Source: an optimization exercise on an open RTL-to-GDS flow (aim: small area and a short achievable clock period). Production flows keep margins and buffers that such runs may drop. Where RTL was checked, it was by simulation tests only, not by an equivalence proof against the original. Not every run is shown, and edits may drop behaviour that the tests do not exercise. For runs 3 to 8, only the layout was checked, not whether the RTL still works.

--- flow/config.mk ---
export PLATFORM = sky130hd
export DESIGN_NAME = compute_array
export DESIGN_NICKNAME = compute_array
export VERILOG_FILES = /design/flow/design.v
export SDC_FILE = /design/flow/constraint.sdc
export NUM_CORES = 4
export LEC_CHECK = 0
export CAP_MARGIN = 20
export CORE_MARGIN = 2
export CORE_UTILIZATION = 40
export SETUP_SLACK_MARGIN = 2
export SLEW_MARGIN = 20
export SYNTH_HIERARCHICAL = 1
export SYNTH_MINIMUM_KEEP_SIZE = 0
--- flow/constraint.sdc ---
create_clock -name core_clock -period 16.0 [get_ports {clk}]
set_input_delay 3.2000 -clock core_clock [delete_from_list [all_inputs] [get_ports {clk}]]
set_output_delay 3.2000 -clock core_clock [all_outputs]
set_load 0.01 [all_outputs]
--- flow/design.v ---
module adder (
input [15:0] a, b,
output [15:0] out
);
assign out = a+b;
endmodule
module fullAdder (input a, b, c, output s, co);
assign s = a ^ b ^ c;
assign co = (a & b) | (a & c) | (b & c);
endmodule
module halfAdder (input a, b, output s, co);
assign s = a ^ b;
assign co = a & b;
endmodule
module computationTile (
input clk, clear,
input [3:0] opcode,
input cache_ok, mac_last,
input [15:0] input0, input1_wire,
output [15:0] cellOut
);
reg [15:0] R;
wire mac = opcode == 4'd15;
wire read = opcode == 4'd8;
wire arith = opcode[1:0] == 2'd3;           
wire isadd = opcode[2:0] == 3'd3;           
wire flagop = ~opcode[3] & (opcode[2:0] == 3'd4 | opcode[2:0] == 3'd5)
            | opcode[2:0] == 3'd6;           
wire eqop = opcode[2:0] == 3'd6;
wire minop = opcode == 4'd12;
wire maxop = opcode == 4'd13;
wire cacheOperand = ~clear & ~read & ~mac & cache_ok;
wire [15:0] x = input0;
wire [15:0] y = (cacheOperand | read) ? R : input1_wire;
wire rowsel = arith & ~isadd;
wire [15:0] xg = x & {16{rowsel}};
wire y0a = (y[0] | isadd) & arith;
wire [15:0] z = ({16{isadd}} & y) | ({16{mac & mac_last}} & R);
wire [15:0] ca = {x[15] ^ opcode[3], x[14:0]};
wire [15:0] cb = {y[15] ^ opcode[3], y[14:0]};
wire [15:0] prod;
wire lt, eq;
wire p1;
wire p2;
wire p3;
wire p4;
wire p5;
wire p6;
wire p7;
wire p8;
wire p9;
wire p10;
wire p11;
wire p12;
wire p13;
wire p14;
wire p15;
wire p16;
wire p17;
wire p18;
wire p19;
wire p20;
wire p21;
wire p22;
wire p23;
wire p24;
wire p25;
wire p26;
wire p27;
wire p28;
wire p29;
wire p30;
wire p31;
wire p32;
wire p33;
wire p34;
wire p35;
wire p36;
wire p37;
wire p38;
wire p39;
wire p40;
wire p41;
wire p42;
wire p43;
wire p44;
wire p45;
wire p46;
wire p47;
wire p48;
wire p49;
wire p50;
wire p51;
wire p52;
wire p53;
wire p54;
wire p55;
wire p56;
wire p57;
wire p58;
wire p59;
wire p60;
wire p61;
wire p62;
wire p63;
wire p64;
wire p65;
wire p66;
wire p67;
wire p68;
wire p69;
wire p70;
wire p71;
wire p72;
wire p73;
wire p74;
wire p75;
wire p76;
wire p77;
wire p78;
wire p79;
wire p80;
wire p81;
wire p82;
wire p83;
wire p84;
wire p85;
wire p86;
wire p87;
wire p88;
wire p89;
wire p90;
wire p91;
wire p92;
wire p93;
wire p94;
wire p95;
wire p96;
wire p97;
wire p98;
wire p99;
wire p100;
wire p101;
wire p102;
wire p103;
wire p104;
wire p105;
wire p106;
wire p107;
wire p108;
wire p109;
wire p110;
wire p111;
wire p112;
wire p113;
wire p114;
wire p115;
wire p116;
wire p117;
wire p118;
wire p119;
wire p120;
wire p121;
wire p122;
wire p123;
wire p124;
wire p125;
wire p126;
wire p127;
wire p128;
wire p129;
wire p130;
wire p131;
wire p132;
wire p133;
wire p134;
wire p135;
wire p136;
wire p137;
wire p138;
wire p139;
wire p140;
wire p141;
wire p142;
wire p143;
wire p144;
wire p145;
wire p146;
wire p147;
wire p148;
wire p149;
wire p150;
wire p151;
wire p152;
wire s153;
wire c154;
wire s155;
wire c156;
wire s157;
wire c158;
wire s159;
wire c160;
wire s161;
wire c162;
wire s163;
wire c164;
wire s165;
wire c166;
wire s167;
wire c168;
wire s169;
wire c170;
wire s171;
wire c172;
wire s173;
wire c174;
wire s175;
wire c176;
wire s177;
wire c178;
wire s179;
wire c180;
wire s181;
wire c182;
wire s183;
wire c184;
wire s185;
wire c186;
wire s187;
wire c188;
wire s189;
wire c190;
wire s191;
wire c192;
wire s193;
wire c194;
wire s195;
wire c196;
wire s197;
wire c198;
wire s199;
wire c200;
wire s201;
wire c202;
wire s203;
wire c204;
wire s205;
wire c206;
wire s207;
wire c208;
wire s209;
wire c210;
wire s211;
wire c212;
wire s213;
wire c214;
wire s215;
wire c216;
wire s217;
wire c218;
wire s219;
wire c220;
wire s221;
wire c222;
wire s223;
wire c224;
wire s225;
wire c226;
wire s227;
wire c228;
wire s229;
wire c230;
wire s231;
wire c232;
wire s233;
wire c234;
wire s235;
wire c236;
wire s237;
wire c238;
wire s239;
wire c240;
wire s241;
wire c242;
wire s243;
wire c244;
wire s245;
wire c246;
wire s247;
wire c248;
wire s249;
wire c250;
wire s251;
wire c252;
wire s253;
wire c254;
wire s255;
wire c256;
wire s257;
wire c258;
wire s259;
wire c260;
wire s261;
wire c262;
wire s263;
wire c264;
wire s265;
wire c266;
wire s267;
wire c268;
wire s269;
wire c270;
wire s271;
wire c272;
wire s273;
wire c274;
wire s275;
wire c276;
wire s277;
wire c278;
wire s279;
wire c280;
wire s281;
wire c282;
wire s283;
wire c284;
wire s285;
wire c286;
wire s287;
wire c288;
wire s289;
wire c290;
wire s291;
wire c292;
wire s293;
wire c294;
wire s295;
wire c296;
wire s297;
wire c298;
wire s299;
wire c300;
wire s301;
wire c302;
wire s303;
wire c304;
wire s305;
wire c306;
wire s307;
wire c308;
wire s309;
wire c310;
wire s311;
wire c312;
wire s313;
wire c314;
wire s315;
wire c316;
wire s317;
wire c318;
wire s319;
wire c320;
wire s321;
wire c322;
wire s323;
wire c324;
wire s325;
wire c326;
wire s327;
wire c328;
wire s329;
wire c330;
wire s331;
wire c332;
wire s333;
wire c334;
wire s335;
wire c336;
wire s337;
wire c338;
wire s339;
wire c340;
wire s341;
wire c342;
wire s343;
wire c344;
wire s345;
wire c346;
wire s347;
wire c348;
wire s349;
wire c350;
wire s351;
wire c352;
wire s353;
wire c354;
wire s355;
wire c356;
wire s357;
wire c358;
wire s359;
wire c360;
wire s361;
wire c362;
wire s363;
wire c364;
wire s365;
wire c366;
wire s367;
wire c368;
wire s369;
wire c370;
wire s371;
wire c372;
wire s373;
wire c374;
wire s375;
wire c376;
wire s377;
wire c378;
wire s379;
wire c380;
wire s381;
wire c382;
wire s383;
wire c384;
wire s385;
wire c386;
wire s387;
wire c388;
wire s389;
wire c390;
wire s391;
wire c392;
wire g393;
wire t394;
wire g395;
wire t396;
wire g397;
wire t398;
wire g399;
wire t400;
wire g401;
wire t402;
wire g403;
wire t404;
wire g405;
wire t406;
wire g407;
wire t408;
wire g409;
wire t410;
wire g411;
wire t412;
wire g413;
wire t414;
wire g415;
wire t416;
wire g417;
wire t418;
wire g419;
wire t420;
wire g421;
wire t422;
wire g423;
wire t424;
wire G425;
wire P426;
wire G427;
wire P428;
wire G429;
wire P430;
wire G431;
wire P432;
wire G433;
wire P434;
wire G435;
wire P436;
wire G437;
wire P438;
wire G439;
wire P440;
wire G441;
wire P442;
wire G443;
wire P444;
wire G445;
wire P446;
wire G447;
wire P448;
wire G449;
wire P450;
wire G451;
wire P452;
wire G453;
wire P454;
wire G455;
wire P456;
wire G457;
wire P458;
wire G459;
wire P460;
wire G461;
wire P462;
wire G463;
wire P464;
wire G465;
wire P466;
wire G467;
wire P468;
wire G469;
wire P470;
wire G471;
wire P472;
wire G473;
wire P474;
wire G475;
wire P476;
wire G477;
wire P478;
wire G479;
wire P480;
wire G481;
wire P482;
wire G483;
wire P484;
wire G485;
wire P486;
wire G487;
wire P488;
wire l489;
wire e490;
wire l491;
wire e492;
wire l493;
wire e494;
wire l495;
wire e496;
wire l497;
wire e498;
wire l499;
wire e500;
wire l501;
wire e502;
wire l503;
wire e504;
wire l505;
wire e506;
wire l507;
wire e508;
wire l509;
wire e510;
wire l511;
wire e512;
wire l513;
wire e514;
wire l515;
wire e516;
wire l517;
wire e518;
wire l519;
wire e520;
wire l521;
wire e522;
wire l523;
wire e524;
wire l525;
wire e526;
wire l527;
wire e528;
wire l529;
wire e530;
wire l531;
wire e532;
wire l533;
wire e534;
wire l535;
wire e536;
wire l537;
wire e538;
wire l539;
wire e540;
wire l541;
wire e542;
wire l543;
wire e544;
wire l545;
wire e546;
wire l547;
wire e548;
wire l549;
wire e550;
assign p1 = (x[0] & y0a);
assign p2 = z[0];
assign p3 = (x[1] & y0a);
assign p4 = (xg[0] & y[1]);
assign p5 = z[1];
assign p6 = (x[2] & y0a);
assign p7 = (xg[1] & y[1]);
assign p8 = (xg[0] & y[2]);
assign p9 = z[2];
assign p10 = (x[3] & y0a);
assign p11 = (xg[2] & y[1]);
assign p12 = (xg[1] & y[2]);
assign p13 = (xg[0] & y[3]);
assign p14 = z[3];
assign p15 = (x[4] & y0a);
assign p16 = (xg[3] & y[1]);
assign p17 = (xg[2] & y[2]);
assign p18 = (xg[1] & y[3]);
assign p19 = (xg[0] & y[4]);
assign p20 = z[4];
assign p21 = (x[5] & y0a);
assign p22 = (xg[4] & y[1]);
assign p23 = (xg[3] & y[2]);
assign p24 = (xg[2] & y[3]);
assign p25 = (xg[1] & y[4]);
assign p26 = (xg[0] & y[5]);
assign p27 = z[5];
assign p28 = (x[6] & y0a);
assign p29 = (xg[5] & y[1]);
assign p30 = (xg[4] & y[2]);
assign p31 = (xg[3] & y[3]);
assign p32 = (xg[2] & y[4]);
assign p33 = (xg[1] & y[5]);
assign p34 = (xg[0] & y[6]);
assign p35 = z[6];
assign p36 = (x[7] & y0a);
assign p37 = (xg[6] & y[1]);
assign p38 = (xg[5] & y[2]);
assign p39 = (xg[4] & y[3]);
assign p40 = (xg[3] & y[4]);
assign p41 = (xg[2] & y[5]);
assign p42 = (xg[1] & y[6]);
assign p43 = (xg[0] & y[7]);
assign p44 = z[7];
assign p45 = (x[8] & y0a);
assign p46 = (xg[7] & y[1]);
assign p47 = (xg[6] & y[2]);
assign p48 = (xg[5] & y[3]);
assign p49 = (xg[4] & y[4]);
assign p50 = (xg[3] & y[5]);
assign p51 = (xg[2] & y[6]);
assign p52 = (xg[1] & y[7]);
assign p53 = (xg[0] & y[8]);
assign p54 = z[8];
assign p55 = (x[9] & y0a);
assign p56 = (xg[8] & y[1]);
assign p57 = (xg[7] & y[2]);
assign p58 = (xg[6] & y[3]);
assign p59 = (xg[5] & y[4]);
assign p60 = (xg[4] & y[5]);
assign p61 = (xg[3] & y[6]);
assign p62 = (xg[2] & y[7]);
assign p63 = (xg[1] & y[8]);
assign p64 = (xg[0] & y[9]);
assign p65 = z[9];
assign p66 = (x[10] & y0a);
assign p67 = (xg[9] & y[1]);
assign p68 = (xg[8] & y[2]);
assign p69 = (xg[7] & y[3]);
assign p70 = (xg[6] & y[4]);
assign p71 = (xg[5] & y[5]);
assign p72 = (xg[4] & y[6]);
assign p73 = (xg[3] & y[7]);
assign p74 = (xg[2] & y[8]);
assign p75 = (xg[1] & y[9]);
assign p76 = (xg[0] & y[10]);
assign p77 = z[10];
assign p78 = (x[11] & y0a);
assign p79 = (xg[10] & y[1]);
assign p80 = (xg[9] & y[2]);
assign p81 = (xg[8] & y[3]);
assign p82 = (xg[7] & y[4]);
assign p83 = (xg[6] & y[5]);
assign p84 = (xg[5] & y[6]);
assign p85 = (xg[4] & y[7]);
assign p86 = (xg[3] & y[8]);
assign p87 = (xg[2] & y[9]);
assign p88 = (xg[1] & y[10]);
assign p89 = (xg[0] & y[11]);
assign p90 = z[11];
assign p91 = (x[12] & y0a);
assign p92 = (xg[11] & y[1]);
assign p93 = (xg[10] & y[2]);
assign p94 = (xg[9] & y[3]);
assign p95 = (xg[8] & y[4]);
assign p96 = (xg[7] & y[5]);
assign p97 = (xg[6] & y[6]);
assign p98 = (xg[5] & y[7]);
assign p99 = (xg[4] & y[8]);
assign p100 = (xg[3] & y[9]);
assign p101 = (xg[2] & y[10]);
assign p102 = (xg[1] & y[11]);
assign p103 = (xg[0] & y[12]);
assign p104 = z[12];
assign p105 = (x[13] & y0a);
assign p106 = (xg[12] & y[1]);
assign p107 = (xg[11] & y[2]);
assign p108 = (xg[10] & y[3]);
assign p109 = (xg[9] & y[4]);
assign p110 = (xg[8] & y[5]);
assign p111 = (xg[7] & y[6]);
assign p112 = (xg[6] & y[7]);
assign p113 = (xg[5] & y[8]);
assign p114 = (xg[4] & y[9]);
assign p115 = (xg[3] & y[10]);
assign p116 = (xg[2] & y[11]);
assign p117 = (xg[1] & y[12]);
assign p118 = (xg[0] & y[13]);
assign p119 = z[13];
assign p120 = (x[14] & y0a);
assign p121 = (xg[13] & y[1]);
assign p122 = (xg[12] & y[2]);
assign p123 = (xg[11] & y[3]);
assign p124 = (xg[10] & y[4]);
assign p125 = (xg[9] & y[5]);
assign p126 = (xg[8] & y[6]);
assign p127 = (xg[7] & y[7]);
assign p128 = (xg[6] & y[8]);
assign p129 = (xg[5] & y[9]);
assign p130 = (xg[4] & y[10]);
assign p131 = (xg[3] & y[11]);
assign p132 = (xg[2] & y[12]);
assign p133 = (xg[1] & y[13]);
assign p134 = (xg[0] & y[14]);
assign p135 = z[14];
assign p136 = (x[15] & y0a);
assign p137 = (xg[14] & y[1]);
assign p138 = (xg[13] & y[2]);
assign p139 = (xg[12] & y[3]);
assign p140 = (xg[11] & y[4]);
assign p141 = (xg[10] & y[5]);
assign p142 = (xg[9] & y[6]);
assign p143 = (xg[8] & y[7]);
assign p144 = (xg[7] & y[8]);
assign p145 = (xg[6] & y[9]);
assign p146 = (xg[5] & y[10]);
assign p147 = (xg[4] & y[11]);
assign p148 = (xg[3] & y[12]);
assign p149 = (xg[2] & y[13]);
assign p150 = (xg[1] & y[14]);
assign p151 = (xg[0] & y[15]);
assign p152 = z[15];
halfAdder us153(p91, p92, s153, c154);
fullAdder us155(p105, p106, p107, s155, c156);
halfAdder us157(p108, p109, s157, c158);
fullAdder us159(p120, p121, p122, s159, c160);
fullAdder us161(p123, p124, p125, s161, c162);
halfAdder us163(p126, p127, s163, c164);
fullAdder us165(p136, p137, p138, s165, c166);
fullAdder us167(p139, p140, p141, s167, c168);
fullAdder us169(p142, p143, p144, s169, c170);
halfAdder us171(p145, p146, s171, c172);
halfAdder us173(p45, p46, s173, c174);
fullAdder us175(p55, p56, p57, s175, c176);
halfAdder us177(p58, p59, s177, c178);
fullAdder us179(p66, p67, p68, s179, c180);
fullAdder us181(p69, p70, p71, s181, c182);
halfAdder us183(p72, p73, s183, c184);
fullAdder us185(p78, p79, p80, s185, c186);
fullAdder us187(p81, p82, p83, s187, c188);
fullAdder us189(p84, p85, p86, s189, c190);
halfAdder us191(p87, p88, s191, c192);
fullAdder us193(p93, p94, p95, s193, c194);
fullAdder us195(p96, p97, p98, s195, c196);
fullAdder us197(p99, p100, p101, s197, c198);
fullAdder us199(p102, p103, p104, s199, c200);
fullAdder us201(p110, p111, p112, s201, c202);
fullAdder us203(p113, p114, p115, s203, c204);
fullAdder us205(p116, p117, p118, s205, c206);
fullAdder us207(p119, s155, s157, s207, c208);
fullAdder us209(p128, p129, p130, s209, c210);
fullAdder us211(p131, p132, p133, s211, c212);
fullAdder us213(p134, p135, s159, s213, c214);
fullAdder us215(s161, s163, c156, s215, c216);
fullAdder us217(p147, p148, p149, s217, c218);
fullAdder us219(p150, p151, p152, s219, c220);
fullAdder us221(s165, s167, s169, s221, c222);
fullAdder us223(s171, c160, c162, s223, c224);
halfAdder us225(p21, p22, s225, c226);
fullAdder us227(p28, p29, p30, s227, c228);
halfAdder us229(p31, p32, s229, c230);
fullAdder us231(p36, p37, p38, s231, c232);
fullAdder us233(p39, p40, p41, s233, c234);
halfAdder us235(p42, p43, s235, c236);
fullAdder us237(p47, p48, p49, s237, c238);
fullAdder us239(p50, p51, p52, s239, c240);
fullAdder us241(p53, p54, s173, s241, c242);
fullAdder us243(p60, p61, p62, s243, c244);
fullAdder us245(p63, p64, p65, s245, c246);
fullAdder us247(s175, s177, c174, s247, c248);
fullAdder us249(p74, p75, p76, s249, c250);
fullAdder us251(p77, s179, s181, s251, c252);
fullAdder us253(s183, c176, c178, s253, c254);
fullAdder us255(p89, p90, s185, s255, c256);
fullAdder us257(s187, s189, s191, s257, c258);
fullAdder us259(c180, c182, c184, s259, c260);
fullAdder us261(s153, s193, s195, s261, c262);
fullAdder us263(s197, s199, c186, s263, c264);
fullAdder us265(c188, c190, c192, s265, c266);
fullAdder us267(c154, s201, s203, s267, c268);
fullAdder us269(s205, s207, c194, s269, c270);
fullAdder us271(c196, c198, c200, s271, c272);
fullAdder us273(c158, s209, s211, s273, c274);
fullAdder us275(s213, s215, c202, s275, c276);
fullAdder us277(c204, c206, c208, s277, c278);
fullAdder us279(c164, s217, s219, s279, c280);
fullAdder us281(s221, s223, c210, s281, c282);
fullAdder us283(c212, c214, c216, s283, c284);
halfAdder us285(p10, p11, s285, c286);
fullAdder us287(p15, p16, p17, s287, c288);
halfAdder us289(p18, p19, s289, c290);
fullAdder us291(p23, p24, p25, s291, c292);
fullAdder us293(p26, p27, s225, s293, c294);
fullAdder us295(p33, p34, p35, s295, c296);
fullAdder us297(s227, s229, c226, s297, c298);
fullAdder us299(p44, s231, s233, s299, c300);
fullAdder us301(s235, c228, c230, s301, c302);
fullAdder us303(s237, s239, s241, s303, c304);
fullAdder us305(c232, c234, c236, s305, c306);
fullAdder us307(s243, s245, s247, s307, c308);
fullAdder us309(c238, c240, c242, s309, c310);
fullAdder us311(s249, s251, s253, s311, c312);
fullAdder us313(c244, c246, c248, s313, c314);
fullAdder us315(s255, s257, s259, s315, c316);
fullAdder us317(c250, c252, c254, s317, c318);
fullAdder us319(s261, s263, s265, s319, c320);
fullAdder us321(c256, c258, c260, s321, c322);
fullAdder us323(s267, s269, s271, s323, c324);
fullAdder us325(c262, c264, c266, s325, c326);
fullAdder us327(s273, s275, s277, s327, c328);
fullAdder us329(c268, c270, c272, s329, c330);
fullAdder us331(s279, s281, s283, s331, c332);
fullAdder us333(c274, c276, c278, s333, c334);
halfAdder us335(p6, p7, s335, c336);
fullAdder us337(p12, p13, p14, s337, c338);
fullAdder us339(p20, s287, s289, s339, c340);
fullAdder us341(s291, s293, c288, s341, c342);
fullAdder us343(s295, s297, c292, s343, c344);
fullAdder us345(s299, s301, c296, s345, c346);
fullAdder us347(s303, s305, c300, s347, c348);
fullAdder us349(s307, s309, c304, s349, c350);
fullAdder us351(s311, s313, c308, s351, c352);
fullAdder us353(s315, s317, c312, s353, c354);
fullAdder us355(s319, s321, c316, s355, c356);
fullAdder us357(s323, s325, c320, s357, c358);
fullAdder us359(s327, s329, c324, s359, c360);
fullAdder us361(s331, s333, c328, s361, c362);
halfAdder us363(p3, p4, s363, c364);
fullAdder us365(p8, p9, s335, s365, c366);
fullAdder us367(s285, s337, c336, s367, c368);
fullAdder us369(c286, s339, c338, s369, c370);
fullAdder us371(c290, s341, c340, s371, c372);
fullAdder us373(c294, s343, c342, s373, c374);
fullAdder us375(c298, s345, c344, s375, c376);
fullAdder us377(c302, s347, c346, s377, c378);
fullAdder us379(c306, s349, c348, s379, c380);
fullAdder us381(c310, s351, c350, s381, c382);
fullAdder us383(c314, s353, c352, s383, c384);
fullAdder us385(c318, s355, c354, s385, c386);
fullAdder us387(c322, s357, c356, s387, c388);
fullAdder us389(c326, s359, c358, s389, c390);
fullAdder us391(c330, s361, c360, s391, c392);
assign g393 = p1 & p2;
assign t394 = p1 ^ p2;
assign g395 = p5 & s363;
assign t396 = p5 ^ s363;
assign g397 = s365 & c364;
assign t398 = s365 ^ c364;
assign g399 = s367 & c366;
assign t400 = s367 ^ c366;
assign g401 = s369 & c368;
assign t402 = s369 ^ c368;
assign g403 = s371 & c370;
assign t404 = s371 ^ c370;
assign g405 = s373 & c372;
assign t406 = s373 ^ c372;
assign g407 = s375 & c374;
assign t408 = s375 ^ c374;
assign g409 = s377 & c376;
assign t410 = s377 ^ c376;
assign g411 = s379 & c378;
assign t412 = s379 ^ c378;
assign g413 = s381 & c380;
assign t414 = s381 ^ c380;
assign g415 = s383 & c382;
assign t416 = s383 ^ c382;
assign g417 = s385 & c384;
assign t418 = s385 ^ c384;
assign g419 = s387 & c386;
assign t420 = s387 ^ c386;
assign g421 = s389 & c388;
assign t422 = s389 ^ c388;
assign g423 = s391 & c390;
assign t424 = s391 ^ c390;
assign G425 = g395 | (t396 & g393);
assign P426 = t396 & t394;
assign G427 = g399 | (t400 & g397);
assign P428 = t400 & t398;
assign G429 = g403 | (t404 & g401);
assign P430 = t404 & t402;
assign G431 = g407 | (t408 & g405);
assign P432 = t408 & t406;
assign G433 = g411 | (t412 & g409);
assign P434 = t412 & t410;
assign G435 = g415 | (t416 & g413);
assign P436 = t416 & t414;
assign G437 = g419 | (t420 & g417);
assign P438 = t420 & t418;
assign G439 = g423 | (t424 & g421);
assign P440 = t424 & t422;
assign G441 = g397 | (t398 & G425);
assign P442 = t398 & P426;
assign G443 = G427 | (P428 & G425);
assign P444 = P428 & P426;
assign G445 = g405 | (t406 & G429);
assign P446 = t406 & P430;
assign G447 = G431 | (P432 & G429);
assign P448 = P432 & P430;
assign G449 = g413 | (t414 & G433);
assign P450 = t414 & P434;
assign G451 = G435 | (P436 & G433);
assign P452 = P436 & P434;
assign G453 = g421 | (t422 & G437);
assign P454 = t422 & P438;
assign G455 = G439 | (P440 & G437);
assign P456 = P440 & P438;
assign G457 = g401 | (t402 & G443);
assign P458 = t402 & P444;
assign G459 = G429 | (P430 & G443);
assign P460 = P430 & P444;
assign G461 = G445 | (P446 & G443);
assign P462 = P446 & P444;
assign G463 = G447 | (P448 & G443);
assign P464 = P448 & P444;
assign G465 = g417 | (t418 & G451);
assign P466 = t418 & P452;
assign G467 = G437 | (P438 & G451);
assign P468 = P438 & P452;
assign G469 = G453 | (P454 & G451);
assign P470 = P454 & P452;
assign G471 = G455 | (P456 & G451);
assign P472 = P456 & P452;
assign G473 = g409 | (t410 & G463);
assign P474 = t410 & P464;
assign G475 = G433 | (P434 & G463);
assign P476 = P434 & P464;
assign G477 = G449 | (P450 & G463);
assign P478 = P450 & P464;
assign G479 = G451 | (P452 & G463);
assign P480 = P452 & P464;
assign G481 = G465 | (P466 & G463);
assign P482 = P466 & P464;
assign G483 = G467 | (P468 & G463);
assign P484 = P468 & P464;
assign G485 = G469 | (P470 & G463);
assign P486 = P470 & P464;
assign G487 = G471 | (P472 & G463);
assign P488 = P472 & P464;
assign prod[0] = t394;
assign prod[1] = t396 ^ g393;
assign prod[2] = t398 ^ G425;
assign prod[3] = t400 ^ G441;
assign prod[4] = t402 ^ G443;
assign prod[5] = t404 ^ G457;
assign prod[6] = t406 ^ G459;
assign prod[7] = t408 ^ G461;
assign prod[8] = t410 ^ G463;
assign prod[9] = t412 ^ G473;
assign prod[10] = t414 ^ G475;
assign prod[11] = t416 ^ G477;
assign prod[12] = t418 ^ G479;
assign prod[13] = t420 ^ G481;
assign prod[14] = t422 ^ G483;
assign prod[15] = t424 ^ G485;
assign l489 = ~ca[0] & cb[0];
assign e490 = ~(ca[0] ^ cb[0]);
assign l491 = ~ca[1] & cb[1];
assign e492 = ~(ca[1] ^ cb[1]);
assign l493 = ~ca[2] & cb[2];
assign e494 = ~(ca[2] ^ cb[2]);
assign l495 = ~ca[3] & cb[3];
assign e496 = ~(ca[3] ^ cb[3]);
assign l497 = ~ca[4] & cb[4];
assign e498 = ~(ca[4] ^ cb[4]);
assign l499 = ~ca[5] & cb[5];
assign e500 = ~(ca[5] ^ cb[5]);
assign l501 = ~ca[6] & cb[6];
assign e502 = ~(ca[6] ^ cb[6]);
assign l503 = ~ca[7] & cb[7];
assign e504 = ~(ca[7] ^ cb[7]);
assign l505 = ~ca[8] & cb[8];
assign e506 = ~(ca[8] ^ cb[8]);
assign l507 = ~ca[9] & cb[9];
assign e508 = ~(ca[9] ^ cb[9]);
assign l509 = ~ca[10] & cb[10];
assign e510 = ~(ca[10] ^ cb[10]);
assign l511 = ~ca[11] & cb[11];
assign e512 = ~(ca[11] ^ cb[11]);
assign l513 = ~ca[12] & cb[12];
assign e514 = ~(ca[12] ^ cb[12]);
assign l515 = ~ca[13] & cb[13];
assign e516 = ~(ca[13] ^ cb[13]);
assign l517 = ~ca[14] & cb[14];
assign e518 = ~(ca[14] ^ cb[14]);
assign l519 = ~ca[15] & cb[15];
assign e520 = ~(ca[15] ^ cb[15]);
assign l521 = l491 | (e492 & l489);
assign e522 = e492 & e490;
assign l523 = l495 | (e496 & l493);
assign e524 = e496 & e494;
assign l525 = l499 | (e500 & l497);
assign e526 = e500 & e498;
assign l527 = l503 | (e504 & l501);
assign e528 = e504 & e502;
assign l529 = l507 | (e508 & l505);
assign e530 = e508 & e506;
assign l531 = l511 | (e512 & l509);
assign e532 = e512 & e510;
assign l533 = l515 | (e516 & l513);
assign e534 = e516 & e514;
assign l535 = l519 | (e520 & l517);
assign e536 = e520 & e518;
assign l537 = l523 | (e524 & l521);
assign e538 = e524 & e522;
assign l539 = l527 | (e528 & l525);
assign e540 = e528 & e526;
assign l541 = l531 | (e532 & l529);
assign e542 = e532 & e530;
assign l543 = l535 | (e536 & l533);
assign e544 = e536 & e534;
assign l545 = l539 | (e540 & l537);
assign e546 = e540 & e538;
assign l547 = l543 | (e544 & l541);
assign e548 = e544 & e542;
assign l549 = l547 | (e548 & l545);
assign e550 = e548 & e546;
assign lt = l549;
assign eq = e550;
wire t_and = opcode[2:0] == 3'd1;
wire t_x = opcode[2:0] == 3'd2 | (minop & lt) | (maxop & ~lt);
wire t_y = opcode[2:0] == 3'd2 | (minop & ~lt) | (maxop & lt) | read;
wire t_nx = opcode == 4'd0;
wire [15:0] g = (x & y & {16{t_and}}) | (x & {16{t_x}}) | (y & {16{t_y}})
              | (~x & {16{t_nx}});
wire bit0 = flagop & (eqop ? eq : lt);
wire [15:0] f = prod | g | {15'b0, bit0};
assign cellOut = f;
always @(posedge clk)
    R <= clear ? 16'd0 : f;
endmodule
module compute_array (
    input clk, clear,
    input [3:0] tile_opcode,
    input [63:0] value_a, value_b,
    output [63:0] wire_out
);
    parameter WORD_BITS = 16;
    parameter TILES = 4;
    reg cache_ok, mac_last;
    always @(posedge clk) begin
        cache_ok <= ~clear & (tile_opcode != 4'd8);
        mac_last <= ~clear & (tile_opcode == 4'd15);
    end
    generate
        genvar i;
        for(i = 0; i < TILES; i = i+1) begin: ctl
            computationTile tile_i(clk, clear, tile_opcode, cache_ok, mac_last,
                value_a[WORD_BITS*(i+1)-1:WORD_BITS*i],
                value_b[WORD_BITS*(i+1)-1:WORD_BITS*i],
                wire_out[WORD_BITS*(i+1)-1:WORD_BITS*i]
            );
        end
    endgenerate
endmodule
--- flow/run.sh ---
#!/bin/bash
# synth_recipe.tcl (not shown) runs the flow's synth.tcl, then flattens the netlist and writes it again
# the make line also repeats each setting of config.mk as NAME=value (left out here)
make -C /OpenROAD-flow-scripts/flow DESIGN_CONFIG=/design/flow/config.mk WORK_HOME=/design/flow/orfs CLKGATE_MAP_FILE= SYNTH_SCRIPT=/design/flow/synth_recipe.tcl finish
==> impl_metrics.yaml, run 1 <==
placement:
  gp_congestion: 0.936
  portBuffers: 197
  dp_hpwl_um: 60800
sta:
  clock.fmax_ghz: 0.0729
  layout_min_cycle_time_ps: 13720
  max_slew_margin: 0.211
  hold_viol: 0
  final-max-slew-violation-count: 0
  fin_setup_tns_ps: 0
  rsz0062_at_grt: "true"
synth:
  synth-main-ff-cell: "dfxtp_1"
  synth_cell_type_count: 57
  yosysWarnings: 8
  synth_async_sr_flop_share: 0
  synth_area_leaders: "fa_1 38%, ha_1 13%, nor2_1 7.7%, dfxtp_1 5.7%, nand2_1 3.7%"
  syn_nets: 3428
  ys_ff_latch: 66
  synth_area_um2: 23100
  ys_seq_area_frac: 0.0571
  yosysTopAreaCell: "fa_1"
clock_tree:
  cts_tree: "yes"
  path_clk_slew_ps: 80
  clock_path_buffers: 2
  h-tree-depth: 3
floorplanning:
  die_height_um: 245
  rows: 88
  start_util: 0.403
  chipWidth_um: 245
  fp.dieArea_um2: 59800
  core_um2: 57500
critical_path:
  cp_num_buf_inv: 4
  critPathMaxStageDelay_ps: 590
  start_kind: "input port"
  slowest_stage: "fa_1"
  crit_type: "in -> out"
  arrival_ps: 10520
  path_common_cell: "fa_1"
drt:
  drc: 0
  drt-pass1-iter-count: 6
  viasPerCell: 5.77
  drt_iter0_markers: 1622
  ant_nets: 0
job:
  drv_cap: 0
layout:
  diodes: 0
  synthToLayoutAreaGrowth_pct: 14.0
  utilization: 0.459
  drive_gt1_frac: 0.0569
global_routing:
  first_global_vias: 21500
  grt_overflow_total: 0
  grt_antenna_before_repair: 1
min_path:
  min_path_type: "reg -> reg"
run_status:
  outcome: "finished clean"
-- run 1: logic make-up after synthesis --
group | synth area share
AOI/OAI and AO/OA | 0.132
xor gates and xnor gates | 0.0182
and+or+nand+nor | 0.206
buffers and inverters | 0.0493
muxes | 0.0303
adders and majority gates | 0.507
DFF | 0.0571
-- run 1: timing repair --
action	CTS	global route
buffers inserted	0	2
resized for setup	2	10
pin swaps	0	1
endpoints found under the setup margin	7	19
hold endpoints to repair	0	0
hold buffers	0	0
-- run 1: layer usage --
| metal | vias up | share of wire | GRT usage | routed length, um |
|---|---|---|---|---|
| li1 | 9065 | - | - | - |
| met1 | 10300 | 0.43 | 0.357 | 34100 |
| met2 | 827 | 0.46 | 0.433 | 37000 |
| met3 | 174 | 0.064 | 0.0396 | 5070 |
| met4 | 2 | 0.045 | 0.123 | 3550 |
| met5 | - | 0.00011 | 0 | 9 |
-- run 1: worst reg2reg max path, cell delays in order (launching register included) --
cell	delay, ps
dfxtp_1	370
nand2b_1	110
nor2_1	70
a311oi_4	260
buf_4	400
mux2i_1	200
a21oi_2	590
and2_1	280
fa_1	440
fa_1	580
fa_1	470
fa_1	480
ha_1	320
o21a_1	120
nor2_1	30
a21oi_1	420
a21oi_1	240
fa_1	420
xnor2_1	140
a21oi_1	110
o211ai_1	90
a221o_2	340
nor2b_4	130
-- run 1: Yosys stat by module, one instance, submodules excluded --
module           copies in the design  cells  flip-flops and latches
computationTile                     4    533                      16
halfAdder                          60      1                       0
compute_array                       1      6                       2
fullAdder                         420      1                       0
-- run 1: final cells by class --
class	count	area, um2
Clock buffer	10	239
Tap cell	765	957
Fill cell	5613	31100
Sequential cell	66	1320
Clock inverter	5	78.8
Timing Repair Buffer	254	2410
Multi-Input combinational cell	2272	20800
Inverter	152	571
-- run 1: through the flow --
step                hold WS (ps)  cell area [um2]  instances  setup slack, ps
floorplan                    707            23100       2618             4120
global placement             752            26000       3507             1970
detailed placement           785            26000       3507             1810
CTS                          804            26300       3522             2090
global route                 879            26400       3524             1990
finish                       804            26400       3524             2280
-- run 1: cells in the mapped netlist (13+ instances only) --
library cell  count
nor2b_1          24
fa_1            436
o21ai_0         100
a31oi_1          48
and2_1           64
mux2i_1          60
nand3_1          48
o21a_1           16
a221o_1          20
a221oi_1         16
o211ai_1         24
ha_1            240
nand2_1         228
clkbuf_1         92
nand4_1          13
dfxtp_1          66
xnor2_1          28
inv_1           152
and3_1           88
nor2_1          474
a21oi_1         120
xor2_1           20
nor3_1           36
-- run 1: final timing paths --
path                                          from                 end  cells after the start  slack (ps)
worst max-delay path                tile_opcode[3]        wire_out[47]                     21        2280
worst max register to register            cache_ok  ctl[1].tile_i.R[9]                     22        9270
worst min register to register  ctl[2].tile_i.R[0]  ctl[2].tile_i.R[0]                      4         800
worst min-delay path            ctl[2].tile_i.R[0]  ctl[2].tile_i.R[0]                      4         800
-- run 1: sequential cells by signal, indices dropped and copies added, names as in the netlist --
register      flops
cache_ok          1
mac_last          1
ctl.tile_i.R     64
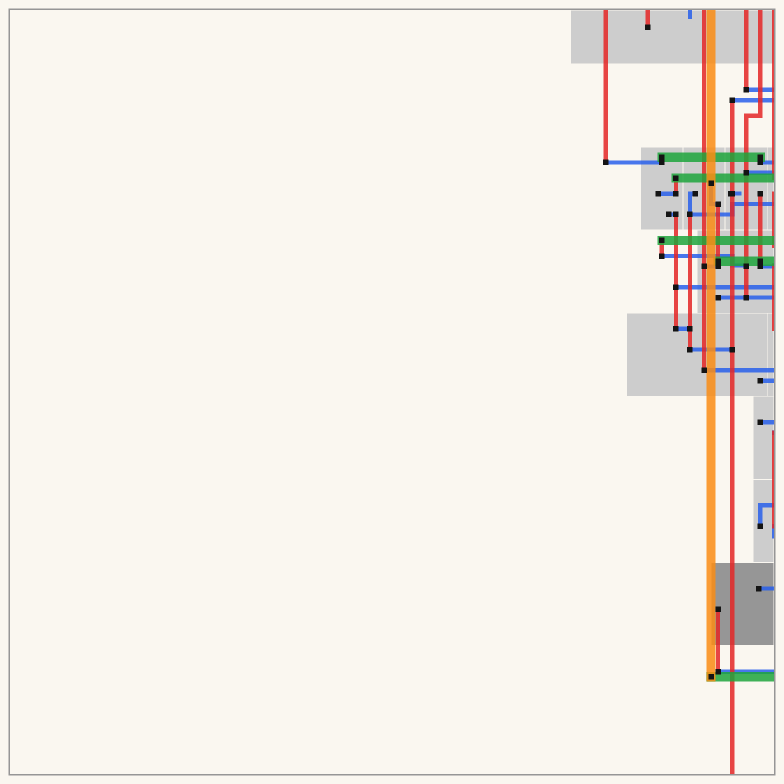
Figure 1: run 1, close-up of the layout.
Window x 110 to 135, y 159 to 184 um. Cells in gray, sequential cells in the stronger gray; small squares are vias.
| color | layer |
|---|---|
| green | metal 3 |
| orange | metal 4 |
| blue | metal 1 |
| red | metal 2 |
most frequent: inv_1 (2)
cells with their middle in the window: 6
sequential cells in the window: 0

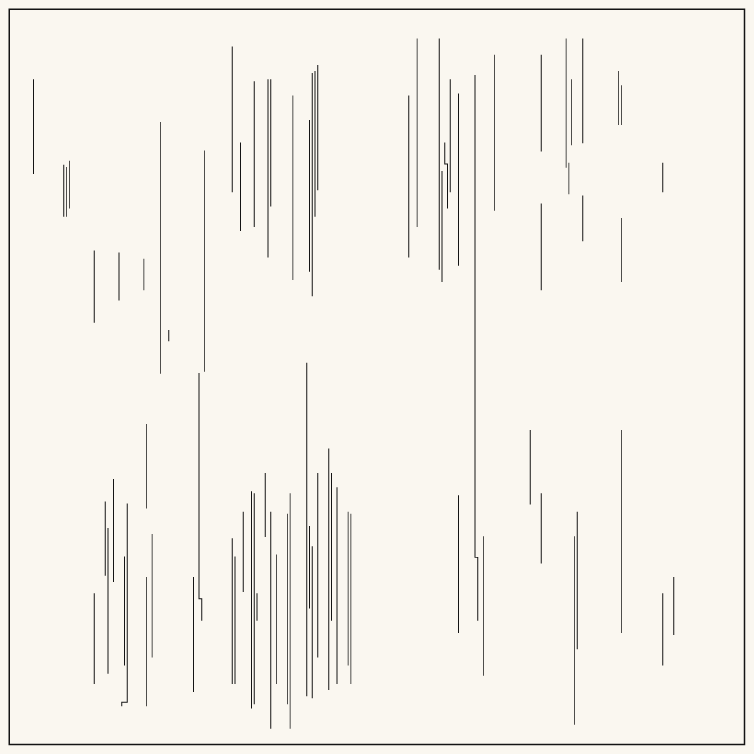
Figure 2: run 1, metal 4.
(3 px per um)
nets with wire on the layer: 70
main direction: vertical
share of all routed wire: 4.5%
wire length on this layer: 3550 um
Via Count: 20300
final wirelength: 79700 um

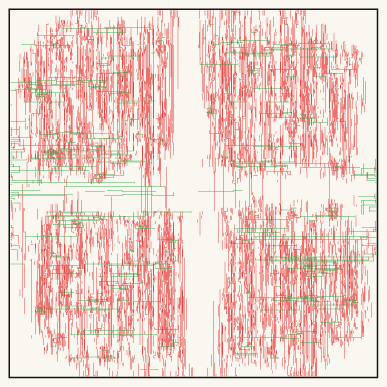
Figure 3: run 1, metal layers overlaid.
(1.5 px per um) Only two layers are drawn.
| color | layer | wire length |
|---|---|---|
| green | metal 3 | 5070 um |
| red | metal 2 | 37.0 mm |

## Run 2: what changed since run 1
==> flow/flow/run.sh (new file) <==
#!/bin/bash
# The standard layout (standard.sh: standard synthesis, then ORFS to
# finish), with the port buffers made as sky130_fd_sc_hd__buf_1 cells in place
# of the delay buffers buffer_ports picks by default.
set -euo pipefail
bash standard.sh BUFFER_PORTS_ARGS="-buffer_cell sky130_fd_sc_hd__buf_1" finish > standard_flow.log 2>&1
==> flow/standard.sh (new file) <==
#!/bin/bash
# synth_recipe.tcl (not shown) runs the flow's synth.tcl, then flattens the netlist and writes it again
# the make line also repeats each setting of config.mk as NAME=value (left out here)
make -C /OpenROAD-flow-scripts/flow DESIGN_CONFIG=/design/flow/config.mk WORK_HOME=/design/flow/orfs CLKGATE_MAP_FILE= SYNTH_SCRIPT=/design/flow/synth_recipe.tcl "${@:-finish}"
removed: flow/run.sh
==> impl_metrics.yaml, run 2 <==
synth:
  ys_top_cells_by_count: "474 x nor2_1, 436 x fa_1, 240 x ha_1"
  synth_async_sr_flop_share: 0
  ys_ff_latch: 66
  ys_seq_area_frac: 0.0571
  synth_area_um2: 23100
  synthAdderAreaFrac: 0.507
  synth-simple-area-share: 0.206
  synth_most_common_cell: "nor2_1"
  synthMuxAreaShare: 0.0303
  yosysTopAreaCell: "fa_1"
  synth-main-ff-cell: "dfxtp_1"
  yosysWarnings: 8
  synth_cell_type_count: 57
  synth_area_leaders: "fa_1 38%, ha_1 13%, nor2_1 7.7%, dfxtp_1 5.7%, nand2_1 3.7%"
  syn_nets: 3428
placement:
  dp_hpwl_um: 59900
  gp_congestion: 0.931
  placed_cells: 3503
critical_path:
  arrival_ps: 10440
  start_kind: "input port"
  path_common_cell: "fa_1"
  cp_num_buf_inv: 3
floorplanning:
  chipWidth_um: 245
  die_height_um: 245
  start_util: 0.403
sta:
  clock.fmax_ghz: 0.0733
  hold_viol: 0
  fin_setup_tns_ps: 0
  layout_min_cycle_time_ps: 13640
clock_tree:
  path_clk_slew_ps: 70
  hold_buffers: 0
  clock_path_buffers: 2
  cts_tree: "yes"
layout:
  largest_reg_flops: 64
  final_cell_count_no_fill: 3523
global_routing:
  grt_antenna_before_repair: 6
  grt_overflow_total: 0
  first_global_vias: 21700
run_status:
  outcome: "finished clean"
drt:
  drt-pass1-iter-count: 5
  drc: 0
  ant_nets: 0
## run 2: final timing paths
path | startpoint | to | slack [ps] | cells past startpoint
max | tile_opcode[0] | wire_out[47] | 2360 | 20
min | ctl[2].tile_i.R[0] | ctl[2].tile_i.R[0] | 800 | 4
max reg2reg | cache_ok | ctl[2].tile_i.R[14] | 9030 | 19
min reg2reg | ctl[2].tile_i.R[0] | ctl[2].tile_i.R[0] | 800 | 4
## run 2: layer usage
layer | global-route usage | vias to the layer above | part of all wire
li1 | - | 9051 | -
met1 | 0.356 | 10300 | 0.42
met2 | 0.443 | 892 | 0.47
met3 | 0.0419 | 182 | 0.072
met4 | 0.109 | 4 | 0.038
met5 | 0 | - | 0.00034
## run 2: tightest hold or removal path, delay by kind of cell (launching register included)
family / cells / cell delay [ps]
compound gates: 1 / 150
mux: 1 / 100
buf+inv: 1 / 120
simple gates: 1 / 80
flops: 1 / 330
## run 2: final cells by class
type	count	area [um2]	area share
multi-input combinational	2272	20800	0.829
clock buffer	12	256	0.0102
antenna	4	10.0	0.000399
inverter	152	571	0.0227
sequential	66	1320	0.0527
timing repair buffer	248	1140	0.0453
tap	765	957	0.0382
clock inverter	4	26.3	0.00105
## run 2: per-stage QoR
step	instance area (um2)	hold WS, ps	setup WS [ps]
2_1_floorplan	23100	707	4120
3_3_place_gp	24800	751	2420
3_5_place_dp	24800	776	2270
4_1_cts	25100	795	2250
5_1_grt	25100	903	1920
6_report	25100	796	2360
## run 2: cells by family (layout without fill, tap and decap cells)
logic type                 count (synthesis)  after routing
and+or+nand+nor                         1036           1036
AOI/OAI and AO/OA                        444            444
xor gates and xnor gates                  48             48
other                                      0              4
muxes                                     68             68
adders and majority gates                676            676
DFF                                       66             66
buffers and inverters                    280            416
## run 2: per-module statistics from Yosys (local to each module, per instance)
module / cells inside / cell area [um2] / copies in the design / flip-flops and latches
computationTile: 533 / 3480 / 4 / 16
compute_array: 6 / 68.8 / 1 / 2
halfAdder: 1 / 12.5 / 60 / 0
fullAdder: 1 / 20.0 / 420 / 0
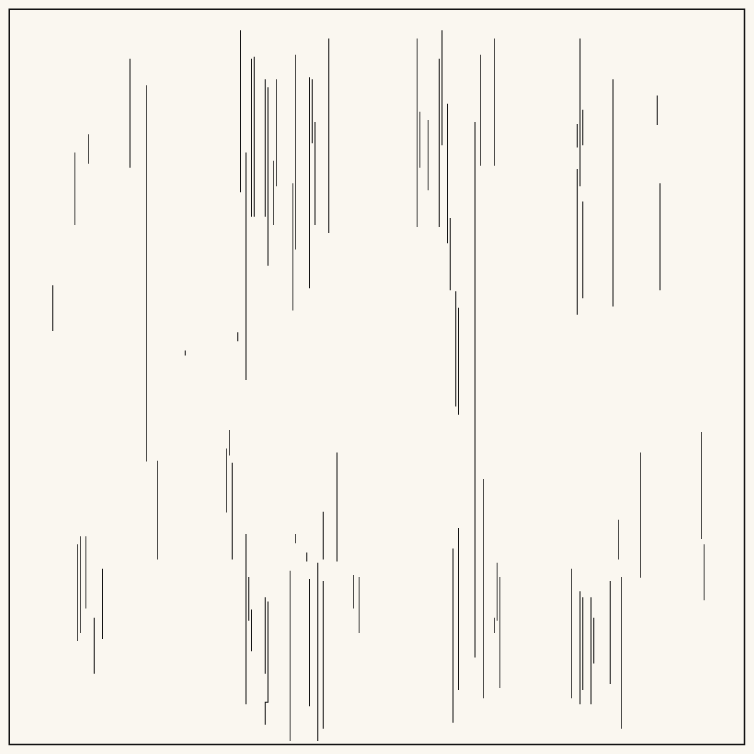
Figure 4: run 2, metal 4.
(3 px per um)
Via Count: 20500
final wirelength: 79100 um

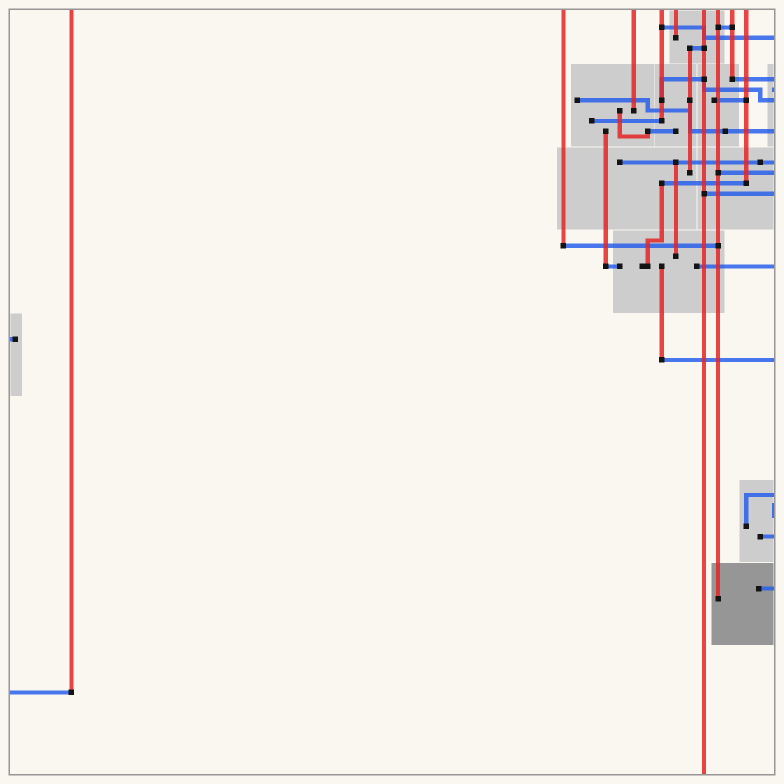
Figure 5: run 2, close-up of the layout.
Window x 110 to 135, y 159 to 184 um. Cells in gray, sequential cells in the stronger gray; small squares are vias.
| color | layer |
|---|---|
| blue | metal 1 |
| red | metal 2 |
sequential cells in the window: 0
cells with their middle in the window: 7
most frequent: ha_1 (2)

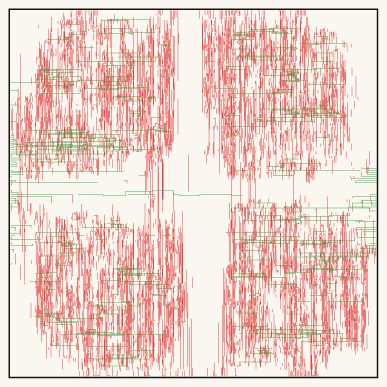
Figure 6: run 2, metal layers overlaid.
(1.5 px per um) Only two layers are drawn.
| color | layer | wire length |
|---|---|---|
| red | metal 2 | 37.2 mm |
| green | metal 3 | 5700 um |
total track usage: 0.270
WL/cell: 22.5 um

## Run 3: what changed since run 2
--- a/flow/design.v
+++ b/flow/design.v
@@ -1,2 +1,16 @@
+module mux2 (
+input in0, in1,
+input s,
+output out
+);
+assign out = s ? in1 : in0;
+endmodule
+module resultBit (
+input x, y, prod,
+input t_x, t_xy, t_y, t_nx,
+output f
+);
+assign f = prod | (x ? (t_x | (y & t_xy)) : (t_nx | (y & t_y)));
+endmodule
 module adder (
 input [15:0] a, b,
@@ -1042,9 +1056,15 @@
 wire t_x = opcode[2:0] == 3'd2 | (minop & lt) | (maxop & ~lt);
 wire t_y = opcode[2:0] == 3'd2 | (minop & ~lt) | (maxop & lt) | read;
+wire t_xy = t_and | t_y;
 wire t_nx = opcode == 4'd0;
-wire [15:0] g = (x & y & {16{t_and}}) | (x & {16{t_x}}) | (y & {16{t_y}})
-              | (~x & {16{t_nx}});
 wire bit0 = flagop & (eqop ? eq : lt);
-wire [15:0] f = prod | g | {15'b0, bit0};
+wire [15:0] f;
+resultBit rb0(x[0], y[0], prod[0] | bit0, t_x, t_xy, t_y, t_nx, f[0]);
+genvar i;
+generate
+    for (i = 1; i < 16; i = i + 1) begin: rbits
+        resultBit rb(x[i], y[i], prod[i], t_x, t_xy, t_y, t_nx, f[i]);
+    end
+endgenerate
 assign cellOut = f;
 always @(posedge clk)
--- a/flow/config.mk
+++ b/flow/config.mk
@@ -9,5 +9,5 @@
 export CORE_MARGIN = 2
 export CORE_UTILIZATION = 40
-export SETUP_SLACK_MARGIN = 2
+export SETUP_SLACK_MARGIN = 2.5
 export SLEW_MARGIN = 20
 export SYNTH_HIERARCHICAL = 1
==> impl_metrics.yaml, run 3 <==
global_routing:
  grt_overflow_total: 0
  first_global_vias: 20000
  grt_antenna_before_repair: 6
synth:
  synthAdderAreaFrac: 0.486
  yosysWarnings: 8
  synthMuxAreaShare: 0.0963
  synth_area_um2: 22600
  ys_top_cells_by_count: "454 x nor2_1, 436 x fa_1, 180 x ha_1"
  syn_nets: 3180
  synth-main-ff-cell: "dfxtp_1"
  synth_async_sr_flop_share: 0
  synth_cell_type_count: 55
critical_path:
  cp_num_buf_inv: 3
  path_common_cell: "fa_1"
  r2r_start: "cache_ok"
  worstRegToRegCells: 17
sta:
  fin_setup_tns_ps: 0
  hold_viol: 0
drt:
  dr_wl_met3_um: 3630
  met1_length_um: 30200
  drt-pass1-iter-count: 5
  top_layer: "met5"
  ant_nets: 0
  drc: 0
floorplanning:
  die_height_um: 242
  chipWidth_um: 242
layout:
  final_cell_count_no_fill: 3349
  largest_reg_flops: 64
run_status:
  outcome: "finished clean"
clock_tree:
  cts_tree: "yes"
  clock_path_buffers: 2
  path_clk_slew_ps: 70
placement:
  placed_cells: 3330
  dp_hpwl_um: 54700
  gp_congestion: 0.922
min_path:
  hp-start: "ctl[1].tile_i.R[15]"
[run 3: stage by stage]
stage	hold WS (ps)	cell area (um2)	utilization
finish	798	24500	0.435
global route	866	24500	0.435
CTS	802	24400	0.434
detailed placement	783	24100	0.429
global placement	767	24100	0.429
floorplan	784	22600	-
[run 3: cell type report]
class                   instances  share of cell area
multi-input cells            2108               0.827
flip-flops and latches         66              0.0540
repair buffers                236              0.0429
well taps                     756              0.0387
inverters                     164              0.0252
clock buffers                  14              0.0112
clock inverters                 2            0.000409
diodes                          3            0.000307
[run 3: worst min-delay path: stages, from the launching register on]
cell,delay [ps]
dfxtp_1,340
mux2i_2,110
inv_1,70
a211o_1,130
nor2b_1,120
[run 3: how the worst max path moves through the flow]
stage                               from           end  depth (start not counted)
after floorplan           tile_opcode[3]  wire_out[15]                         19
final                     tile_opcode[1]  wire_out[63]                         19
after global routing      tile_opcode[1]  wire_out[63]                         19
after global placement    tile_opcode[1]  wire_out[63]                         18
after CTS                 tile_opcode[3]  wire_out[47]                         19
after detailed placement  tile_opcode[1]  wire_out[63]                         18
[run 3: cell families (layout without fill, tap and decap cells)]
family | count (synthesis) | count (layout)
adder cells (fa/ha/maj) | 616 | 616
other | 0 | 3
multiplexers | 184 | 184
AO/OA/AOI/OAI | 324 | 324
XOR/XNOR | 52 | 52
buffers and inverters | 256 | 416
AND/OR/NAND/NOR | 932 | 932
flip-flops | 66 | 66
[run 3: what timing repair did]
item | 4_1_cts | 5_1_grt
endpoints found under the setup margin | 1 | 4
hold buffers | 0 | 0
pin swaps | 0 | 0
buffers inserted | 0 | 0
resized for setup | 1 | 14
[run 3: layer usage]
metal / up-vias / GRT usage
met5: - / 0
met4: 4 / 0.106
met3: 145 / 0.0351
met2: 601 / 0.404
met1: 9448 / 0.318
li1: 8342 / -
[run 3: Yosys stat by module (local to each module, per instance)]
module / times used / flip-flops and latches / cell area [um2] / cells inside
computationTile: 4 / 16 / 2850 / 438
compute_array: 1 / 2 / 68.8 / 6
resultBit: 64 / 0 / 31.3 / 3
fullAdder: 420 / 0 / 20.0 / 1
halfAdder: 60 / 0 / 12.5 / 1
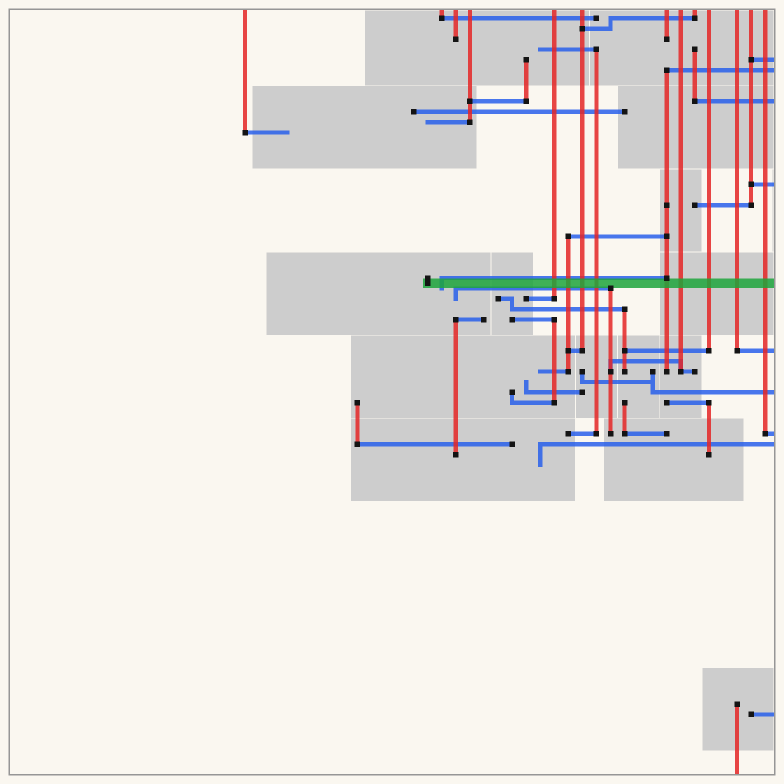
Figure 7: run 3, close-up of the layout.
Window x 108 to 133, y 157 to 182 um. Cells in gray, sequential cells in the stronger gray; small squares are vias.
| color | layer |
|---|---|
| red | metal 2 |
| green | metal 3 |
| blue | metal 1 |
most frequent: fa_1 (8), nor2_1 (5)
sequential cells in the window: 0
cells with their middle in the window: 15

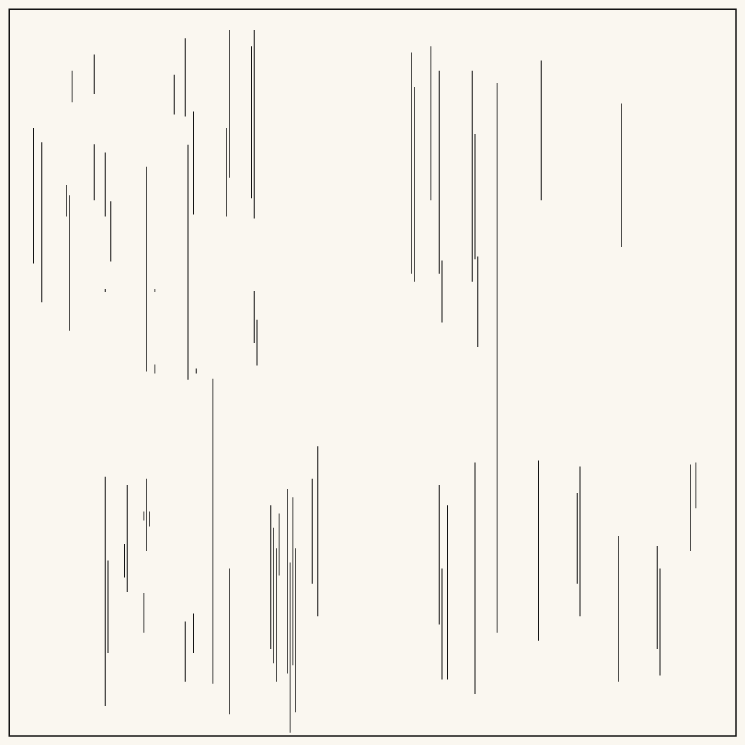
Figure 8: run 3, metal 4.
(3 px per um)
longest straight run: 183 um
nets with wire on the layer: 62
wire length on this layer: 2750 um
final wirelength: 69800 um
Via Count: 18500

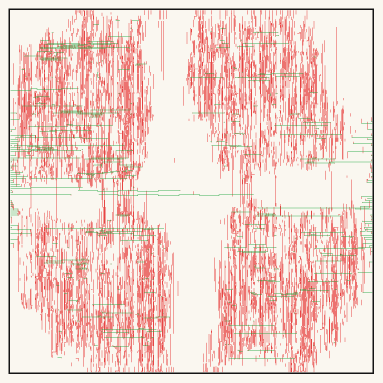
Figure 9: run 3, metal layers overlaid.
(1.5 px per um) Only two layers are drawn.
total track usage: 0.244
WL/cell: 20.9 um

## Run 4: what changed since run 3
--- a/flow/config.mk
+++ b/flow/config.mk
@@ -9,5 +9,5 @@
 export CORE_MARGIN = 2
 export CORE_UTILIZATION = 40
-export SETUP_SLACK_MARGIN = 2.5
+export SETUP_SLACK_MARGIN = 3.5
 export SLEW_MARGIN = 20
 export SYNTH_HIERARCHICAL = 1
==> impl_metrics.yaml, run 4 <==
clock_tree:
  hold_buffers: 0
  cts_tree: "yes"
  path_clk_slew_ps: 70
placement:
  dp_hpwl_um: 54700
  gp_congestion: 0.922
floorplanning:
  chipWidth_um: 242
critical_path:
  worstRegToRegCells: 19
  r2r_start: "cache_ok"
  crit_start: "tile_opcode[1]"
  crit_end: "wire_out[31]"
synth:
  yosysWarnings: 8
  synth_area_um2: 22600
  synth_async_sr_flop_share: 0
  syn_nets: 3180
  synth_cell_type_count: 55
layout:
  largest_reg_flops: 64
  largestRegisters: "ctl.tile_i.R x64, cache_ok x1, mac_last x1"
global_routing:
  grt_overflow_total: 0
  grt_antenna_before_repair: 5
  first_global_vias: 20200
sta:
  final-max-slew-violation-count: 0
  hold_viol: 0
  fin_setup_tns_ps: 0
drt:
  ant_nets: 0
  drt-pass1-iter-count: 5
  drc: 0
  viasPerCell: 5.52
run_status:
  outcome: "finished clean"
run 4: worst min-delay path by stage:
stage	start	end	slack (ps)
after floorplan	ctl[0].tile_i.R[15]	ctl[0].tile_i.R[15]	780
after global placement	ctl[3].tile_i.R[15]	ctl[3].tile_i.R[15]	770
after detailed placement	ctl[1].tile_i.R[15]	ctl[1].tile_i.R[15]	780
after CTS	ctl[1].tile_i.R[15]	ctl[1].tile_i.R[15]	800
after global routing	ctl[1].tile_i.R[15]	ctl[1].tile_i.R[15]	860
final	ctl[1].tile_i.R[15]	ctl[1].tile_i.R[15]	800
run 4: layout make-up:
type | count | area (um2)
Inverter | 164 | 616
Sequential cell | 66 | 1320
Timing Repair Buffer | 308 | 1790
Tap cell | 756 | 946
Antenna cell | 3 | 7.51
Multi-Input combinational cell | 2108 | 20500
Fill cell | 5507 | 30700
Clock inverter | 2 | 10.0
Clock buffer | 14 | 274
run 4: metrics by stage:
stage	std cells	utilization	hold slack, ps	area, um2
floorplan	2430	-	784	22600
global placement	3330	0.429	767	24100
detailed placement	3330	0.429	783	24100
CTS	3367	0.442	802	24800
global route	3421	0.453	857	25400
finish	3421	0.453	797	25400
run 4: kinds of logic after synthesis:
family / count (synthesis) / synth area share
adder cells (fa/ha/maj): 616 / 0.486
AO/OA/AOI/OAI: 324 / 0.0981
AND/OR/NAND/NOR: 932 / 0.191
buffers and inverters: 256 / 0.0505
XOR/XNOR: 52 / 0.0201
flip-flops: 66 / 0.0584
multiplexers: 184 / 0.0963
run 4: Yosys stat by module (local to each module, per instance):
module           times used  flops+latches
computationTile           4             16
compute_array             1              2
resultBit                64              0
fullAdder               420              0
halfAdder                60              0
run 4: critical path: cells and delay by family:
family / cells / cell delay, ps
buf+inv: 4 / 600
simple gates: 2 / 420
fa+ha+maj: 6 / 2780
compound gates: 9 / 2100
run 4: what timing repair did:
item / in CTS / in global routing
buffers inserted: 21 / 48
pin swaps: 7 / 15
endpoints found under the setup margin: 25 / 14
resized for setup: 44 / 57
gates cloned: 0 / 3
run 4: metal layers:
| layer | GRT usage | vias to the layer above | share of wire |
|---|---|---|---|
| li1 | - | 8488 | - |
| met3 | 0.0377 | 150 | 0.056 |
| met5 | 0 | - | 0.00022 |
| met2 | 0.405 | 694 | 0.48 |
| met4 | 0.113 | 2 | 0.041 |
| met1 | 0.320 | 9567 | 0.43 |
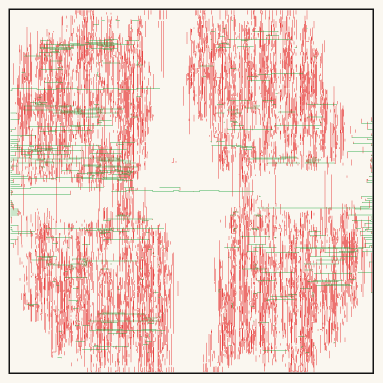
Figure 10: run 4, metal layers overlaid.
(1.5 px per um) Only two layers are drawn.
total track usage: 0.246
WL/cell: 20.9 um
Via Count: 18900
final wirelength: 71300 um

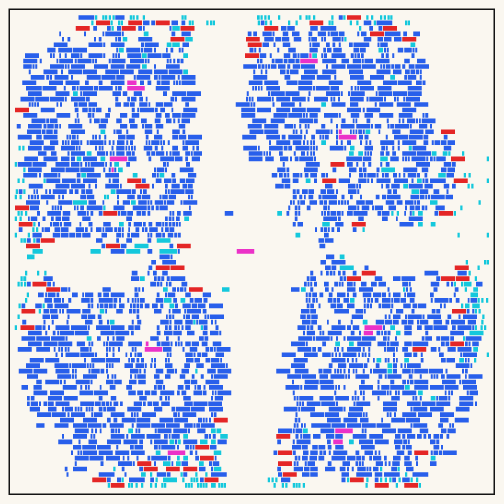
Figure 11: run 4, cell classes on the final placement.
(2 px per um)
| color | class | cells | share of their area |
|---|---|---|---|
| cyan | other buffers and delay cells | 308 | 7.3% |
| red | flops | 66 | 5.4% |
| magenta | clock drivers and dummy loads | 16 | 1.2% |
| blue | combinational and other logic | 2272 | 86% |

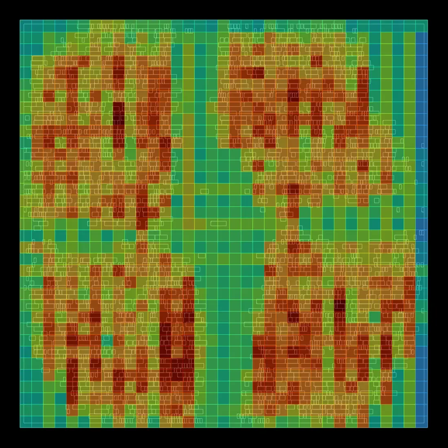
Figure 12: run 4, congestion heat map.
met2 Usage GRT: 0.405
met3 usage: 0.0377
final core occ: 0.453
routing usage on met1: 0.320

==> run 5: a larger rewrite; changed files in full <==
removed: flow/flow/run.sh
removed: flow/standard.sh
==> flow/design.v <==
module computationTile (
input clk, clear,
input [3:0] opcode,
input cache_ok, mac_last,
input [15:0] input0, input1_wire,
output [15:0] cellOut
);
reg [15:0] R;
wire mac = opcode == 4'd15;
wire cacheOperand = ~clear & (opcode != 4'd8) & ~mac & cache_ok;
wire [15:0] x = input0;
wire [15:0] y = cacheOperand ? R : input1_wire;
wire isadd = opcode[2:0] == 3'd3;
wire [15:0] xg = x & {16{~isadd}};
wire y0a = y[0] | isadd;
wire [15:0] z = ({16{isadd}} & y) | ({16{mac & mac_last}} & R);
wire [15:0] ca = {x[15] ^ opcode[3], x[14:0]};
wire [15:0] cb = {y[15] ^ opcode[3], y[14:0]};
wire [15:0] prod;
wire lt, eq;
wire p1;
wire p2;
wire p3;
wire p4;
wire p5;
wire p6;
wire p7;
wire p8;
wire p9;
wire p10;
wire p11;
wire p12;
wire p13;
wire p14;
wire p15;
wire p16;
wire p17;
wire p18;
wire p19;
wire p20;
wire p21;
wire p22;
wire p23;
wire p24;
wire p25;
wire p26;
wire p27;
wire p28;
wire p29;
wire p30;
wire p31;
wire p32;
wire p33;
wire p34;
wire p35;
wire p36;
wire p37;
wire p38;
wire p39;
wire p40;
wire p41;
wire p42;
wire p43;
wire p44;
wire p45;
wire p46;
wire p47;
wire p48;
wire p49;
wire p50;
wire p51;
wire p52;
wire p53;
wire p54;
wire p55;
wire p56;
wire p57;
wire p58;
wire p59;
wire p60;
wire p61;
wire p62;
wire p63;
wire p64;
wire p65;
wire p66;
wire p67;
wire p68;
wire p69;
wire p70;
wire p71;
wire p72;
wire p73;
wire p74;
wire p75;
wire p76;
wire p77;
wire p78;
wire p79;
wire p80;
wire p81;
wire p82;
wire p83;
wire p84;
wire p85;
wire p86;
wire p87;
wire p88;
wire p89;
wire p90;
wire p91;
wire p92;
wire p93;
wire p94;
wire p95;
wire p96;
wire p97;
wire p98;
wire p99;
wire p100;
wire p101;
wire p102;
wire p103;
wire p104;
wire p105;
wire p106;
wire p107;
wire p108;
wire p109;
wire p110;
wire p111;
wire p112;
wire p113;
wire p114;
wire p115;
wire p116;
wire p117;
wire p118;
wire p119;
wire p120;
wire p121;
wire p122;
wire p123;
wire p124;
wire p125;
wire p126;
wire p127;
wire p128;
wire p129;
wire p130;
wire p131;
wire p132;
wire p133;
wire p134;
wire p135;
wire p136;
wire p137;
wire p138;
wire p139;
wire p140;
wire p141;
wire p142;
wire p143;
wire p144;
wire p145;
wire p146;
wire p147;
wire p148;
wire p149;
wire p150;
wire p151;
wire p152;
wire s153;
wire c154;
wire s155;
wire c156;
wire s157;
wire c158;
wire s159;
wire c160;
wire s161;
wire c162;
wire s163;
wire c164;
wire s165;
wire c166;
wire s167;
wire c168;
wire s169;
wire c170;
wire s171;
wire c172;
wire s173;
wire c174;
wire s175;
wire c176;
wire s177;
wire c178;
wire s179;
wire c180;
wire s181;
wire c182;
wire s183;
wire c184;
wire s185;
wire c186;
wire s187;
wire c188;
wire s189;
wire c190;
wire s191;
wire c192;
wire s193;
wire c194;
wire s195;
wire c196;
wire s197;
wire c198;
wire s199;
wire c200;
wire s201;
wire c202;
wire s203;
wire c204;
wire s205;
wire c206;
wire s207;
wire c208;
wire s209;
wire c210;
wire s211;
wire c212;
wire s213;
wire c214;
wire s215;
wire c216;
wire s217;
wire c218;
wire s219;
wire c220;
wire s221;
wire c222;
wire s223;
wire c224;
wire s225;
wire c226;
wire s227;
wire c228;
wire s229;
wire c230;
wire s231;
wire c232;
wire s233;
wire c234;
wire s235;
wire c236;
wire s237;
wire c238;
wire s239;
wire c240;
wire s241;
wire c242;
wire s243;
wire c244;
wire s245;
wire c246;
wire s247;
wire c248;
wire s249;
wire c250;
wire s251;
wire c252;
wire s253;
wire c254;
wire s255;
wire c256;
wire s257;
wire c258;
wire s259;
wire c260;
wire s261;
wire c262;
wire s263;
wire c264;
wire s265;
wire c266;
wire s267;
wire c268;
wire s269;
wire c270;
wire s271;
wire c272;
wire s273;
wire c274;
wire s275;
wire c276;
wire s277;
wire c278;
wire s279;
wire c280;
wire s281;
wire c282;
wire s283;
wire c284;
wire s285;
wire c286;
wire s287;
wire c288;
wire s289;
wire c290;
wire s291;
wire c292;
wire s293;
wire c294;
wire s295;
wire c296;
wire s297;
wire c298;
wire s299;
wire c300;
wire s301;
wire c302;
wire s303;
wire c304;
wire s305;
wire c306;
wire s307;
wire c308;
wire s309;
wire c310;
wire s311;
wire c312;
wire s313;
wire c314;
wire s315;
wire c316;
wire s317;
wire c318;
wire s319;
wire c320;
wire s321;
wire c322;
wire s323;
wire c324;
wire s325;
wire c326;
wire s327;
wire c328;
wire s329;
wire c330;
wire s331;
wire c332;
wire s333;
wire c334;
wire s335;
wire c336;
wire s337;
wire c338;
wire s339;
wire c340;
wire s341;
wire c342;
wire s343;
wire c344;
wire s345;
wire c346;
wire s347;
wire c348;
wire s349;
wire c350;
wire s351;
wire c352;
wire s353;
wire c354;
wire s355;
wire c356;
wire s357;
wire c358;
wire s359;
wire c360;
wire s361;
wire c362;
wire s363;
wire c364;
wire s365;
wire c366;
wire s367;
wire c368;
wire s369;
wire c370;
wire s371;
wire c372;
wire s373;
wire c374;
wire s375;
wire c376;
wire s377;
wire c378;
wire s379;
wire c380;
wire s381;
wire c382;
wire s383;
wire c384;
wire s385;
wire c386;
wire s387;
wire c388;
wire s389;
wire c390;
wire s391;
wire c392;
wire g393;
wire t394;
wire g395;
wire t396;
wire g397;
wire t398;
wire g399;
wire t400;
wire g401;
wire t402;
wire g403;
wire t404;
wire g405;
wire t406;
wire g407;
wire t408;
wire g409;
wire t410;
wire g411;
wire t412;
wire g413;
wire t414;
wire g415;
wire t416;
wire g417;
wire t418;
wire g419;
wire t420;
wire g421;
wire t422;
wire g423;
wire t424;
wire G425;
wire P426;
wire G427;
wire P428;
wire G429;
wire P430;
wire G431;
wire P432;
wire G433;
wire P434;
wire G435;
wire P436;
wire G437;
wire P438;
wire G439;
wire P440;
wire G441;
wire P442;
wire G443;
wire P444;
wire G445;
wire P446;
wire G447;
wire P448;
wire G449;
wire P450;
wire G451;
wire P452;
wire G453;
wire P454;
wire G455;
wire P456;
wire G457;
wire P458;
wire G459;
wire P460;
wire G461;
wire P462;
wire G463;
wire P464;
wire G465;
wire P466;
wire G467;
wire P468;
wire G469;
wire P470;
wire G471;
wire P472;
wire G473;
wire P474;
wire G475;
wire P476;
wire G477;
wire P478;
wire G479;
wire P480;
wire G481;
wire P482;
wire G483;
wire P484;
wire G485;
wire P486;
wire G487;
wire P488;
wire l489;
wire e490;
wire l491;
wire e492;
wire l493;
wire e494;
wire l495;
wire e496;
wire l497;
wire e498;
wire l499;
wire e500;
wire l501;
wire e502;
wire l503;
wire e504;
wire l505;
wire e506;
wire l507;
wire e508;
wire l509;
wire e510;
wire l511;
wire e512;
wire l513;
wire e514;
wire l515;
wire e516;
wire l517;
wire e518;
wire l519;
wire e520;
wire l521;
wire e522;
wire l523;
wire e524;
wire l525;
wire e526;
wire l527;
wire e528;
wire l529;
wire e530;
wire l531;
wire e532;
wire l533;
wire e534;
wire l535;
wire e536;
wire l537;
wire e538;
wire l539;
wire e540;
wire l541;
wire e542;
wire l543;
wire e544;
wire l545;
wire e546;
wire l547;
wire e548;
wire l549;
wire e550;
assign p1 = (x[0] & y0a);
assign p2 = z[0];
assign p3 = (x[1] & y0a);
assign p4 = (xg[0] & y[1]);
assign p5 = z[1];
assign p6 = (x[2] & y0a);
assign p7 = (xg[1] & y[1]);
assign p8 = (xg[0] & y[2]);
assign p9 = z[2];
assign p10 = (x[3] & y0a);
assign p11 = (xg[2] & y[1]);
assign p12 = (xg[1] & y[2]);
assign p13 = (xg[0] & y[3]);
assign p14 = z[3];
assign p15 = (x[4] & y0a);
assign p16 = (xg[3] & y[1]);
assign p17 = (xg[2] & y[2]);
assign p18 = (xg[1] & y[3]);
assign p19 = (xg[0] & y[4]);
assign p20 = z[4];
assign p21 = (x[5] & y0a);
assign p22 = (xg[4] & y[1]);
assign p23 = (xg[3] & y[2]);
assign p24 = (xg[2] & y[3]);
assign p25 = (xg[1] & y[4]);
assign p26 = (xg[0] & y[5]);
assign p27 = z[5];
assign p28 = (x[6] & y0a);
assign p29 = (xg[5] & y[1]);
assign p30 = (xg[4] & y[2]);
assign p31 = (xg[3] & y[3]);
assign p32 = (xg[2] & y[4]);
assign p33 = (xg[1] & y[5]);
assign p34 = (xg[0] & y[6]);
assign p35 = z[6];
assign p36 = (x[7] & y0a);
assign p37 = (xg[6] & y[1]);
assign p38 = (xg[5] & y[2]);
assign p39 = (xg[4] & y[3]);
assign p40 = (xg[3] & y[4]);
assign p41 = (xg[2] & y[5]);
assign p42 = (xg[1] & y[6]);
assign p43 = (xg[0] & y[7]);
assign p44 = z[7];
assign p45 = (x[8] & y0a);
assign p46 = (xg[7] & y[1]);
assign p47 = (xg[6] & y[2]);
assign p48 = (xg[5] & y[3]);
assign p49 = (xg[4] & y[4]);
assign p50 = (xg[3] & y[5]);
assign p51 = (xg[2] & y[6]);
assign p52 = (xg[1] & y[7]);
assign p53 = (xg[0] & y[8]);
assign p54 = z[8];
assign p55 = (x[9] & y0a);
assign p56 = (xg[8] & y[1]);
assign p57 = (xg[7] & y[2]);
assign p58 = (xg[6] & y[3]);
assign p59 = (xg[5] & y[4]);
assign p60 = (xg[4] & y[5]);
assign p61 = (xg[3] & y[6]);
assign p62 = (xg[2] & y[7]);
assign p63 = (xg[1] & y[8]);
assign p64 = (xg[0] & y[9]);
assign p65 = z[9];
assign p66 = (x[10] & y0a);
assign p67 = (xg[9] & y[1]);
assign p68 = (xg[8] & y[2]);
assign p69 = (xg[7] & y[3]);
assign p70 = (xg[6] & y[4]);
assign p71 = (xg[5] & y[5]);
assign p72 = (xg[4] & y[6]);
assign p73 = (xg[3] & y[7]);
assign p74 = (xg[2] & y[8]);
assign p75 = (xg[1] & y[9]);
assign p76 = (xg[0] & y[10]);
assign p77 = z[10];
assign p78 = (x[11] & y0a);
assign p79 = (xg[10] & y[1]);
assign p80 = (xg[9] & y[2]);
assign p81 = (xg[8] & y[3]);
assign p82 = (xg[7] & y[4]);
assign p83 = (xg[6] & y[5]);
assign p84 = (xg[5] & y[6]);
assign p85 = (xg[4] & y[7]);
assign p86 = (xg[3] & y[8]);
assign p87 = (xg[2] & y[9]);
assign p88 = (xg[1] & y[10]);
assign p89 = (xg[0] & y[11]);
assign p90 = z[11];
assign p91 = (x[12] & y0a);
assign p92 = (xg[11] & y[1]);
assign p93 = (xg[10] & y[2]);
assign p94 = (xg[9] & y[3]);
assign p95 = (xg[8] & y[4]);
assign p96 = (xg[7] & y[5]);
assign p97 = (xg[6] & y[6]);
assign p98 = (xg[5] & y[7]);
assign p99 = (xg[4] & y[8]);
assign p100 = (xg[3] & y[9]);
assign p101 = (xg[2] & y[10]);
assign p102 = (xg[1] & y[11]);
assign p103 = (xg[0] & y[12]);
assign p104 = z[12];
assign p105 = (x[13] & y0a);
assign p106 = (xg[12] & y[1]);
assign p107 = (xg[11] & y[2]);
assign p108 = (xg[10] & y[3]);
assign p109 = (xg[9] & y[4]);
assign p110 = (xg[8] & y[5]);
assign p111 = (xg[7] & y[6]);
assign p112 = (xg[6] & y[7]);
assign p113 = (xg[5] & y[8]);
assign p114 = (xg[4] & y[9]);
assign p115 = (xg[3] & y[10]);
assign p116 = (xg[2] & y[11]);
assign p117 = (xg[1] & y[12]);
assign p118 = (xg[0] & y[13]);
assign p119 = z[13];
assign p120 = (x[14] & y0a);
assign p121 = (xg[13] & y[1]);
assign p122 = (xg[12] & y[2]);
assign p123 = (xg[11] & y[3]);
assign p124 = (xg[10] & y[4]);
assign p125 = (xg[9] & y[5]);
assign p126 = (xg[8] & y[6]);
assign p127 = (xg[7] & y[7]);
assign p128 = (xg[6] & y[8]);
assign p129 = (xg[5] & y[9]);
assign p130 = (xg[4] & y[10]);
assign p131 = (xg[3] & y[11]);
assign p132 = (xg[2] & y[12]);
assign p133 = (xg[1] & y[13]);
assign p134 = (xg[0] & y[14]);
assign p135 = z[14];
assign p136 = (x[15] & y0a);
assign p137 = (xg[14] & y[1]);
assign p138 = (xg[13] & y[2]);
assign p139 = (xg[12] & y[3]);
assign p140 = (xg[11] & y[4]);
assign p141 = (xg[10] & y[5]);
assign p142 = (xg[9] & y[6]);
assign p143 = (xg[8] & y[7]);
assign p144 = (xg[7] & y[8]);
assign p145 = (xg[6] & y[9]);
assign p146 = (xg[5] & y[10]);
assign p147 = (xg[4] & y[11]);
assign p148 = (xg[3] & y[12]);
assign p149 = (xg[2] & y[13]);
assign p150 = (xg[1] & y[14]);
assign p151 = (xg[0] & y[15]);
assign p152 = z[15];
assign s153 = p91 ^ p92;
assign c154 = p91 & p92;
assign s155 = p105 ^ p106 ^ p107;
assign c156 = (p105 & p106) | (p105 & p107) | (p106 & p107);
assign s157 = p108 ^ p109;
assign c158 = p108 & p109;
assign s159 = p120 ^ p121 ^ p122;
assign c160 = (p120 & p121) | (p120 & p122) | (p121 & p122);
assign s161 = p123 ^ p124 ^ p125;
assign c162 = (p123 & p124) | (p123 & p125) | (p124 & p125);
assign s163 = p126 ^ p127;
assign c164 = p126 & p127;
assign s165 = p136 ^ p137 ^ p138;
assign c166 = (p136 & p137) | (p136 & p138) | (p137 & p138);
assign s167 = p139 ^ p140 ^ p141;
assign c168 = (p139 & p140) | (p139 & p141) | (p140 & p141);
assign s169 = p142 ^ p143 ^ p144;
assign c170 = (p142 & p143) | (p142 & p144) | (p143 & p144);
assign s171 = p145 ^ p146;
assign c172 = p145 & p146;
assign s173 = p45 ^ p46;
assign c174 = p45 & p46;
assign s175 = p55 ^ p56 ^ p57;
assign c176 = (p55 & p56) | (p55 & p57) | (p56 & p57);
assign s177 = p58 ^ p59;
assign c178 = p58 & p59;
assign s179 = p66 ^ p67 ^ p68;
assign c180 = (p66 & p67) | (p66 & p68) | (p67 & p68);
assign s181 = p69 ^ p70 ^ p71;
assign c182 = (p69 & p70) | (p69 & p71) | (p70 & p71);
assign s183 = p72 ^ p73;
assign c184 = p72 & p73;
assign s185 = p78 ^ p79 ^ p80;
assign c186 = (p78 & p79) | (p78 & p80) | (p79 & p80);
assign s187 = p81 ^ p82 ^ p83;
assign c188 = (p81 & p82) | (p81 & p83) | (p82 & p83);
assign s189 = p84 ^ p85 ^ p86;
assign c190 = (p84 & p85) | (p84 & p86) | (p85 & p86);
assign s191 = p87 ^ p88;
assign c192 = p87 & p88;
assign s193 = p93 ^ p94 ^ p95;
assign c194 = (p93 & p94) | (p93 & p95) | (p94 & p95);
assign s195 = p96 ^ p97 ^ p98;
assign c196 = (p96 & p97) | (p96 & p98) | (p97 & p98);
assign s197 = p99 ^ p100 ^ p101;
assign c198 = (p99 & p100) | (p99 & p101) | (p100 & p101);
assign s199 = p102 ^ p103 ^ p104;
assign c200 = (p102 & p103) | (p102 & p104) | (p103 & p104);
assign s201 = p110 ^ p111 ^ p112;
assign c202 = (p110 & p111) | (p110 & p112) | (p111 & p112);
assign s203 = p113 ^ p114 ^ p115;
assign c204 = (p113 & p114) | (p113 & p115) | (p114 & p115);
assign s205 = p116 ^ p117 ^ p118;
assign c206 = (p116 & p117) | (p116 & p118) | (p117 & p118);
assign s207 = p119 ^ s155 ^ s157;
assign c208 = (p119 & s155) | (p119 & s157) | (s155 & s157);
assign s209 = p128 ^ p129 ^ p130;
assign c210 = (p128 & p129) | (p128 & p130) | (p129 & p130);
assign s211 = p131 ^ p132 ^ p133;
assign c212 = (p131 & p132) | (p131 & p133) | (p132 & p133);
assign s213 = p134 ^ p135 ^ s159;
assign c214 = (p134 & p135) | (p134 & s159) | (p135 & s159);
assign s215 = s161 ^ s163 ^ c156;
assign c216 = (s161 & s163) | (s161 & c156) | (s163 & c156);
assign s217 = p147 ^ p148 ^ p149;
assign c218 = (p147 & p148) | (p147 & p149) | (p148 & p149);
assign s219 = p150 ^ p151 ^ p152;
assign c220 = (p150 & p151) | (p150 & p152) | (p151 & p152);
assign s221 = s165 ^ s167 ^ s169;
assign c222 = (s165 & s167) | (s165 & s169) | (s167 & s169);
assign s223 = s171 ^ c160 ^ c162;
assign c224 = (s171 & c160) | (s171 & c162) | (c160 & c162);
assign s225 = p21 ^ p22;
assign c226 = p21 & p22;
assign s227 = p28 ^ p29 ^ p30;
assign c228 = (p28 & p29) | (p28 & p30) | (p29 & p30);
assign s229 = p31 ^ p32;
assign c230 = p31 & p32;
assign s231 = p36 ^ p37 ^ p38;
assign c232 = (p36 & p37) | (p36 & p38) | (p37 & p38);
assign s233 = p39 ^ p40 ^ p41;
assign c234 = (p39 & p40) | (p39 & p41) | (p40 & p41);
assign s235 = p42 ^ p43;
assign c236 = p42 & p43;
assign s237 = p47 ^ p48 ^ p49;
assign c238 = (p47 & p48) | (p47 & p49) | (p48 & p49);
assign s239 = p50 ^ p51 ^ p52;
assign c240 = (p50 & p51) | (p50 & p52) | (p51 & p52);
assign s241 = p53 ^ p54 ^ s173;
assign c242 = (p53 & p54) | (p53 & s173) | (p54 & s173);
assign s243 = p60 ^ p61 ^ p62;
assign c244 = (p60 & p61) | (p60 & p62) | (p61 & p62);
assign s245 = p63 ^ p64 ^ p65;
assign c246 = (p63 & p64) | (p63 & p65) | (p64 & p65);
assign s247 = s175 ^ s177 ^ c174;
assign c248 = (s175 & s177) | (s175 & c174) | (s177 & c174);
assign s249 = p74 ^ p75 ^ p76;
assign c250 = (p74 & p75) | (p74 & p76) | (p75 & p76);
assign s251 = p77 ^ s179 ^ s181;
assign c252 = (p77 & s179) | (p77 & s181) | (s179 & s181);
assign s253 = s183 ^ c176 ^ c178;
assign c254 = (s183 & c176) | (s183 & c178) | (c176 & c178);
assign s255 = p89 ^ p90 ^ s185;
assign c256 = (p89 & p90) | (p89 & s185) | (p90 & s185);
assign s257 = s187 ^ s189 ^ s191;
assign c258 = (s187 & s189) | (s187 & s191) | (s189 & s191);
assign s259 = c180 ^ c182 ^ c184;
assign c260 = (c180 & c182) | (c180 & c184) | (c182 & c184);
assign s261 = s153 ^ s193 ^ s195;
assign c262 = (s153 & s193) | (s153 & s195) | (s193 & s195);
assign s263 = s197 ^ s199 ^ c186;
assign c264 = (s197 & s199) | (s197 & c186) | (s199 & c186);
assign s265 = c188 ^ c190 ^ c192;
assign c266 = (c188 & c190) | (c188 & c192) | (c190 & c192);
assign s267 = c154 ^ s201 ^ s203;
assign c268 = (c154 & s201) | (c154 & s203) | (s201 & s203);
assign s269 = s205 ^ s207 ^ c194;
assign c270 = (s205 & s207) | (s205 & c194) | (s207 & c194);
assign s271 = c196 ^ c198 ^ c200;
assign c272 = (c196 & c198) | (c196 & c200) | (c198 & c200);
assign s273 = c158 ^ s209 ^ s211;
assign c274 = (c158 & s209) | (c158 & s211) | (s209 & s211);
assign s275 = s213 ^ s215 ^ c202;
assign c276 = (s213 & s215) | (s213 & c202) | (s215 & c202);
assign s277 = c204 ^ c206 ^ c208;
assign c278 = (c204 & c206) | (c204 & c208) | (c206 & c208);
assign s279 = c164 ^ s217 ^ s219;
assign c280 = (c164 & s217) | (c164 & s219) | (s217 & s219);
assign s281 = s221 ^ s223 ^ c210;
assign c282 = (s221 & s223) | (s221 & c210) | (s223 & c210);
assign s283 = c212 ^ c214 ^ c216;
assign c284 = (c212 & c214) | (c212 & c216) | (c214 & c216);
assign s285 = p10 ^ p11;
assign c286 = p10 & p11;
assign s287 = p15 ^ p16 ^ p17;
assign c288 = (p15 & p16) | (p15 & p17) | (p16 & p17);
assign s289 = p18 ^ p19;
assign c290 = p18 & p19;
assign s291 = p23 ^ p24 ^ p25;
assign c292 = (p23 & p24) | (p23 & p25) | (p24 & p25);
assign s293 = p26 ^ p27 ^ s225;
assign c294 = (p26 & p27) | (p26 & s225) | (p27 & s225);
assign s295 = p33 ^ p34 ^ p35;
assign c296 = (p33 & p34) | (p33 & p35) | (p34 & p35);
assign s297 = s227 ^ s229 ^ c226;
assign c298 = (s227 & s229) | (s227 & c226) | (s229 & c226);
assign s299 = p44 ^ s231 ^ s233;
assign c300 = (p44 & s231) | (p44 & s233) | (s231 & s233);
assign s301 = s235 ^ c228 ^ c230;
assign c302 = (s235 & c228) | (s235 & c230) | (c228 & c230);
assign s303 = s237 ^ s239 ^ s241;
assign c304 = (s237 & s239) | (s237 & s241) | (s239 & s241);
assign s305 = c232 ^ c234 ^ c236;
assign c306 = (c232 & c234) | (c232 & c236) | (c234 & c236);
assign s307 = s243 ^ s245 ^ s247;
assign c308 = (s243 & s245) | (s243 & s247) | (s245 & s247);
assign s309 = c238 ^ c240 ^ c242;
assign c310 = (c238 & c240) | (c238 & c242) | (c240 & c242);
assign s311 = s249 ^ s251 ^ s253;
assign c312 = (s249 & s251) | (s249 & s253) | (s251 & s253);
assign s313 = c244 ^ c246 ^ c248;
assign c314 = (c244 & c246) | (c244 & c248) | (c246 & c248);
assign s315 = s255 ^ s257 ^ s259;
assign c316 = (s255 & s257) | (s255 & s259) | (s257 & s259);
assign s317 = c250 ^ c252 ^ c254;
assign c318 = (c250 & c252) | (c250 & c254) | (c252 & c254);
assign s319 = s261 ^ s263 ^ s265;
assign c320 = (s261 & s263) | (s261 & s265) | (s263 & s265);
assign s321 = c256 ^ c258 ^ c260;
assign c322 = (c256 & c258) | (c256 & c260) | (c258 & c260);
assign s323 = s267 ^ s269 ^ s271;
assign c324 = (s267 & s269) | (s267 & s271) | (s269 & s271);
assign s325 = c262 ^ c264 ^ c266;
assign c326 = (c262 & c264) | (c262 & c266) | (c264 & c266);
assign s327 = s273 ^ s275 ^ s277;
assign c328 = (s273 & s275) | (s273 & s277) | (s275 & s277);
assign s329 = c268 ^ c270 ^ c272;
assign c330 = (c268 & c270) | (c268 & c272) | (c270 & c272);
assign s331 = s279 ^ s281 ^ s283;
assign c332 = (s279 & s281) | (s279 & s283) | (s281 & s283);
assign s333 = c274 ^ c276 ^ c278;
assign c334 = (c274 & c276) | (c274 & c278) | (c276 & c278);
assign s335 = p6 ^ p7;
assign c336 = p6 & p7;
assign s337 = p12 ^ p13 ^ p14;
assign c338 = (p12 & p13) | (p12 & p14) | (p13 & p14);
assign s339 = p20 ^ s287 ^ s289;
assign c340 = (p20 & s287) | (p20 & s289) | (s287 & s289);
assign s341 = s291 ^ s293 ^ c288;
assign c342 = (s291 & s293) | (s291 & c288) | (s293 & c288);
assign s343 = s295 ^ s297 ^ c292;
assign c344 = (s295 & s297) | (s295 & c292) | (s297 & c292);
assign s345 = s299 ^ s301 ^ c296;
assign c346 = (s299 & s301) | (s299 & c296) | (s301 & c296);
assign s347 = s303 ^ s305 ^ c300;
assign c348 = (s303 & s305) | (s303 & c300) | (s305 & c300);
assign s349 = s307 ^ s309 ^ c304;
assign c350 = (s307 & s309) | (s307 & c304) | (s309 & c304);
assign s351 = s311 ^ s313 ^ c308;
assign c352 = (s311 & s313) | (s311 & c308) | (s313 & c308);
assign s353 = s315 ^ s317 ^ c312;
assign c354 = (s315 & s317) | (s315 & c312) | (s317 & c312);
assign s355 = s319 ^ s321 ^ c316;
assign c356 = (s319 & s321) | (s319 & c316) | (s321 & c316);
assign s357 = s323 ^ s325 ^ c320;
assign c358 = (s323 & s325) | (s323 & c320) | (s325 & c320);
assign s359 = s327 ^ s329 ^ c324;
assign c360 = (s327 & s329) | (s327 & c324) | (s329 & c324);
assign s361 = s331 ^ s333 ^ c328;
assign c362 = (s331 & s333) | (s331 & c328) | (s333 & c328);
assign s363 = p3 ^ p4;
assign c364 = p3 & p4;
assign s365 = p8 ^ p9 ^ s335;
assign c366 = (p8 & p9) | (p8 & s335) | (p9 & s335);
assign s367 = s285 ^ s337 ^ c336;
assign c368 = (s285 & s337) | (s285 & c336) | (s337 & c336);
assign s369 = c286 ^ s339 ^ c338;
assign c370 = (c286 & s339) | (c286 & c338) | (s339 & c338);
assign s371 = c290 ^ s341 ^ c340;
assign c372 = (c290 & s341) | (c290 & c340) | (s341 & c340);
assign s373 = c294 ^ s343 ^ c342;
assign c374 = (c294 & s343) | (c294 & c342) | (s343 & c342);
assign s375 = c298 ^ s345 ^ c344;
assign c376 = (c298 & s345) | (c298 & c344) | (s345 & c344);
assign s377 = c302 ^ s347 ^ c346;
assign c378 = (c302 & s347) | (c302 & c346) | (s347 & c346);
assign s379 = c306 ^ s349 ^ c348;
assign c380 = (c306 & s349) | (c306 & c348) | (s349 & c348);
assign s381 = c310 ^ s351 ^ c350;
assign c382 = (c310 & s351) | (c310 & c350) | (s351 & c350);
assign s383 = c314 ^ s353 ^ c352;
assign c384 = (c314 & s353) | (c314 & c352) | (s353 & c352);
assign s385 = c318 ^ s355 ^ c354;
assign c386 = (c318 & s355) | (c318 & c354) | (s355 & c354);
assign s387 = c322 ^ s357 ^ c356;
assign c388 = (c322 & s357) | (c322 & c356) | (s357 & c356);
assign s389 = c326 ^ s359 ^ c358;
assign c390 = (c326 & s359) | (c326 & c358) | (s359 & c358);
assign s391 = c330 ^ s361 ^ c360;
assign c392 = (c330 & s361) | (c330 & c360) | (s361 & c360);
assign g393 = p1 & p2;
assign t394 = p1 ^ p2;
assign g395 = p5 & s363;
assign t396 = p5 ^ s363;
assign g397 = s365 & c364;
assign t398 = s365 ^ c364;
assign g399 = s367 & c366;
assign t400 = s367 ^ c366;
assign g401 = s369 & c368;
assign t402 = s369 ^ c368;
assign g403 = s371 & c370;
assign t404 = s371 ^ c370;
assign g405 = s373 & c372;
assign t406 = s373 ^ c372;
assign g407 = s375 & c374;
assign t408 = s375 ^ c374;
assign g409 = s377 & c376;
assign t410 = s377 ^ c376;
assign g411 = s379 & c378;
assign t412 = s379 ^ c378;
assign g413 = s381 & c380;
assign t414 = s381 ^ c380;
assign g415 = s383 & c382;
assign t416 = s383 ^ c382;
assign g417 = s385 & c384;
assign t418 = s385 ^ c384;
assign g419 = s387 & c386;
assign t420 = s387 ^ c386;
assign g421 = s389 & c388;
assign t422 = s389 ^ c388;
assign g423 = s391 & c390;
assign t424 = s391 ^ c390;
assign G425 = g395 | (t396 & g393);
assign P426 = t396 & t394;
assign G427 = g399 | (t400 & g397);
assign P428 = t400 & t398;
assign G429 = g403 | (t404 & g401);
assign P430 = t404 & t402;
assign G431 = g407 | (t408 & g405);
assign P432 = t408 & t406;
assign G433 = g411 | (t412 & g409);
assign P434 = t412 & t410;
assign G435 = g415 | (t416 & g413);
assign P436 = t416 & t414;
assign G437 = g419 | (t420 & g417);
assign P438 = t420 & t418;
assign G439 = g423 | (t424 & g421);
assign P440 = t424 & t422;
assign G441 = g397 | (t398 & G425);
assign P442 = t398 & P426;
assign G443 = G427 | (P428 & G425);
assign P444 = P428 & P426;
assign G445 = g405 | (t406 & G429);
assign P446 = t406 & P430;
assign G447 = G431 | (P432 & G429);
assign P448 = P432 & P430;
assign G449 = g413 | (t414 & G433);
assign P450 = t414 & P434;
assign G451 = G435 | (P436 & G433);
assign P452 = P436 & P434;
assign G453 = g421 | (t422 & G437);
assign P454 = t422 & P438;
assign G455 = G439 | (P440 & G437);
assign P456 = P440 & P438;
assign G457 = g401 | (t402 & G443);
assign P458 = t402 & P444;
assign G459 = G429 | (P430 & G443);
assign P460 = P430 & P444;
assign G461 = G445 | (P446 & G443);
assign P462 = P446 & P444;
assign G463 = G447 | (P448 & G443);
assign P464 = P448 & P444;
assign G465 = g417 | (t418 & G451);
assign P466 = t418 & P452;
assign G467 = G437 | (P438 & G451);
assign P468 = P438 & P452;
assign G469 = G453 | (P454 & G451);
assign P470 = P454 & P452;
assign G471 = G455 | (P456 & G451);
assign P472 = P456 & P452;
assign G473 = g409 | (t410 & G463);
assign P474 = t410 & P464;
assign G475 = G433 | (P434 & G463);
assign P476 = P434 & P464;
assign G477 = G449 | (P450 & G463);
assign P478 = P450 & P464;
assign G479 = G451 | (P452 & G463);
assign P480 = P452 & P464;
assign G481 = G465 | (P466 & G463);
assign P482 = P466 & P464;
assign G483 = G467 | (P468 & G463);
assign P484 = P468 & P464;
assign G485 = G469 | (P470 & G463);
assign P486 = P470 & P464;
assign G487 = G471 | (P472 & G463);
assign P488 = P472 & P464;
assign prod[0] = t394;
assign prod[1] = t396 ^ g393;
assign prod[2] = t398 ^ G425;
assign prod[3] = t400 ^ G441;
assign prod[4] = t402 ^ G443;
assign prod[5] = t404 ^ G457;
assign prod[6] = t406 ^ G459;
assign prod[7] = t408 ^ G461;
assign prod[8] = t410 ^ G463;
assign prod[9] = t412 ^ G473;
assign prod[10] = t414 ^ G475;
assign prod[11] = t416 ^ G477;
assign prod[12] = t418 ^ G479;
assign prod[13] = t420 ^ G481;
assign prod[14] = t422 ^ G483;
assign prod[15] = t424 ^ G485;
assign l489 = ~ca[0] & cb[0];
assign e490 = ~(ca[0] ^ cb[0]);
assign l491 = ~ca[1] & cb[1];
assign e492 = ~(ca[1] ^ cb[1]);
assign l493 = ~ca[2] & cb[2];
assign e494 = ~(ca[2] ^ cb[2]);
assign l495 = ~ca[3] & cb[3];
assign e496 = ~(ca[3] ^ cb[3]);
assign l497 = ~ca[4] & cb[4];
assign e498 = ~(ca[4] ^ cb[4]);
assign l499 = ~ca[5] & cb[5];
assign e500 = ~(ca[5] ^ cb[5]);
assign l501 = ~ca[6] & cb[6];
assign e502 = ~(ca[6] ^ cb[6]);
assign l503 = ~ca[7] & cb[7];
assign e504 = ~(ca[7] ^ cb[7]);
assign l505 = ~ca[8] & cb[8];
assign e506 = ~(ca[8] ^ cb[8]);
assign l507 = ~ca[9] & cb[9];
assign e508 = ~(ca[9] ^ cb[9]);
assign l509 = ~ca[10] & cb[10];
assign e510 = ~(ca[10] ^ cb[10]);
assign l511 = ~ca[11] & cb[11];
assign e512 = ~(ca[11] ^ cb[11]);
assign l513 = ~ca[12] & cb[12];
assign e514 = ~(ca[12] ^ cb[12]);
assign l515 = ~ca[13] & cb[13];
assign e516 = ~(ca[13] ^ cb[13]);
assign l517 = ~ca[14] & cb[14];
assign e518 = ~(ca[14] ^ cb[14]);
assign l519 = ~ca[15] & cb[15];
assign e520 = ~(ca[15] ^ cb[15]);
assign l521 = l491 | (e492 & l489);
assign e522 = e492 & e490;
assign l523 = l495 | (e496 & l493);
assign e524 = e496 & e494;
assign l525 = l499 | (e500 & l497);
assign e526 = e500 & e498;
assign l527 = l503 | (e504 & l501);
assign e528 = e504 & e502;
assign l529 = l507 | (e508 & l505);
assign e530 = e508 & e506;
assign l531 = l511 | (e512 & l509);
assign e532 = e512 & e510;
assign l533 = l515 | (e516 & l513);
assign e534 = e516 & e514;
assign l535 = l519 | (e520 & l517);
assign e536 = e520 & e518;
assign l537 = l523 | (e524 & l521);
assign e538 = e524 & e522;
assign l539 = l527 | (e528 & l525);
assign e540 = e528 & e526;
assign l541 = l531 | (e532 & l529);
assign e542 = e532 & e530;
assign l543 = l535 | (e536 & l533);
assign e544 = e536 & e534;
assign l545 = l539 | (e540 & l537);
assign e546 = e540 & e538;
assign l547 = l543 | (e544 & l541);
assign e548 = e544 & e542;
assign l549 = l547 | (e548 & l545);
assign e550 = e548 & e546;
assign lt = l549;
assign eq = e550;
reg [15:0] g;
always @* begin
    case (opcode[2:0])
    3'd0: g = opcode[3] ? R : ~x;
    3'd1: g = x & y;
    3'd2: g = x | y;
    3'd4: g = opcode[3] ? (lt ? x : y) : {15'b0, lt};
    3'd5: g = opcode[3] ? (lt ? y : x) : {15'b0, lt};
    3'd6: g = {15'b0, eq};
    default: g = 16'd0;
    endcase
end
wire [15:0] f = (opcode[1:0] == 2'd3) ? prod : g;
assign cellOut = f;
always @(posedge clk)
    R <= clear ? 16'd0 : f;
endmodule
module compute_array (
    input clk, clear,
    input [3:0] tile_opcode,
    input [63:0] value_a, value_b,
    output [63:0] wire_out
);
    parameter WORD_BITS = 16;
    parameter TILES = 4;
    reg cache_ok, mac_last;
    always @(posedge clk) begin
        cache_ok <= ~clear & (tile_opcode != 4'd8);
        mac_last <= ~clear & (tile_opcode == 4'd15);
    end
    generate
        genvar i;
        for(i = 0; i < TILES; i = i+1) begin: ctl
            computationTile tile_i(clk, clear, tile_opcode, cache_ok, mac_last,
                value_a[WORD_BITS*(i+1)-1:WORD_BITS*i],
                value_b[WORD_BITS*(i+1)-1:WORD_BITS*i],
                wire_out[WORD_BITS*(i+1)-1:WORD_BITS*i]
            );
        end
    endgenerate
endmodule
==> flow/run.sh <==
#!/bin/bash
# synth_recipe.tcl (not shown) runs the flow's synth.tcl, then flattens the netlist and writes it again
# the make line also repeats each setting of config.mk as NAME=value (left out here)
make -C /OpenROAD-flow-scripts/flow DESIGN_CONFIG=/design/flow/config.mk WORK_HOME=/design/flow/orfs CLKGATE_MAP_FILE= SYNTH_SCRIPT=/design/flow/synth_recipe.tcl finish
==> flow/config.mk <==
export PLATFORM = sky130hd
export DESIGN_NAME = compute_array
export DESIGN_NICKNAME = compute_array
export VERILOG_FILES = /design/flow/design.v
export SDC_FILE = /design/flow/constraint.sdc
export NUM_CORES = 4
export LEC_CHECK = 0
export CAP_MARGIN = 20
export CORE_MARGIN = 2
export CORE_UTILIZATION = 40
export SLEW_MARGIN = 20
==> impl_metrics.yaml, run 5 <==
run_status:
  outcome: "finished clean"
global_routing:
  grt_pass1_wl_um: 146000
  first_global_vias: 23700
  grt_overflow_total: 0
  grt_antenna_before_repair: 3
drt:
  drt-pass1-iter-count: 5
  drt_iter0_markers: 2426
  viasPerCell: 5.63
  drt-total-wl_um: 95200
  vias: 24100
  ant_nets: 0
  drc: 0
  wl_per_cell_um: 22.2
layout:
  largestRegisters: "ctl.tile_i.R x64, cache_ok x1, mac_last x1"
  largest_reg_flops: 64
  diodes: 0
  fillers: 6584
sta:
  final-max-slew-violation-count: 0
  worst_slew_pin_slew_ps: 1080
  fin_setup_tns_ps: 0
  post-route-period-util: 0.924
critical_path:
  r2r_start: "cache_ok"
  crit_start: "tile_opcode[3]"
  crit_end: "wire_out[15]"
  critPathMaxStageDelay_ps: 620
  start_kind: "input port"
  worstRegToRegCells: 25
floorplanning:
  chipWidth_um: 259
clock_tree:
  cts_resized: 0
  path_clk_slew_ps: 70
  h-tree-depth: 3
  post_cts_buffers: 0
  cts_tree: "yes"
synth:
  syn_nets: 4173
  synth-main-ff-cell: "dfxtp_1"
  yosysTopAreaCell: "fa_1"
  synth_async_sr_flop_share: 0
  synth_cell_type_count: 79
  yosysWarnings: 2
min_path:
  min_path_type: "reg -> reg"
placement:
  dp_hpwl_um: 72600
  gp_congestion: 0.933
==> run 5: cell count changes after synthesis, moves of 80 or more <==
cell      before  now
and2_1       124    4
nand2_1      152  291
xnor2_1       36  116
inv_1        164  541
a21oi_1       56  178
ha_1         180  296
clkbuf_1      40  157
==> run 5: worst min path at each step <==
stage	startpoint	endpoint	slack, ps	cells past startpoint
after global routing	ctl[2].tile_i.R[1]	ctl[2].tile_i.R[1]	950	3
final	ctl[3].tile_i.R[0]	ctl[3].tile_i.R[0]	850	5
after floorplan	ctl[3].tile_i.R[0]	ctl[3].tile_i.R[0]	780	5
after detailed placement	ctl[3].tile_i.R[0]	ctl[3].tile_i.R[0]	840	5
after global placement	ctl[3].tile_i.R[0]	ctl[3].tile_i.R[0]	830	5
after CTS	ctl[3].tile_i.R[0]	ctl[3].tile_i.R[0]	850	5
==> run 5: kinds of logic after synthesis <==
group | Yosys count | share of synthesized area
xor+xnor | 156 | 0.0555
fa+ha+maj | 676 | 0.433
mux | 71 | 0.0281
simple gates | 1055 | 0.176
compound gates | 581 | 0.145
flops | 66 | 0.0506
buf+inv | 758 | 0.111
==> run 5: area by class of cell <==
cell class	instances	area, um2	area share
multi-input cells	2539	21900	0.755
clock inverters	2	35.0	0.00121
inverters	571	2140	0.0738
flip-flops and latches	66	1320	0.0455
well taps	855	1070	0.0368
clock buffers	14	264	0.00909
repair buffers	236	2280	0.0785
==> run 5: per-layer routing <==
| layer | global-route usage | routed length, um | vias up | share of wire |
|---|---|---|---|---|
| met4 | 0.0950 | 3040 | 6 | 0.032 |
| met5 | 0 | 40 | - | 0.00042 |
| met2 | 0.450 | 43300 | 1170 | 0.46 |
| met3 | 0.0474 | 8570 | 158 | 0.090 |
| met1 | 0.395 | 40200 | 11800 | 0.42 |
| li1 | - | - | 10900 | - |
==> run 5: through the flow <==
step | hold slack [ps] | cells | utilization | setup WS, ps | area (um2)
after floorplan | 779 | 3363 | - | 2880 | 26100
after global placement | 832 | 4267 | 0.446 | 1530 | 28700
after detailed placement | 837 | 4267 | 0.446 | 1340 | 28700
after CTS | 853 | 4283 | 0.451 | 1300 | 29000
after global routing | 951 | 4283 | 0.451 | 813 | 29000
final | 851 | 4283 | 0.451 | 1220 | 29000
==> run 5: worst max-delay path, delay by kind of cell <==
kind	cells	cell delay, ps
AOI/OAI and AO/OA	5	1030
xor gates and xnor gates	1	480
adders and majority gates	6	2780
buffers and inverters	5	1650
and+or+nand+nor	7	2350
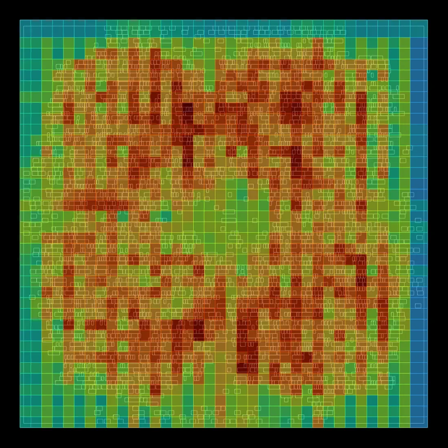
Figure 13: run 5, congestion heat map.
total track usage: 0.285
GRT Max-Usage Layer: met2

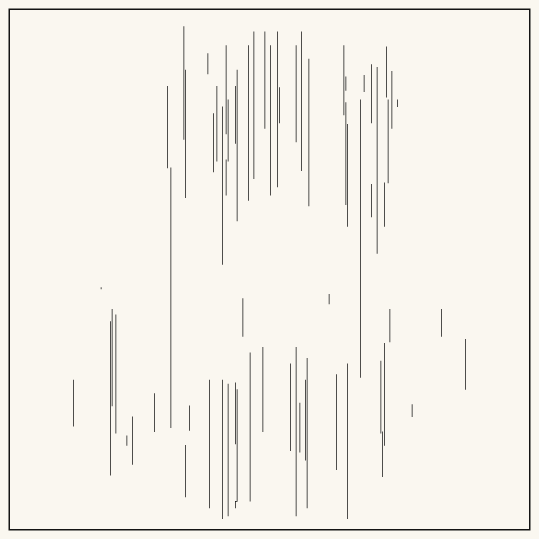
Figure 14: run 5, metal 4.
(2 px per um)
longest straight run: 139 um
wire length on this layer: 3040 um
share of all routed wire: 3.2%
nets with wire on the layer: 57

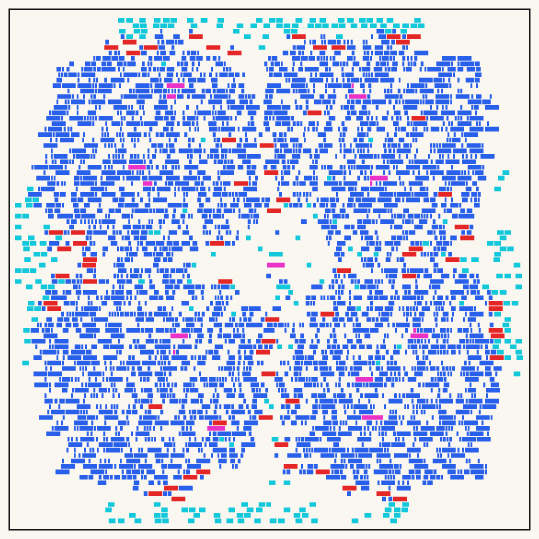
Figure 15: run 5, cell classes on the final placement.
(2 px per um)
core region area: 64500 um2
Finished Cell Area: 29000 um2

## Run 6: what changed since run 5
--- a/flow/config.mk
+++ b/flow/config.mk
@@ -9,3 +9,4 @@
 export CORE_MARGIN = 2
 export CORE_UTILIZATION = 40
+export SETUP_SLACK_MARGIN = 2
 export SLEW_MARGIN = 20
==> impl_metrics.yaml, run 6 <==
clock_tree:
  clock_path_buffers: 2
  h-tree-depth: 3
  hold_buffers: 0
  cts_tree: "yes"
  path_clk_slew_ps: 70
synth:
  synth_async_sr_flop_share: 0
  synth_area_leaders: "fa_1 29%, ha_1 14%, inv_1 7.8%, nor2_1 6.6%, dfxtp_1 5.1%"
  synth-main-ff-cell: "dfxtp_1"
  syn_nets: 4173
  yosysTopAreaCell: "fa_1"
  yosysWarnings: 2
  synth_cell_type_count: 79
  ys_ff_latch: 66
  synth_area_um2: 26100
floorplanning:
  start_util: 0.405
  chipWidth_um: 259
  io_pins: 198
  core_um2: 64500
layout:
  drive_gt1_frac: 0.0554
  largest_reg_flops: 64
  largest-register: "ctl.tile_i.R"
  largestRegisters: "ctl.tile_i.R x64, cache_ok x1, mac_last x1"
  final_cell_count_no_fill: 4319
global_routing:
  grt_antenna_before_repair: 2
  grt_pass1_wl_um: 146000
  first_global_vias: 23800
  grt_overflow_total: 0
sta:
  fin_setup_tns_ps: 0
  final-max-slew-violation-count: 0
  max_slew_margin: 0.252
  whs_ps: 876
  worst_slew_pin_slew_ps: 1090
  rsz0062_at_grt: "true"
  post-route-period-util: 0.855
critical_path:
  start_kind: "input port"
  r2r_start: "cache_ok"
  r2r_end: "ctl[0].tile_i.R[15]"
  worstRegToRegCells: 24
  worst-r2r-setup-slack_ps: 8810
  critPathMaxStageDelay_ps: 640
  arrival_ps: 10480
  cp_num_buf_inv: 9
  crit_family: "adder cells"
drt:
  drc: 0
  ant_nets: 0
  drt_iter0_markers: 2314
  viasPerCell: 5.62
  drt-pass1-iter-count: 6
run_status:
  outcome: "finished clean"
placement:
  portBuffers: 197
  dp_hpwl_um: 72600
  placed_cells: 4267
  gp_congestion: 0.933
min_path:
  min_path_type: "reg -> reg"
  worstHoldEndpoint: "ctl[3].tile_i.R[0]"
  hp-start: "ctl[3].tile_i.R[0]"
  whs_path_depth: 5
[run 6: cell counts after synthesis]
No cell type changed its count.
[run 6: how the worst max path moves through the flow]
stage | startpoint | end | depth (start not counted)
2_1_floorplan | tile_opcode[3] | wire_out[15] | 29
3_3_place_gp | tile_opcode[3] | wire_out[15] | 23
6_report | tile_opcode[0] | wire_out[63] | 30
5_1_grt | tile_opcode[0] | wire_out[31] | 26
3_5_place_dp | tile_opcode[1] | wire_out[31] | 26
4_1_cts | tile_opcode[3] | wire_out[47] | 27
[run 6: timing repair]
action                     4_1_cts  5_1_grt
setup endpoints to repair       15       12
buffers inserted                 9       22
gates cloned                     1        3
pin swaps                        3        6
gates resized for setup         13       41
[run 6: layout make-up]
cell class	count	area (um2)
Clock inverter	2	35.0
Clock buffer	14	264
Antenna cell	1	2.50
Timing Repair Buffer	269	2650
Sequential cell	66	1320
Fill cell	6547	34900
Inverter	571	2160
Tap cell	855	1070
Multi-Input combinational cell	2541	22000
[run 6: cells by family after synthesis]
kind of cell	share of synthesized area
mux	0.0281
simple gates	0.176
flops	0.0506
buf+inv	0.111
compound gates	0.145
xor+xnor	0.0555
fa+ha+maj	0.433
[run 6: metrics by stage]
step / worst slack, ps / util / area, um2
5_1_grt: 1960 / 0.458 / 29600
3_3_place_gp: 1530 / 0.446 / 28700
3_5_place_dp: 1340 / 0.446 / 28700
4_1_cts: 2000 / 0.453 / 29200
2_1_floorplan: 2880 / - / 26100
6_report: 2320 / 0.458 / 29600
[run 6: worst reg2reg max path, stage by stage, from the launching register on]
cell     delay (ps)
dfxtp_1         340
nor2b_2         450
nand3_4         160
buf_4           220
nand2_1          80
nand2_1         250
inv_1           500
nor3_1          140
fa_1            560
inv_1            50
fa_1            590
fa_1            450
fa_1            500
fa_1            510
fa_1            420
xnor2_1         210
xnor2_1         160
xnor2_1         100
xnor2_1         260
xnor2_1         170
xnor2_1         150
xnor2_1         160
nor3_1           70
a311o_1         390
nor2b_1         180
[run 6: layer usage]
layer / GRT usage / wire length [um]
met1: 0.395 / 40900
met2: 0.451 / 44100
met3: 0.0500 / 8760
met4: 0.0985 / 3440
met5: 0 / 30
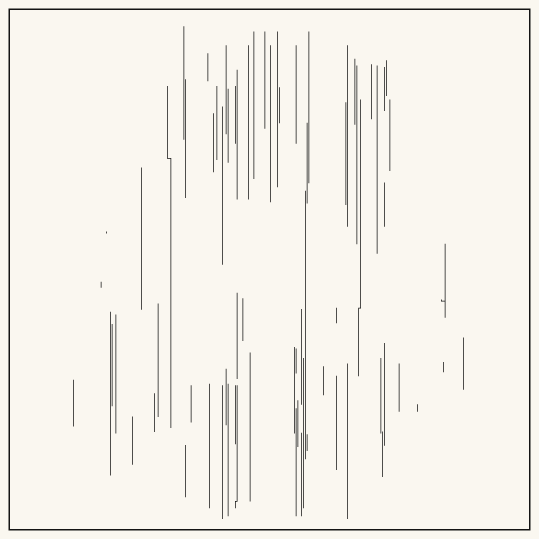
Figure 16: run 6, metal 4.
(2 px per um)
main direction: vertical
share of all routed wire: 3.5%
final wirelength: 97200 um
Via Count: 24300

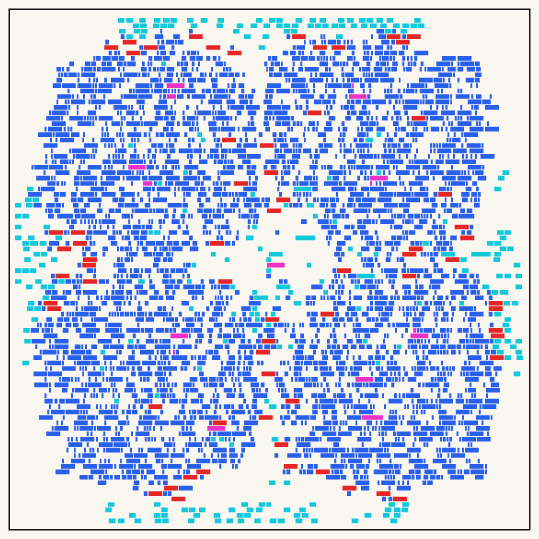
Figure 17: run 6, cell classes on the final placement.
(2 px per um)
| color | class | cells | share of their area |
|---|---|---|---|
| magenta | clock drivers and dummy loads | 16 | 1.0% |
| blue | combinational and other logic | 3112 | 85% |
| cyan | other buffers and delay cells | 269 | 9.3% |
| red | flops | 66 | 4.6% |
Finished Cell Area: 29600 um2
Seq area share: 0.0447
final core occ: 0.458

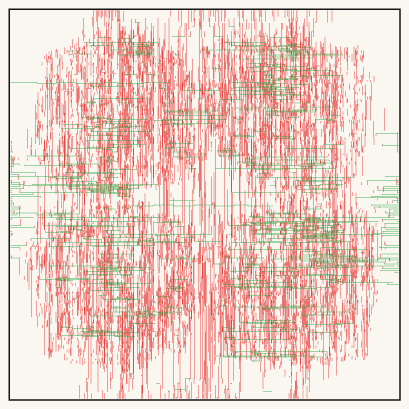
Figure 18: run 6, metal layers overlaid.
(1.5 px per um) Only two layers are drawn.
WL/cell: 22.5 um
total track usage: 0.286

## Run 7: what changed since run 6
--- a/flow/config.mk
+++ b/flow/config.mk
@@ -9,4 +9,4 @@
 export CORE_MARGIN = 2
 export CORE_UTILIZATION = 40
-export SETUP_SLACK_MARGIN = 2
+export SETUP_SLACK_MARGIN = 4
 export SLEW_MARGIN = 20
==> impl_metrics.yaml, run 7 <==
run_status:
  outcome: "finished clean"
global_routing:
  grt_overflow_total: 0
  track_usage: 0.299
  grt_pass1_wl_um: 153000
clock_tree:
  h-tree-depth: 3
  hold_buffers: 0
  clock_path_buffers: 2
  cts_tree: "yes"
synth:
  yosysTopAreaCell: "fa_1"
  synth_cell_type_count: 79
  syn_nets: 4173
  synth-main-ff-cell: "dfxtp_1"
  synth_async_sr_flop_share: 0
  yosysWarnings: 2
layout:
  largest_reg_flops: 64
  drive_gt1_frac: 0.153
floorplanning:
  start_util: 0.405
  chipWidth_um: 259
  io_pins: 198
  core_um2: 64500
sta:
  max_slew_margin: 0.231
  whs_ps: 908
  worst_slew_pin_slew_ps: 1150
critical_path:
  arrival_ps: 9620
  start_kind: "input port"
placement:
  dp_hpwl_um: 72400
  portBuffers: 197
drt:
  drt-pass1-iter-count: 6
  drt-total-wl_um: 101000
  viasPerCell: 5.63
min_path:
  min_path_type: "reg -> reg"
==> run 7: cell count changes in the layout (fill, tap and decap cells not counted), moves of 23 or more <==
cell	previous run	this run
nand2_1	282	253
inv_1	538	514
buf_4	64	139
buf_2	0	23
buf_6	5	45
clkdlybuf4s50_1	190	157
==> run 7: final timing paths <==
path / start / to / slack, ps / depth (start not counted)
max reg2reg: cache_ok / ctl[1].tile_i.R[15] / 9370 / 26
min reg2reg: ctl[2].tile_i.R[1] / ctl[2].tile_i.R[1] / 910 / 3
max: tile_opcode[0] / wire_out[63] / 3180 / 28
min: ctl[2].tile_i.R[1] / ctl[2].tile_i.R[1] / 910 / 3
==> run 7: metal layers <==
layer	vias to the layer above	wire length, um	track usage
li1	11300	-	-
met1	12300	42400	0.404
met2	1273	46200	0.479
met3	219	9020	0.0554
met4	4	3570	0.106
met5	-	26	0
==> run 7: through the flow <==
| step | utilization | std cells | setup WS, ps |
|---|---|---|---|
| after CTS | 0.483 | 4391 | 3090 |
| after floorplan | - | 3363 | 3640 |
| after global routing | 0.499 | 4444 | 2960 |
| final | 0.499 | 4445 | 3180 |
| after global placement | 0.452 | 4264 | 1840 |
| after detailed placement | 0.452 | 4264 | 1730 |
==> run 7: repair_timing <==
item                                   4_1_cts  5_1_grt
buffers inserted                           106       51
cloned                                       6        1
endpoints found under the hold margin        0        0
setup endpoints to repair                   57       43
pin swaps                                   97      113
resized for setup                          284      162
==> run 7: cell type report <==
cell class              count  area (um2)
multi-input cells        2541       23400
repair buffers            395        3810
fillers                  6392       32300
clock inverters             2        35.0
inverters                 571        2230
flip-flops and latches     66        1320
clock buffers              13         270
diodes                      2        5.00
well taps                 855        1070
==> run 7: cells by family (layout without fill, tap and decap cells) <==
kind of cell,after synthesis,in the layout,synth area share
compound gates,581,581,0.145
fa+ha+maj,676,676,0.433
other cells,0,2,0
buf+inv,758,981,0.111
mux,71,71,0.0281
xor+xnor,156,156,0.0555
flops,66,66,0.0506
simple gates,1055,1057,0.176
==> run 7: critical path: stages <==
cell,delay [ps]
buf_16,120
or4b_4,550
nand3_4,140
buf_12,160
buf_4,160
nand2_2,100
nand2_8,130
buf_4,160
nand3_2,80
fa_1,500
inv_1,50
fa_1,480
inv_1,60
fa_1,520
inv_1,50
fa_1,470
inv_1,50
fa_1,490
inv_2,50
ha_4,220
a21o_1,150
a41o_1,240
a21o_1,260
o41ai_4,280
o21bai_1,100
xnor3_1,370
o22a_1,210
dlygate4sd2_1,290
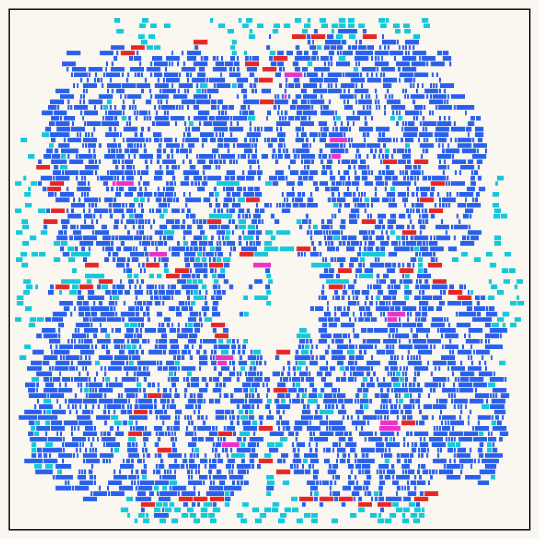
Figure 19: run 7, cell classes on the final placement.
(2 px per um)
Finished Cell Area: 32200 um2
final core occ: 0.499
row cnt: 93
Seq area share: 0.0411

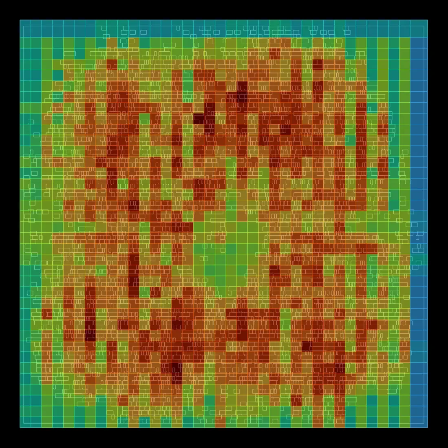
Figure 20: run 7, congestion heat map.
WL/cell: 22.8 um
met3 usage: 0.0554

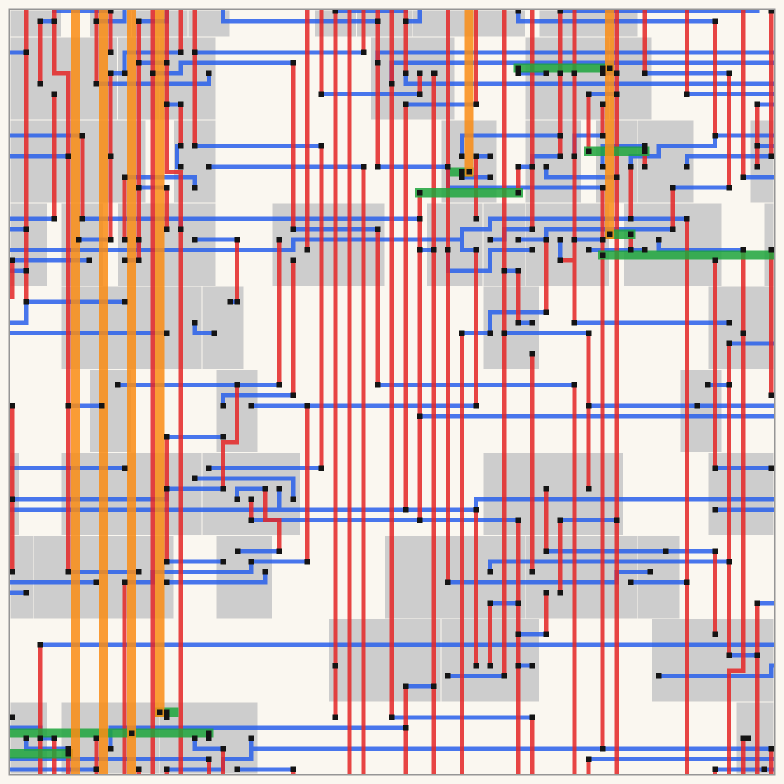
Figure 21: run 7, close-up of the layout.
Window x 117 to 142, y 169 to 194 um. Cells in gray, sequential cells in the stronger gray; small squares are vias.
| color | layer |
|---|---|
| green | metal 3 |
| orange | metal 4 |
| red | metal 2 |
| blue | metal 1 |
sequential cells in the window: 0
most frequent: ha_1 (7), inv_1 (6), nor2_1 (6)
cells with their middle in the window: 41

## Run 8: what changed since run 7
--- a/flow/design.v
+++ b/flow/design.v
@@ -8,10 +8,18 @@
 reg [15:0] R;
 wire mac = opcode == 4'd15;
-wire cacheOperand = ~clear & (opcode != 4'd8) & ~mac & cache_ok;
+wire read = opcode == 4'd8;
+wire arith = opcode[1:0] == 2'd3;           
+wire isadd = opcode[2:0] == 3'd3;           
+wire flagop = ~opcode[3] & (opcode[2:0] == 3'd4 | opcode[2:0] == 3'd5)
+            | opcode[2:0] == 3'd6;           
+wire eqop = opcode[2:0] == 3'd6;
+wire minop = opcode == 4'd12;
+wire maxop = opcode == 4'd13;
+wire cacheOperand = ~clear & ~read & ~mac & cache_ok;
 wire [15:0] x = input0;
-wire [15:0] y = cacheOperand ? R : input1_wire;
-wire isadd = opcode[2:0] == 3'd3;
-wire [15:0] xg = x & {16{~isadd}};
-wire y0a = y[0] | isadd;
+wire [15:0] y = (cacheOperand | read) ? R : input1_wire;
+wire rowsel = arith & ~isadd;
+wire [15:0] xg = x & {16{rowsel}};
+wire y0a = (y[0] | isadd) & arith;
 wire [15:0] z = ({16{isadd}} & y) | ({16{mac & mac_last}} & R);
 wire [15:0] ca = {x[15] ^ opcode[3], x[14:0]};
@@ -1137,17 +1145,12 @@
 assign lt = l549;
 assign eq = e550;
-reg [15:0] g;
-always @* begin
-    case (opcode[2:0])
-    3'd0: g = opcode[3] ? R : ~x;
-    3'd1: g = x & y;
-    3'd2: g = x | y;
-    3'd4: g = opcode[3] ? (lt ? x : y) : {15'b0, lt};
-    3'd5: g = opcode[3] ? (lt ? y : x) : {15'b0, lt};
-    3'd6: g = {15'b0, eq};
-    default: g = 16'd0;
-    endcase
-end
-wire [15:0] f = (opcode[1:0] == 2'd3) ? prod : g;
+wire t_and = opcode[2:0] == 3'd1;
+wire t_x = opcode[2:0] == 3'd2 | (minop & lt) | (maxop & ~lt);
+wire t_y = opcode[2:0] == 3'd2 | (minop & ~lt) | (maxop & lt) | read;
+wire t_nx = opcode == 4'd0;
+wire [15:0] g = (x & y & {16{t_and}}) | (x & {16{t_x}}) | (y & {16{t_y}})
+              | (~x & {16{t_nx}});
+wire bit0 = flagop & (eqop ? eq : lt);
+wire [15:0] f = prod | g | {15'b0, bit0};
 assign cellOut = f;
 always @(posedge clk)
--- a/flow/config.mk
+++ b/flow/config.mk
@@ -9,4 +9,4 @@
 export CORE_MARGIN = 2
 export CORE_UTILIZATION = 40
-export SETUP_SLACK_MARGIN = 4
+export SETUP_SLACK_MARGIN = 2
 export SLEW_MARGIN = 20
==> impl_metrics.yaml, run 8 <==
run_status:
  outcome: "finished clean"
synth:
  synthAdderAreaFrac: 0.455
  synth-simple-area-share: 0.175
  synth_cell_type_count: 65
  synth-compound-area-share: 0.109
  synthMuxAreaShare: 0.0366
  syn_nets: 3582
  synth_async_sr_flop_share: 0
  synthXorXnorAreaFrac: 0.0601
  synth_top_family_by_area: "adder cells"
  yosysTopAreaCell: "fa_1"
drt:
  viasPerCell: 5.58
  drt-pass1-iter-count: 6
  drt-total-wl_um: 85200
layout:
  diodes: 0
  fillers: 5731
critical_path:
  crit_cells: 23
  arrival_ps: 10560
  r2r_start: "cache_ok"
  crit_family: "adder cells"
  worstRegToRegCells: 23
  cp_num_buf_inv: 5
sta:
  max_slew_margin: 0.297
  fin_ws_ps: 2240
min_path:
  whs_path_depth: 3
clock_tree:
  hold_buffers: 0
  h-tree-depth: 3
placement:
  portBuffers: 197
global_routing:
  busiest_layer: "met2"
  grt_pass1_wl_um: 131000
  use_met2: 0.460
floorplanning:
  chipWidth_um: 245
  rows: 88
  core_um2: 57500
  start_util: 0.404
## run 8: final timing paths
kind / end / slack [ps]
worst max-delay path: wire_out[63] / 2240
worst min-delay path: ctl[2].tile_i.R[15] / 780
worst max register to register: ctl[1].tile_i.R[15] / 8730
worst min register to register: ctl[2].tile_i.R[15] / 780
## run 8: tightest hold or removal path: stages, from the launching register on
cell,delay (ps)
dfxtp_1,350
mux2_2,170
a221oi_1,90
a21oi_1,130
## run 8: cell families after synthesis
| group | after synthesis |
|---|---|
| multiplexers | 83 |
| AO/OA/AOI/OAI | 373 |
| adder cells (fa/ha/maj) | 616 |
| buffers and inverters | 640 |
| XOR/XNOR | 145 |
| AND/OR/NAND/NOR | 909 |
| flip-flops | 66 |
## run 8: area by class of cell
| type | count | area [um2] | share of cell area |
|---|---|---|---|
| multi-input cells | 2127 | 19600 | 0.734 |
| clock inverters | 5 | 128 | 0.00479 |
| well taps | 765 | 957 | 0.0359 |
| flip-flops and latches | 66 | 1320 | 0.0496 |
| inverters | 528 | 1980 | 0.0743 |
| repair buffers | 259 | 2480 | 0.0932 |
| clock buffers | 10 | 229 | 0.00859 |
## run 8: metal layers
metal | part of all wire | wire length [um]
met2 | 0.46 | 38900
met1 | 0.42 | 35700
met3 | 0.083 | 7100
met4 | 0.040 | 3420
met5 | 0.00043 | 37
## run 8: metrics by stage
stage                     hold slack [ps]  cell area [um2]   util  std cells
after detailed placement              764            26100  0.454       3740
final                                 778            26700  0.464       3760
after floorplan                       699            23200      -       2832
after CTS                             779            26600  0.463       3757
after global placement                744            26100  0.454       3740
after global routing                  848            26700  0.464       3760
## run 8: repair_timing
item	CTS	global route
resized for setup	36	20
gates cloned	1	0
setup endpoints to repair	21	5
endpoints found under the hold margin	0	0
setup buffers	1	3
pin swaps	1	2
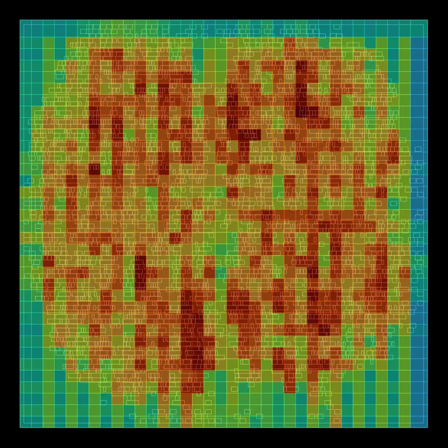
Figure 22: run 8, congestion heat map.
routing usage on met1: 0.386
total track usage: 0.287
met3 usage: 0.0473
WL/cell: 22.7 um

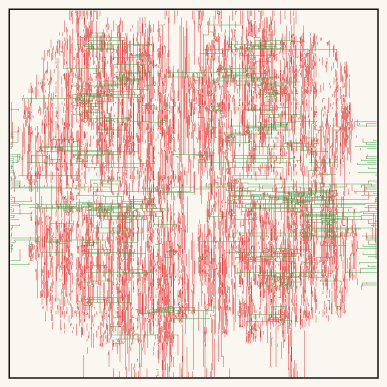
Figure 23: run 8, metal layers overlaid.
(1.5 px per um) Only two layers are drawn.
| color | layer | wire length |
|---|---|---|
| green | metal 3 | 7100 um |
| red | metal 2 | 38.9 mm |

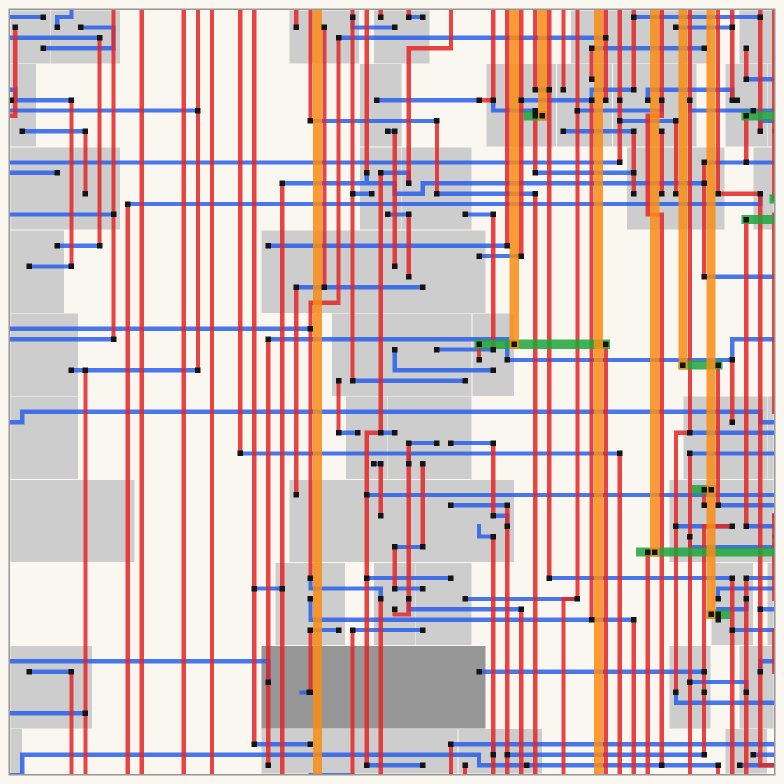
Figure 24: run 8, close-up of the layout.
Window x 110 to 135, y 159 to 184 um. Cells in gray, sequential cells in the stronger gray; small squares are vias.
| color | layer |
|---|---|
| blue | metal 1 |
| red | metal 2 |
| orange | metal 4 |
| green | metal 3 |
sequential cells in the window: 1
netlist names of flops here include: ctl.tile_i.R (1)
cells with their middle in the window: 34
most frequent: inv_1 (6)

-- separate check: timing with driven ports --
In the flow no input, the clock included, has a driving cell. The finished layouts below were timed again as built, in two steps.
Step 1, drivers: a clkbuf_16 drives clk and a buf_2 each remaining input, both assumed.
Step 2 also shifts input and output timing later by t, the mid clock arrival at the registers, as if the neighbouring blocks saw the same clock.
Three values: no drivers, after step 1, after step 2; two values: the first two.
| run | t (ns) | setup WS [ns] | worst setup path after step 2 | slew at the worst register clock pin (ns) | worst slew at a driven data input, ns |
|---|---|---|---|---|---|
| run 1 | 0.450 | 2.281 / 2.194 / 2.194 | input to output | 0.08 / 0.08 | 0.09 |
| run 2 | 0.446 | 2.358 / 2.273 / 2.273 | input to output | 0.08 / 0.08 | 0.09 |
| run 3 | 0.449 | 2.885 / 2.811 / 2.811 | input to output | 0.07 / 0.07 | 0.09 |
| run 4 | 0.444 | 3.679 / 3.584 / 3.584 | input to output | 0.07 / 0.07 | 0.10 |
| run 5 | 0.459 | 1.222 / 1.163 / 1.163 | input to output | 0.08 / 0.08 | 0.15 |
| run 6 | 0.462 | 2.320 / 2.204 / 2.204 | input to output | 0.09 / 0.09 | 0.20 |
| run 7 | 0.451 | 3.184 / 2.942 / 2.942 | input to output | 0.08 / 0.08 | 0.27 |
| run 8 | 0.451 | 2.240 / 2.154 / 2.154 | input to output | 0.08 / 0.08 | 0.12 |
After both steps every run listed still meets setup and hold. The setup slack of run 7, which loses most, moves by -0.242 ns with the drivers and by -0.242 ns with both steps.
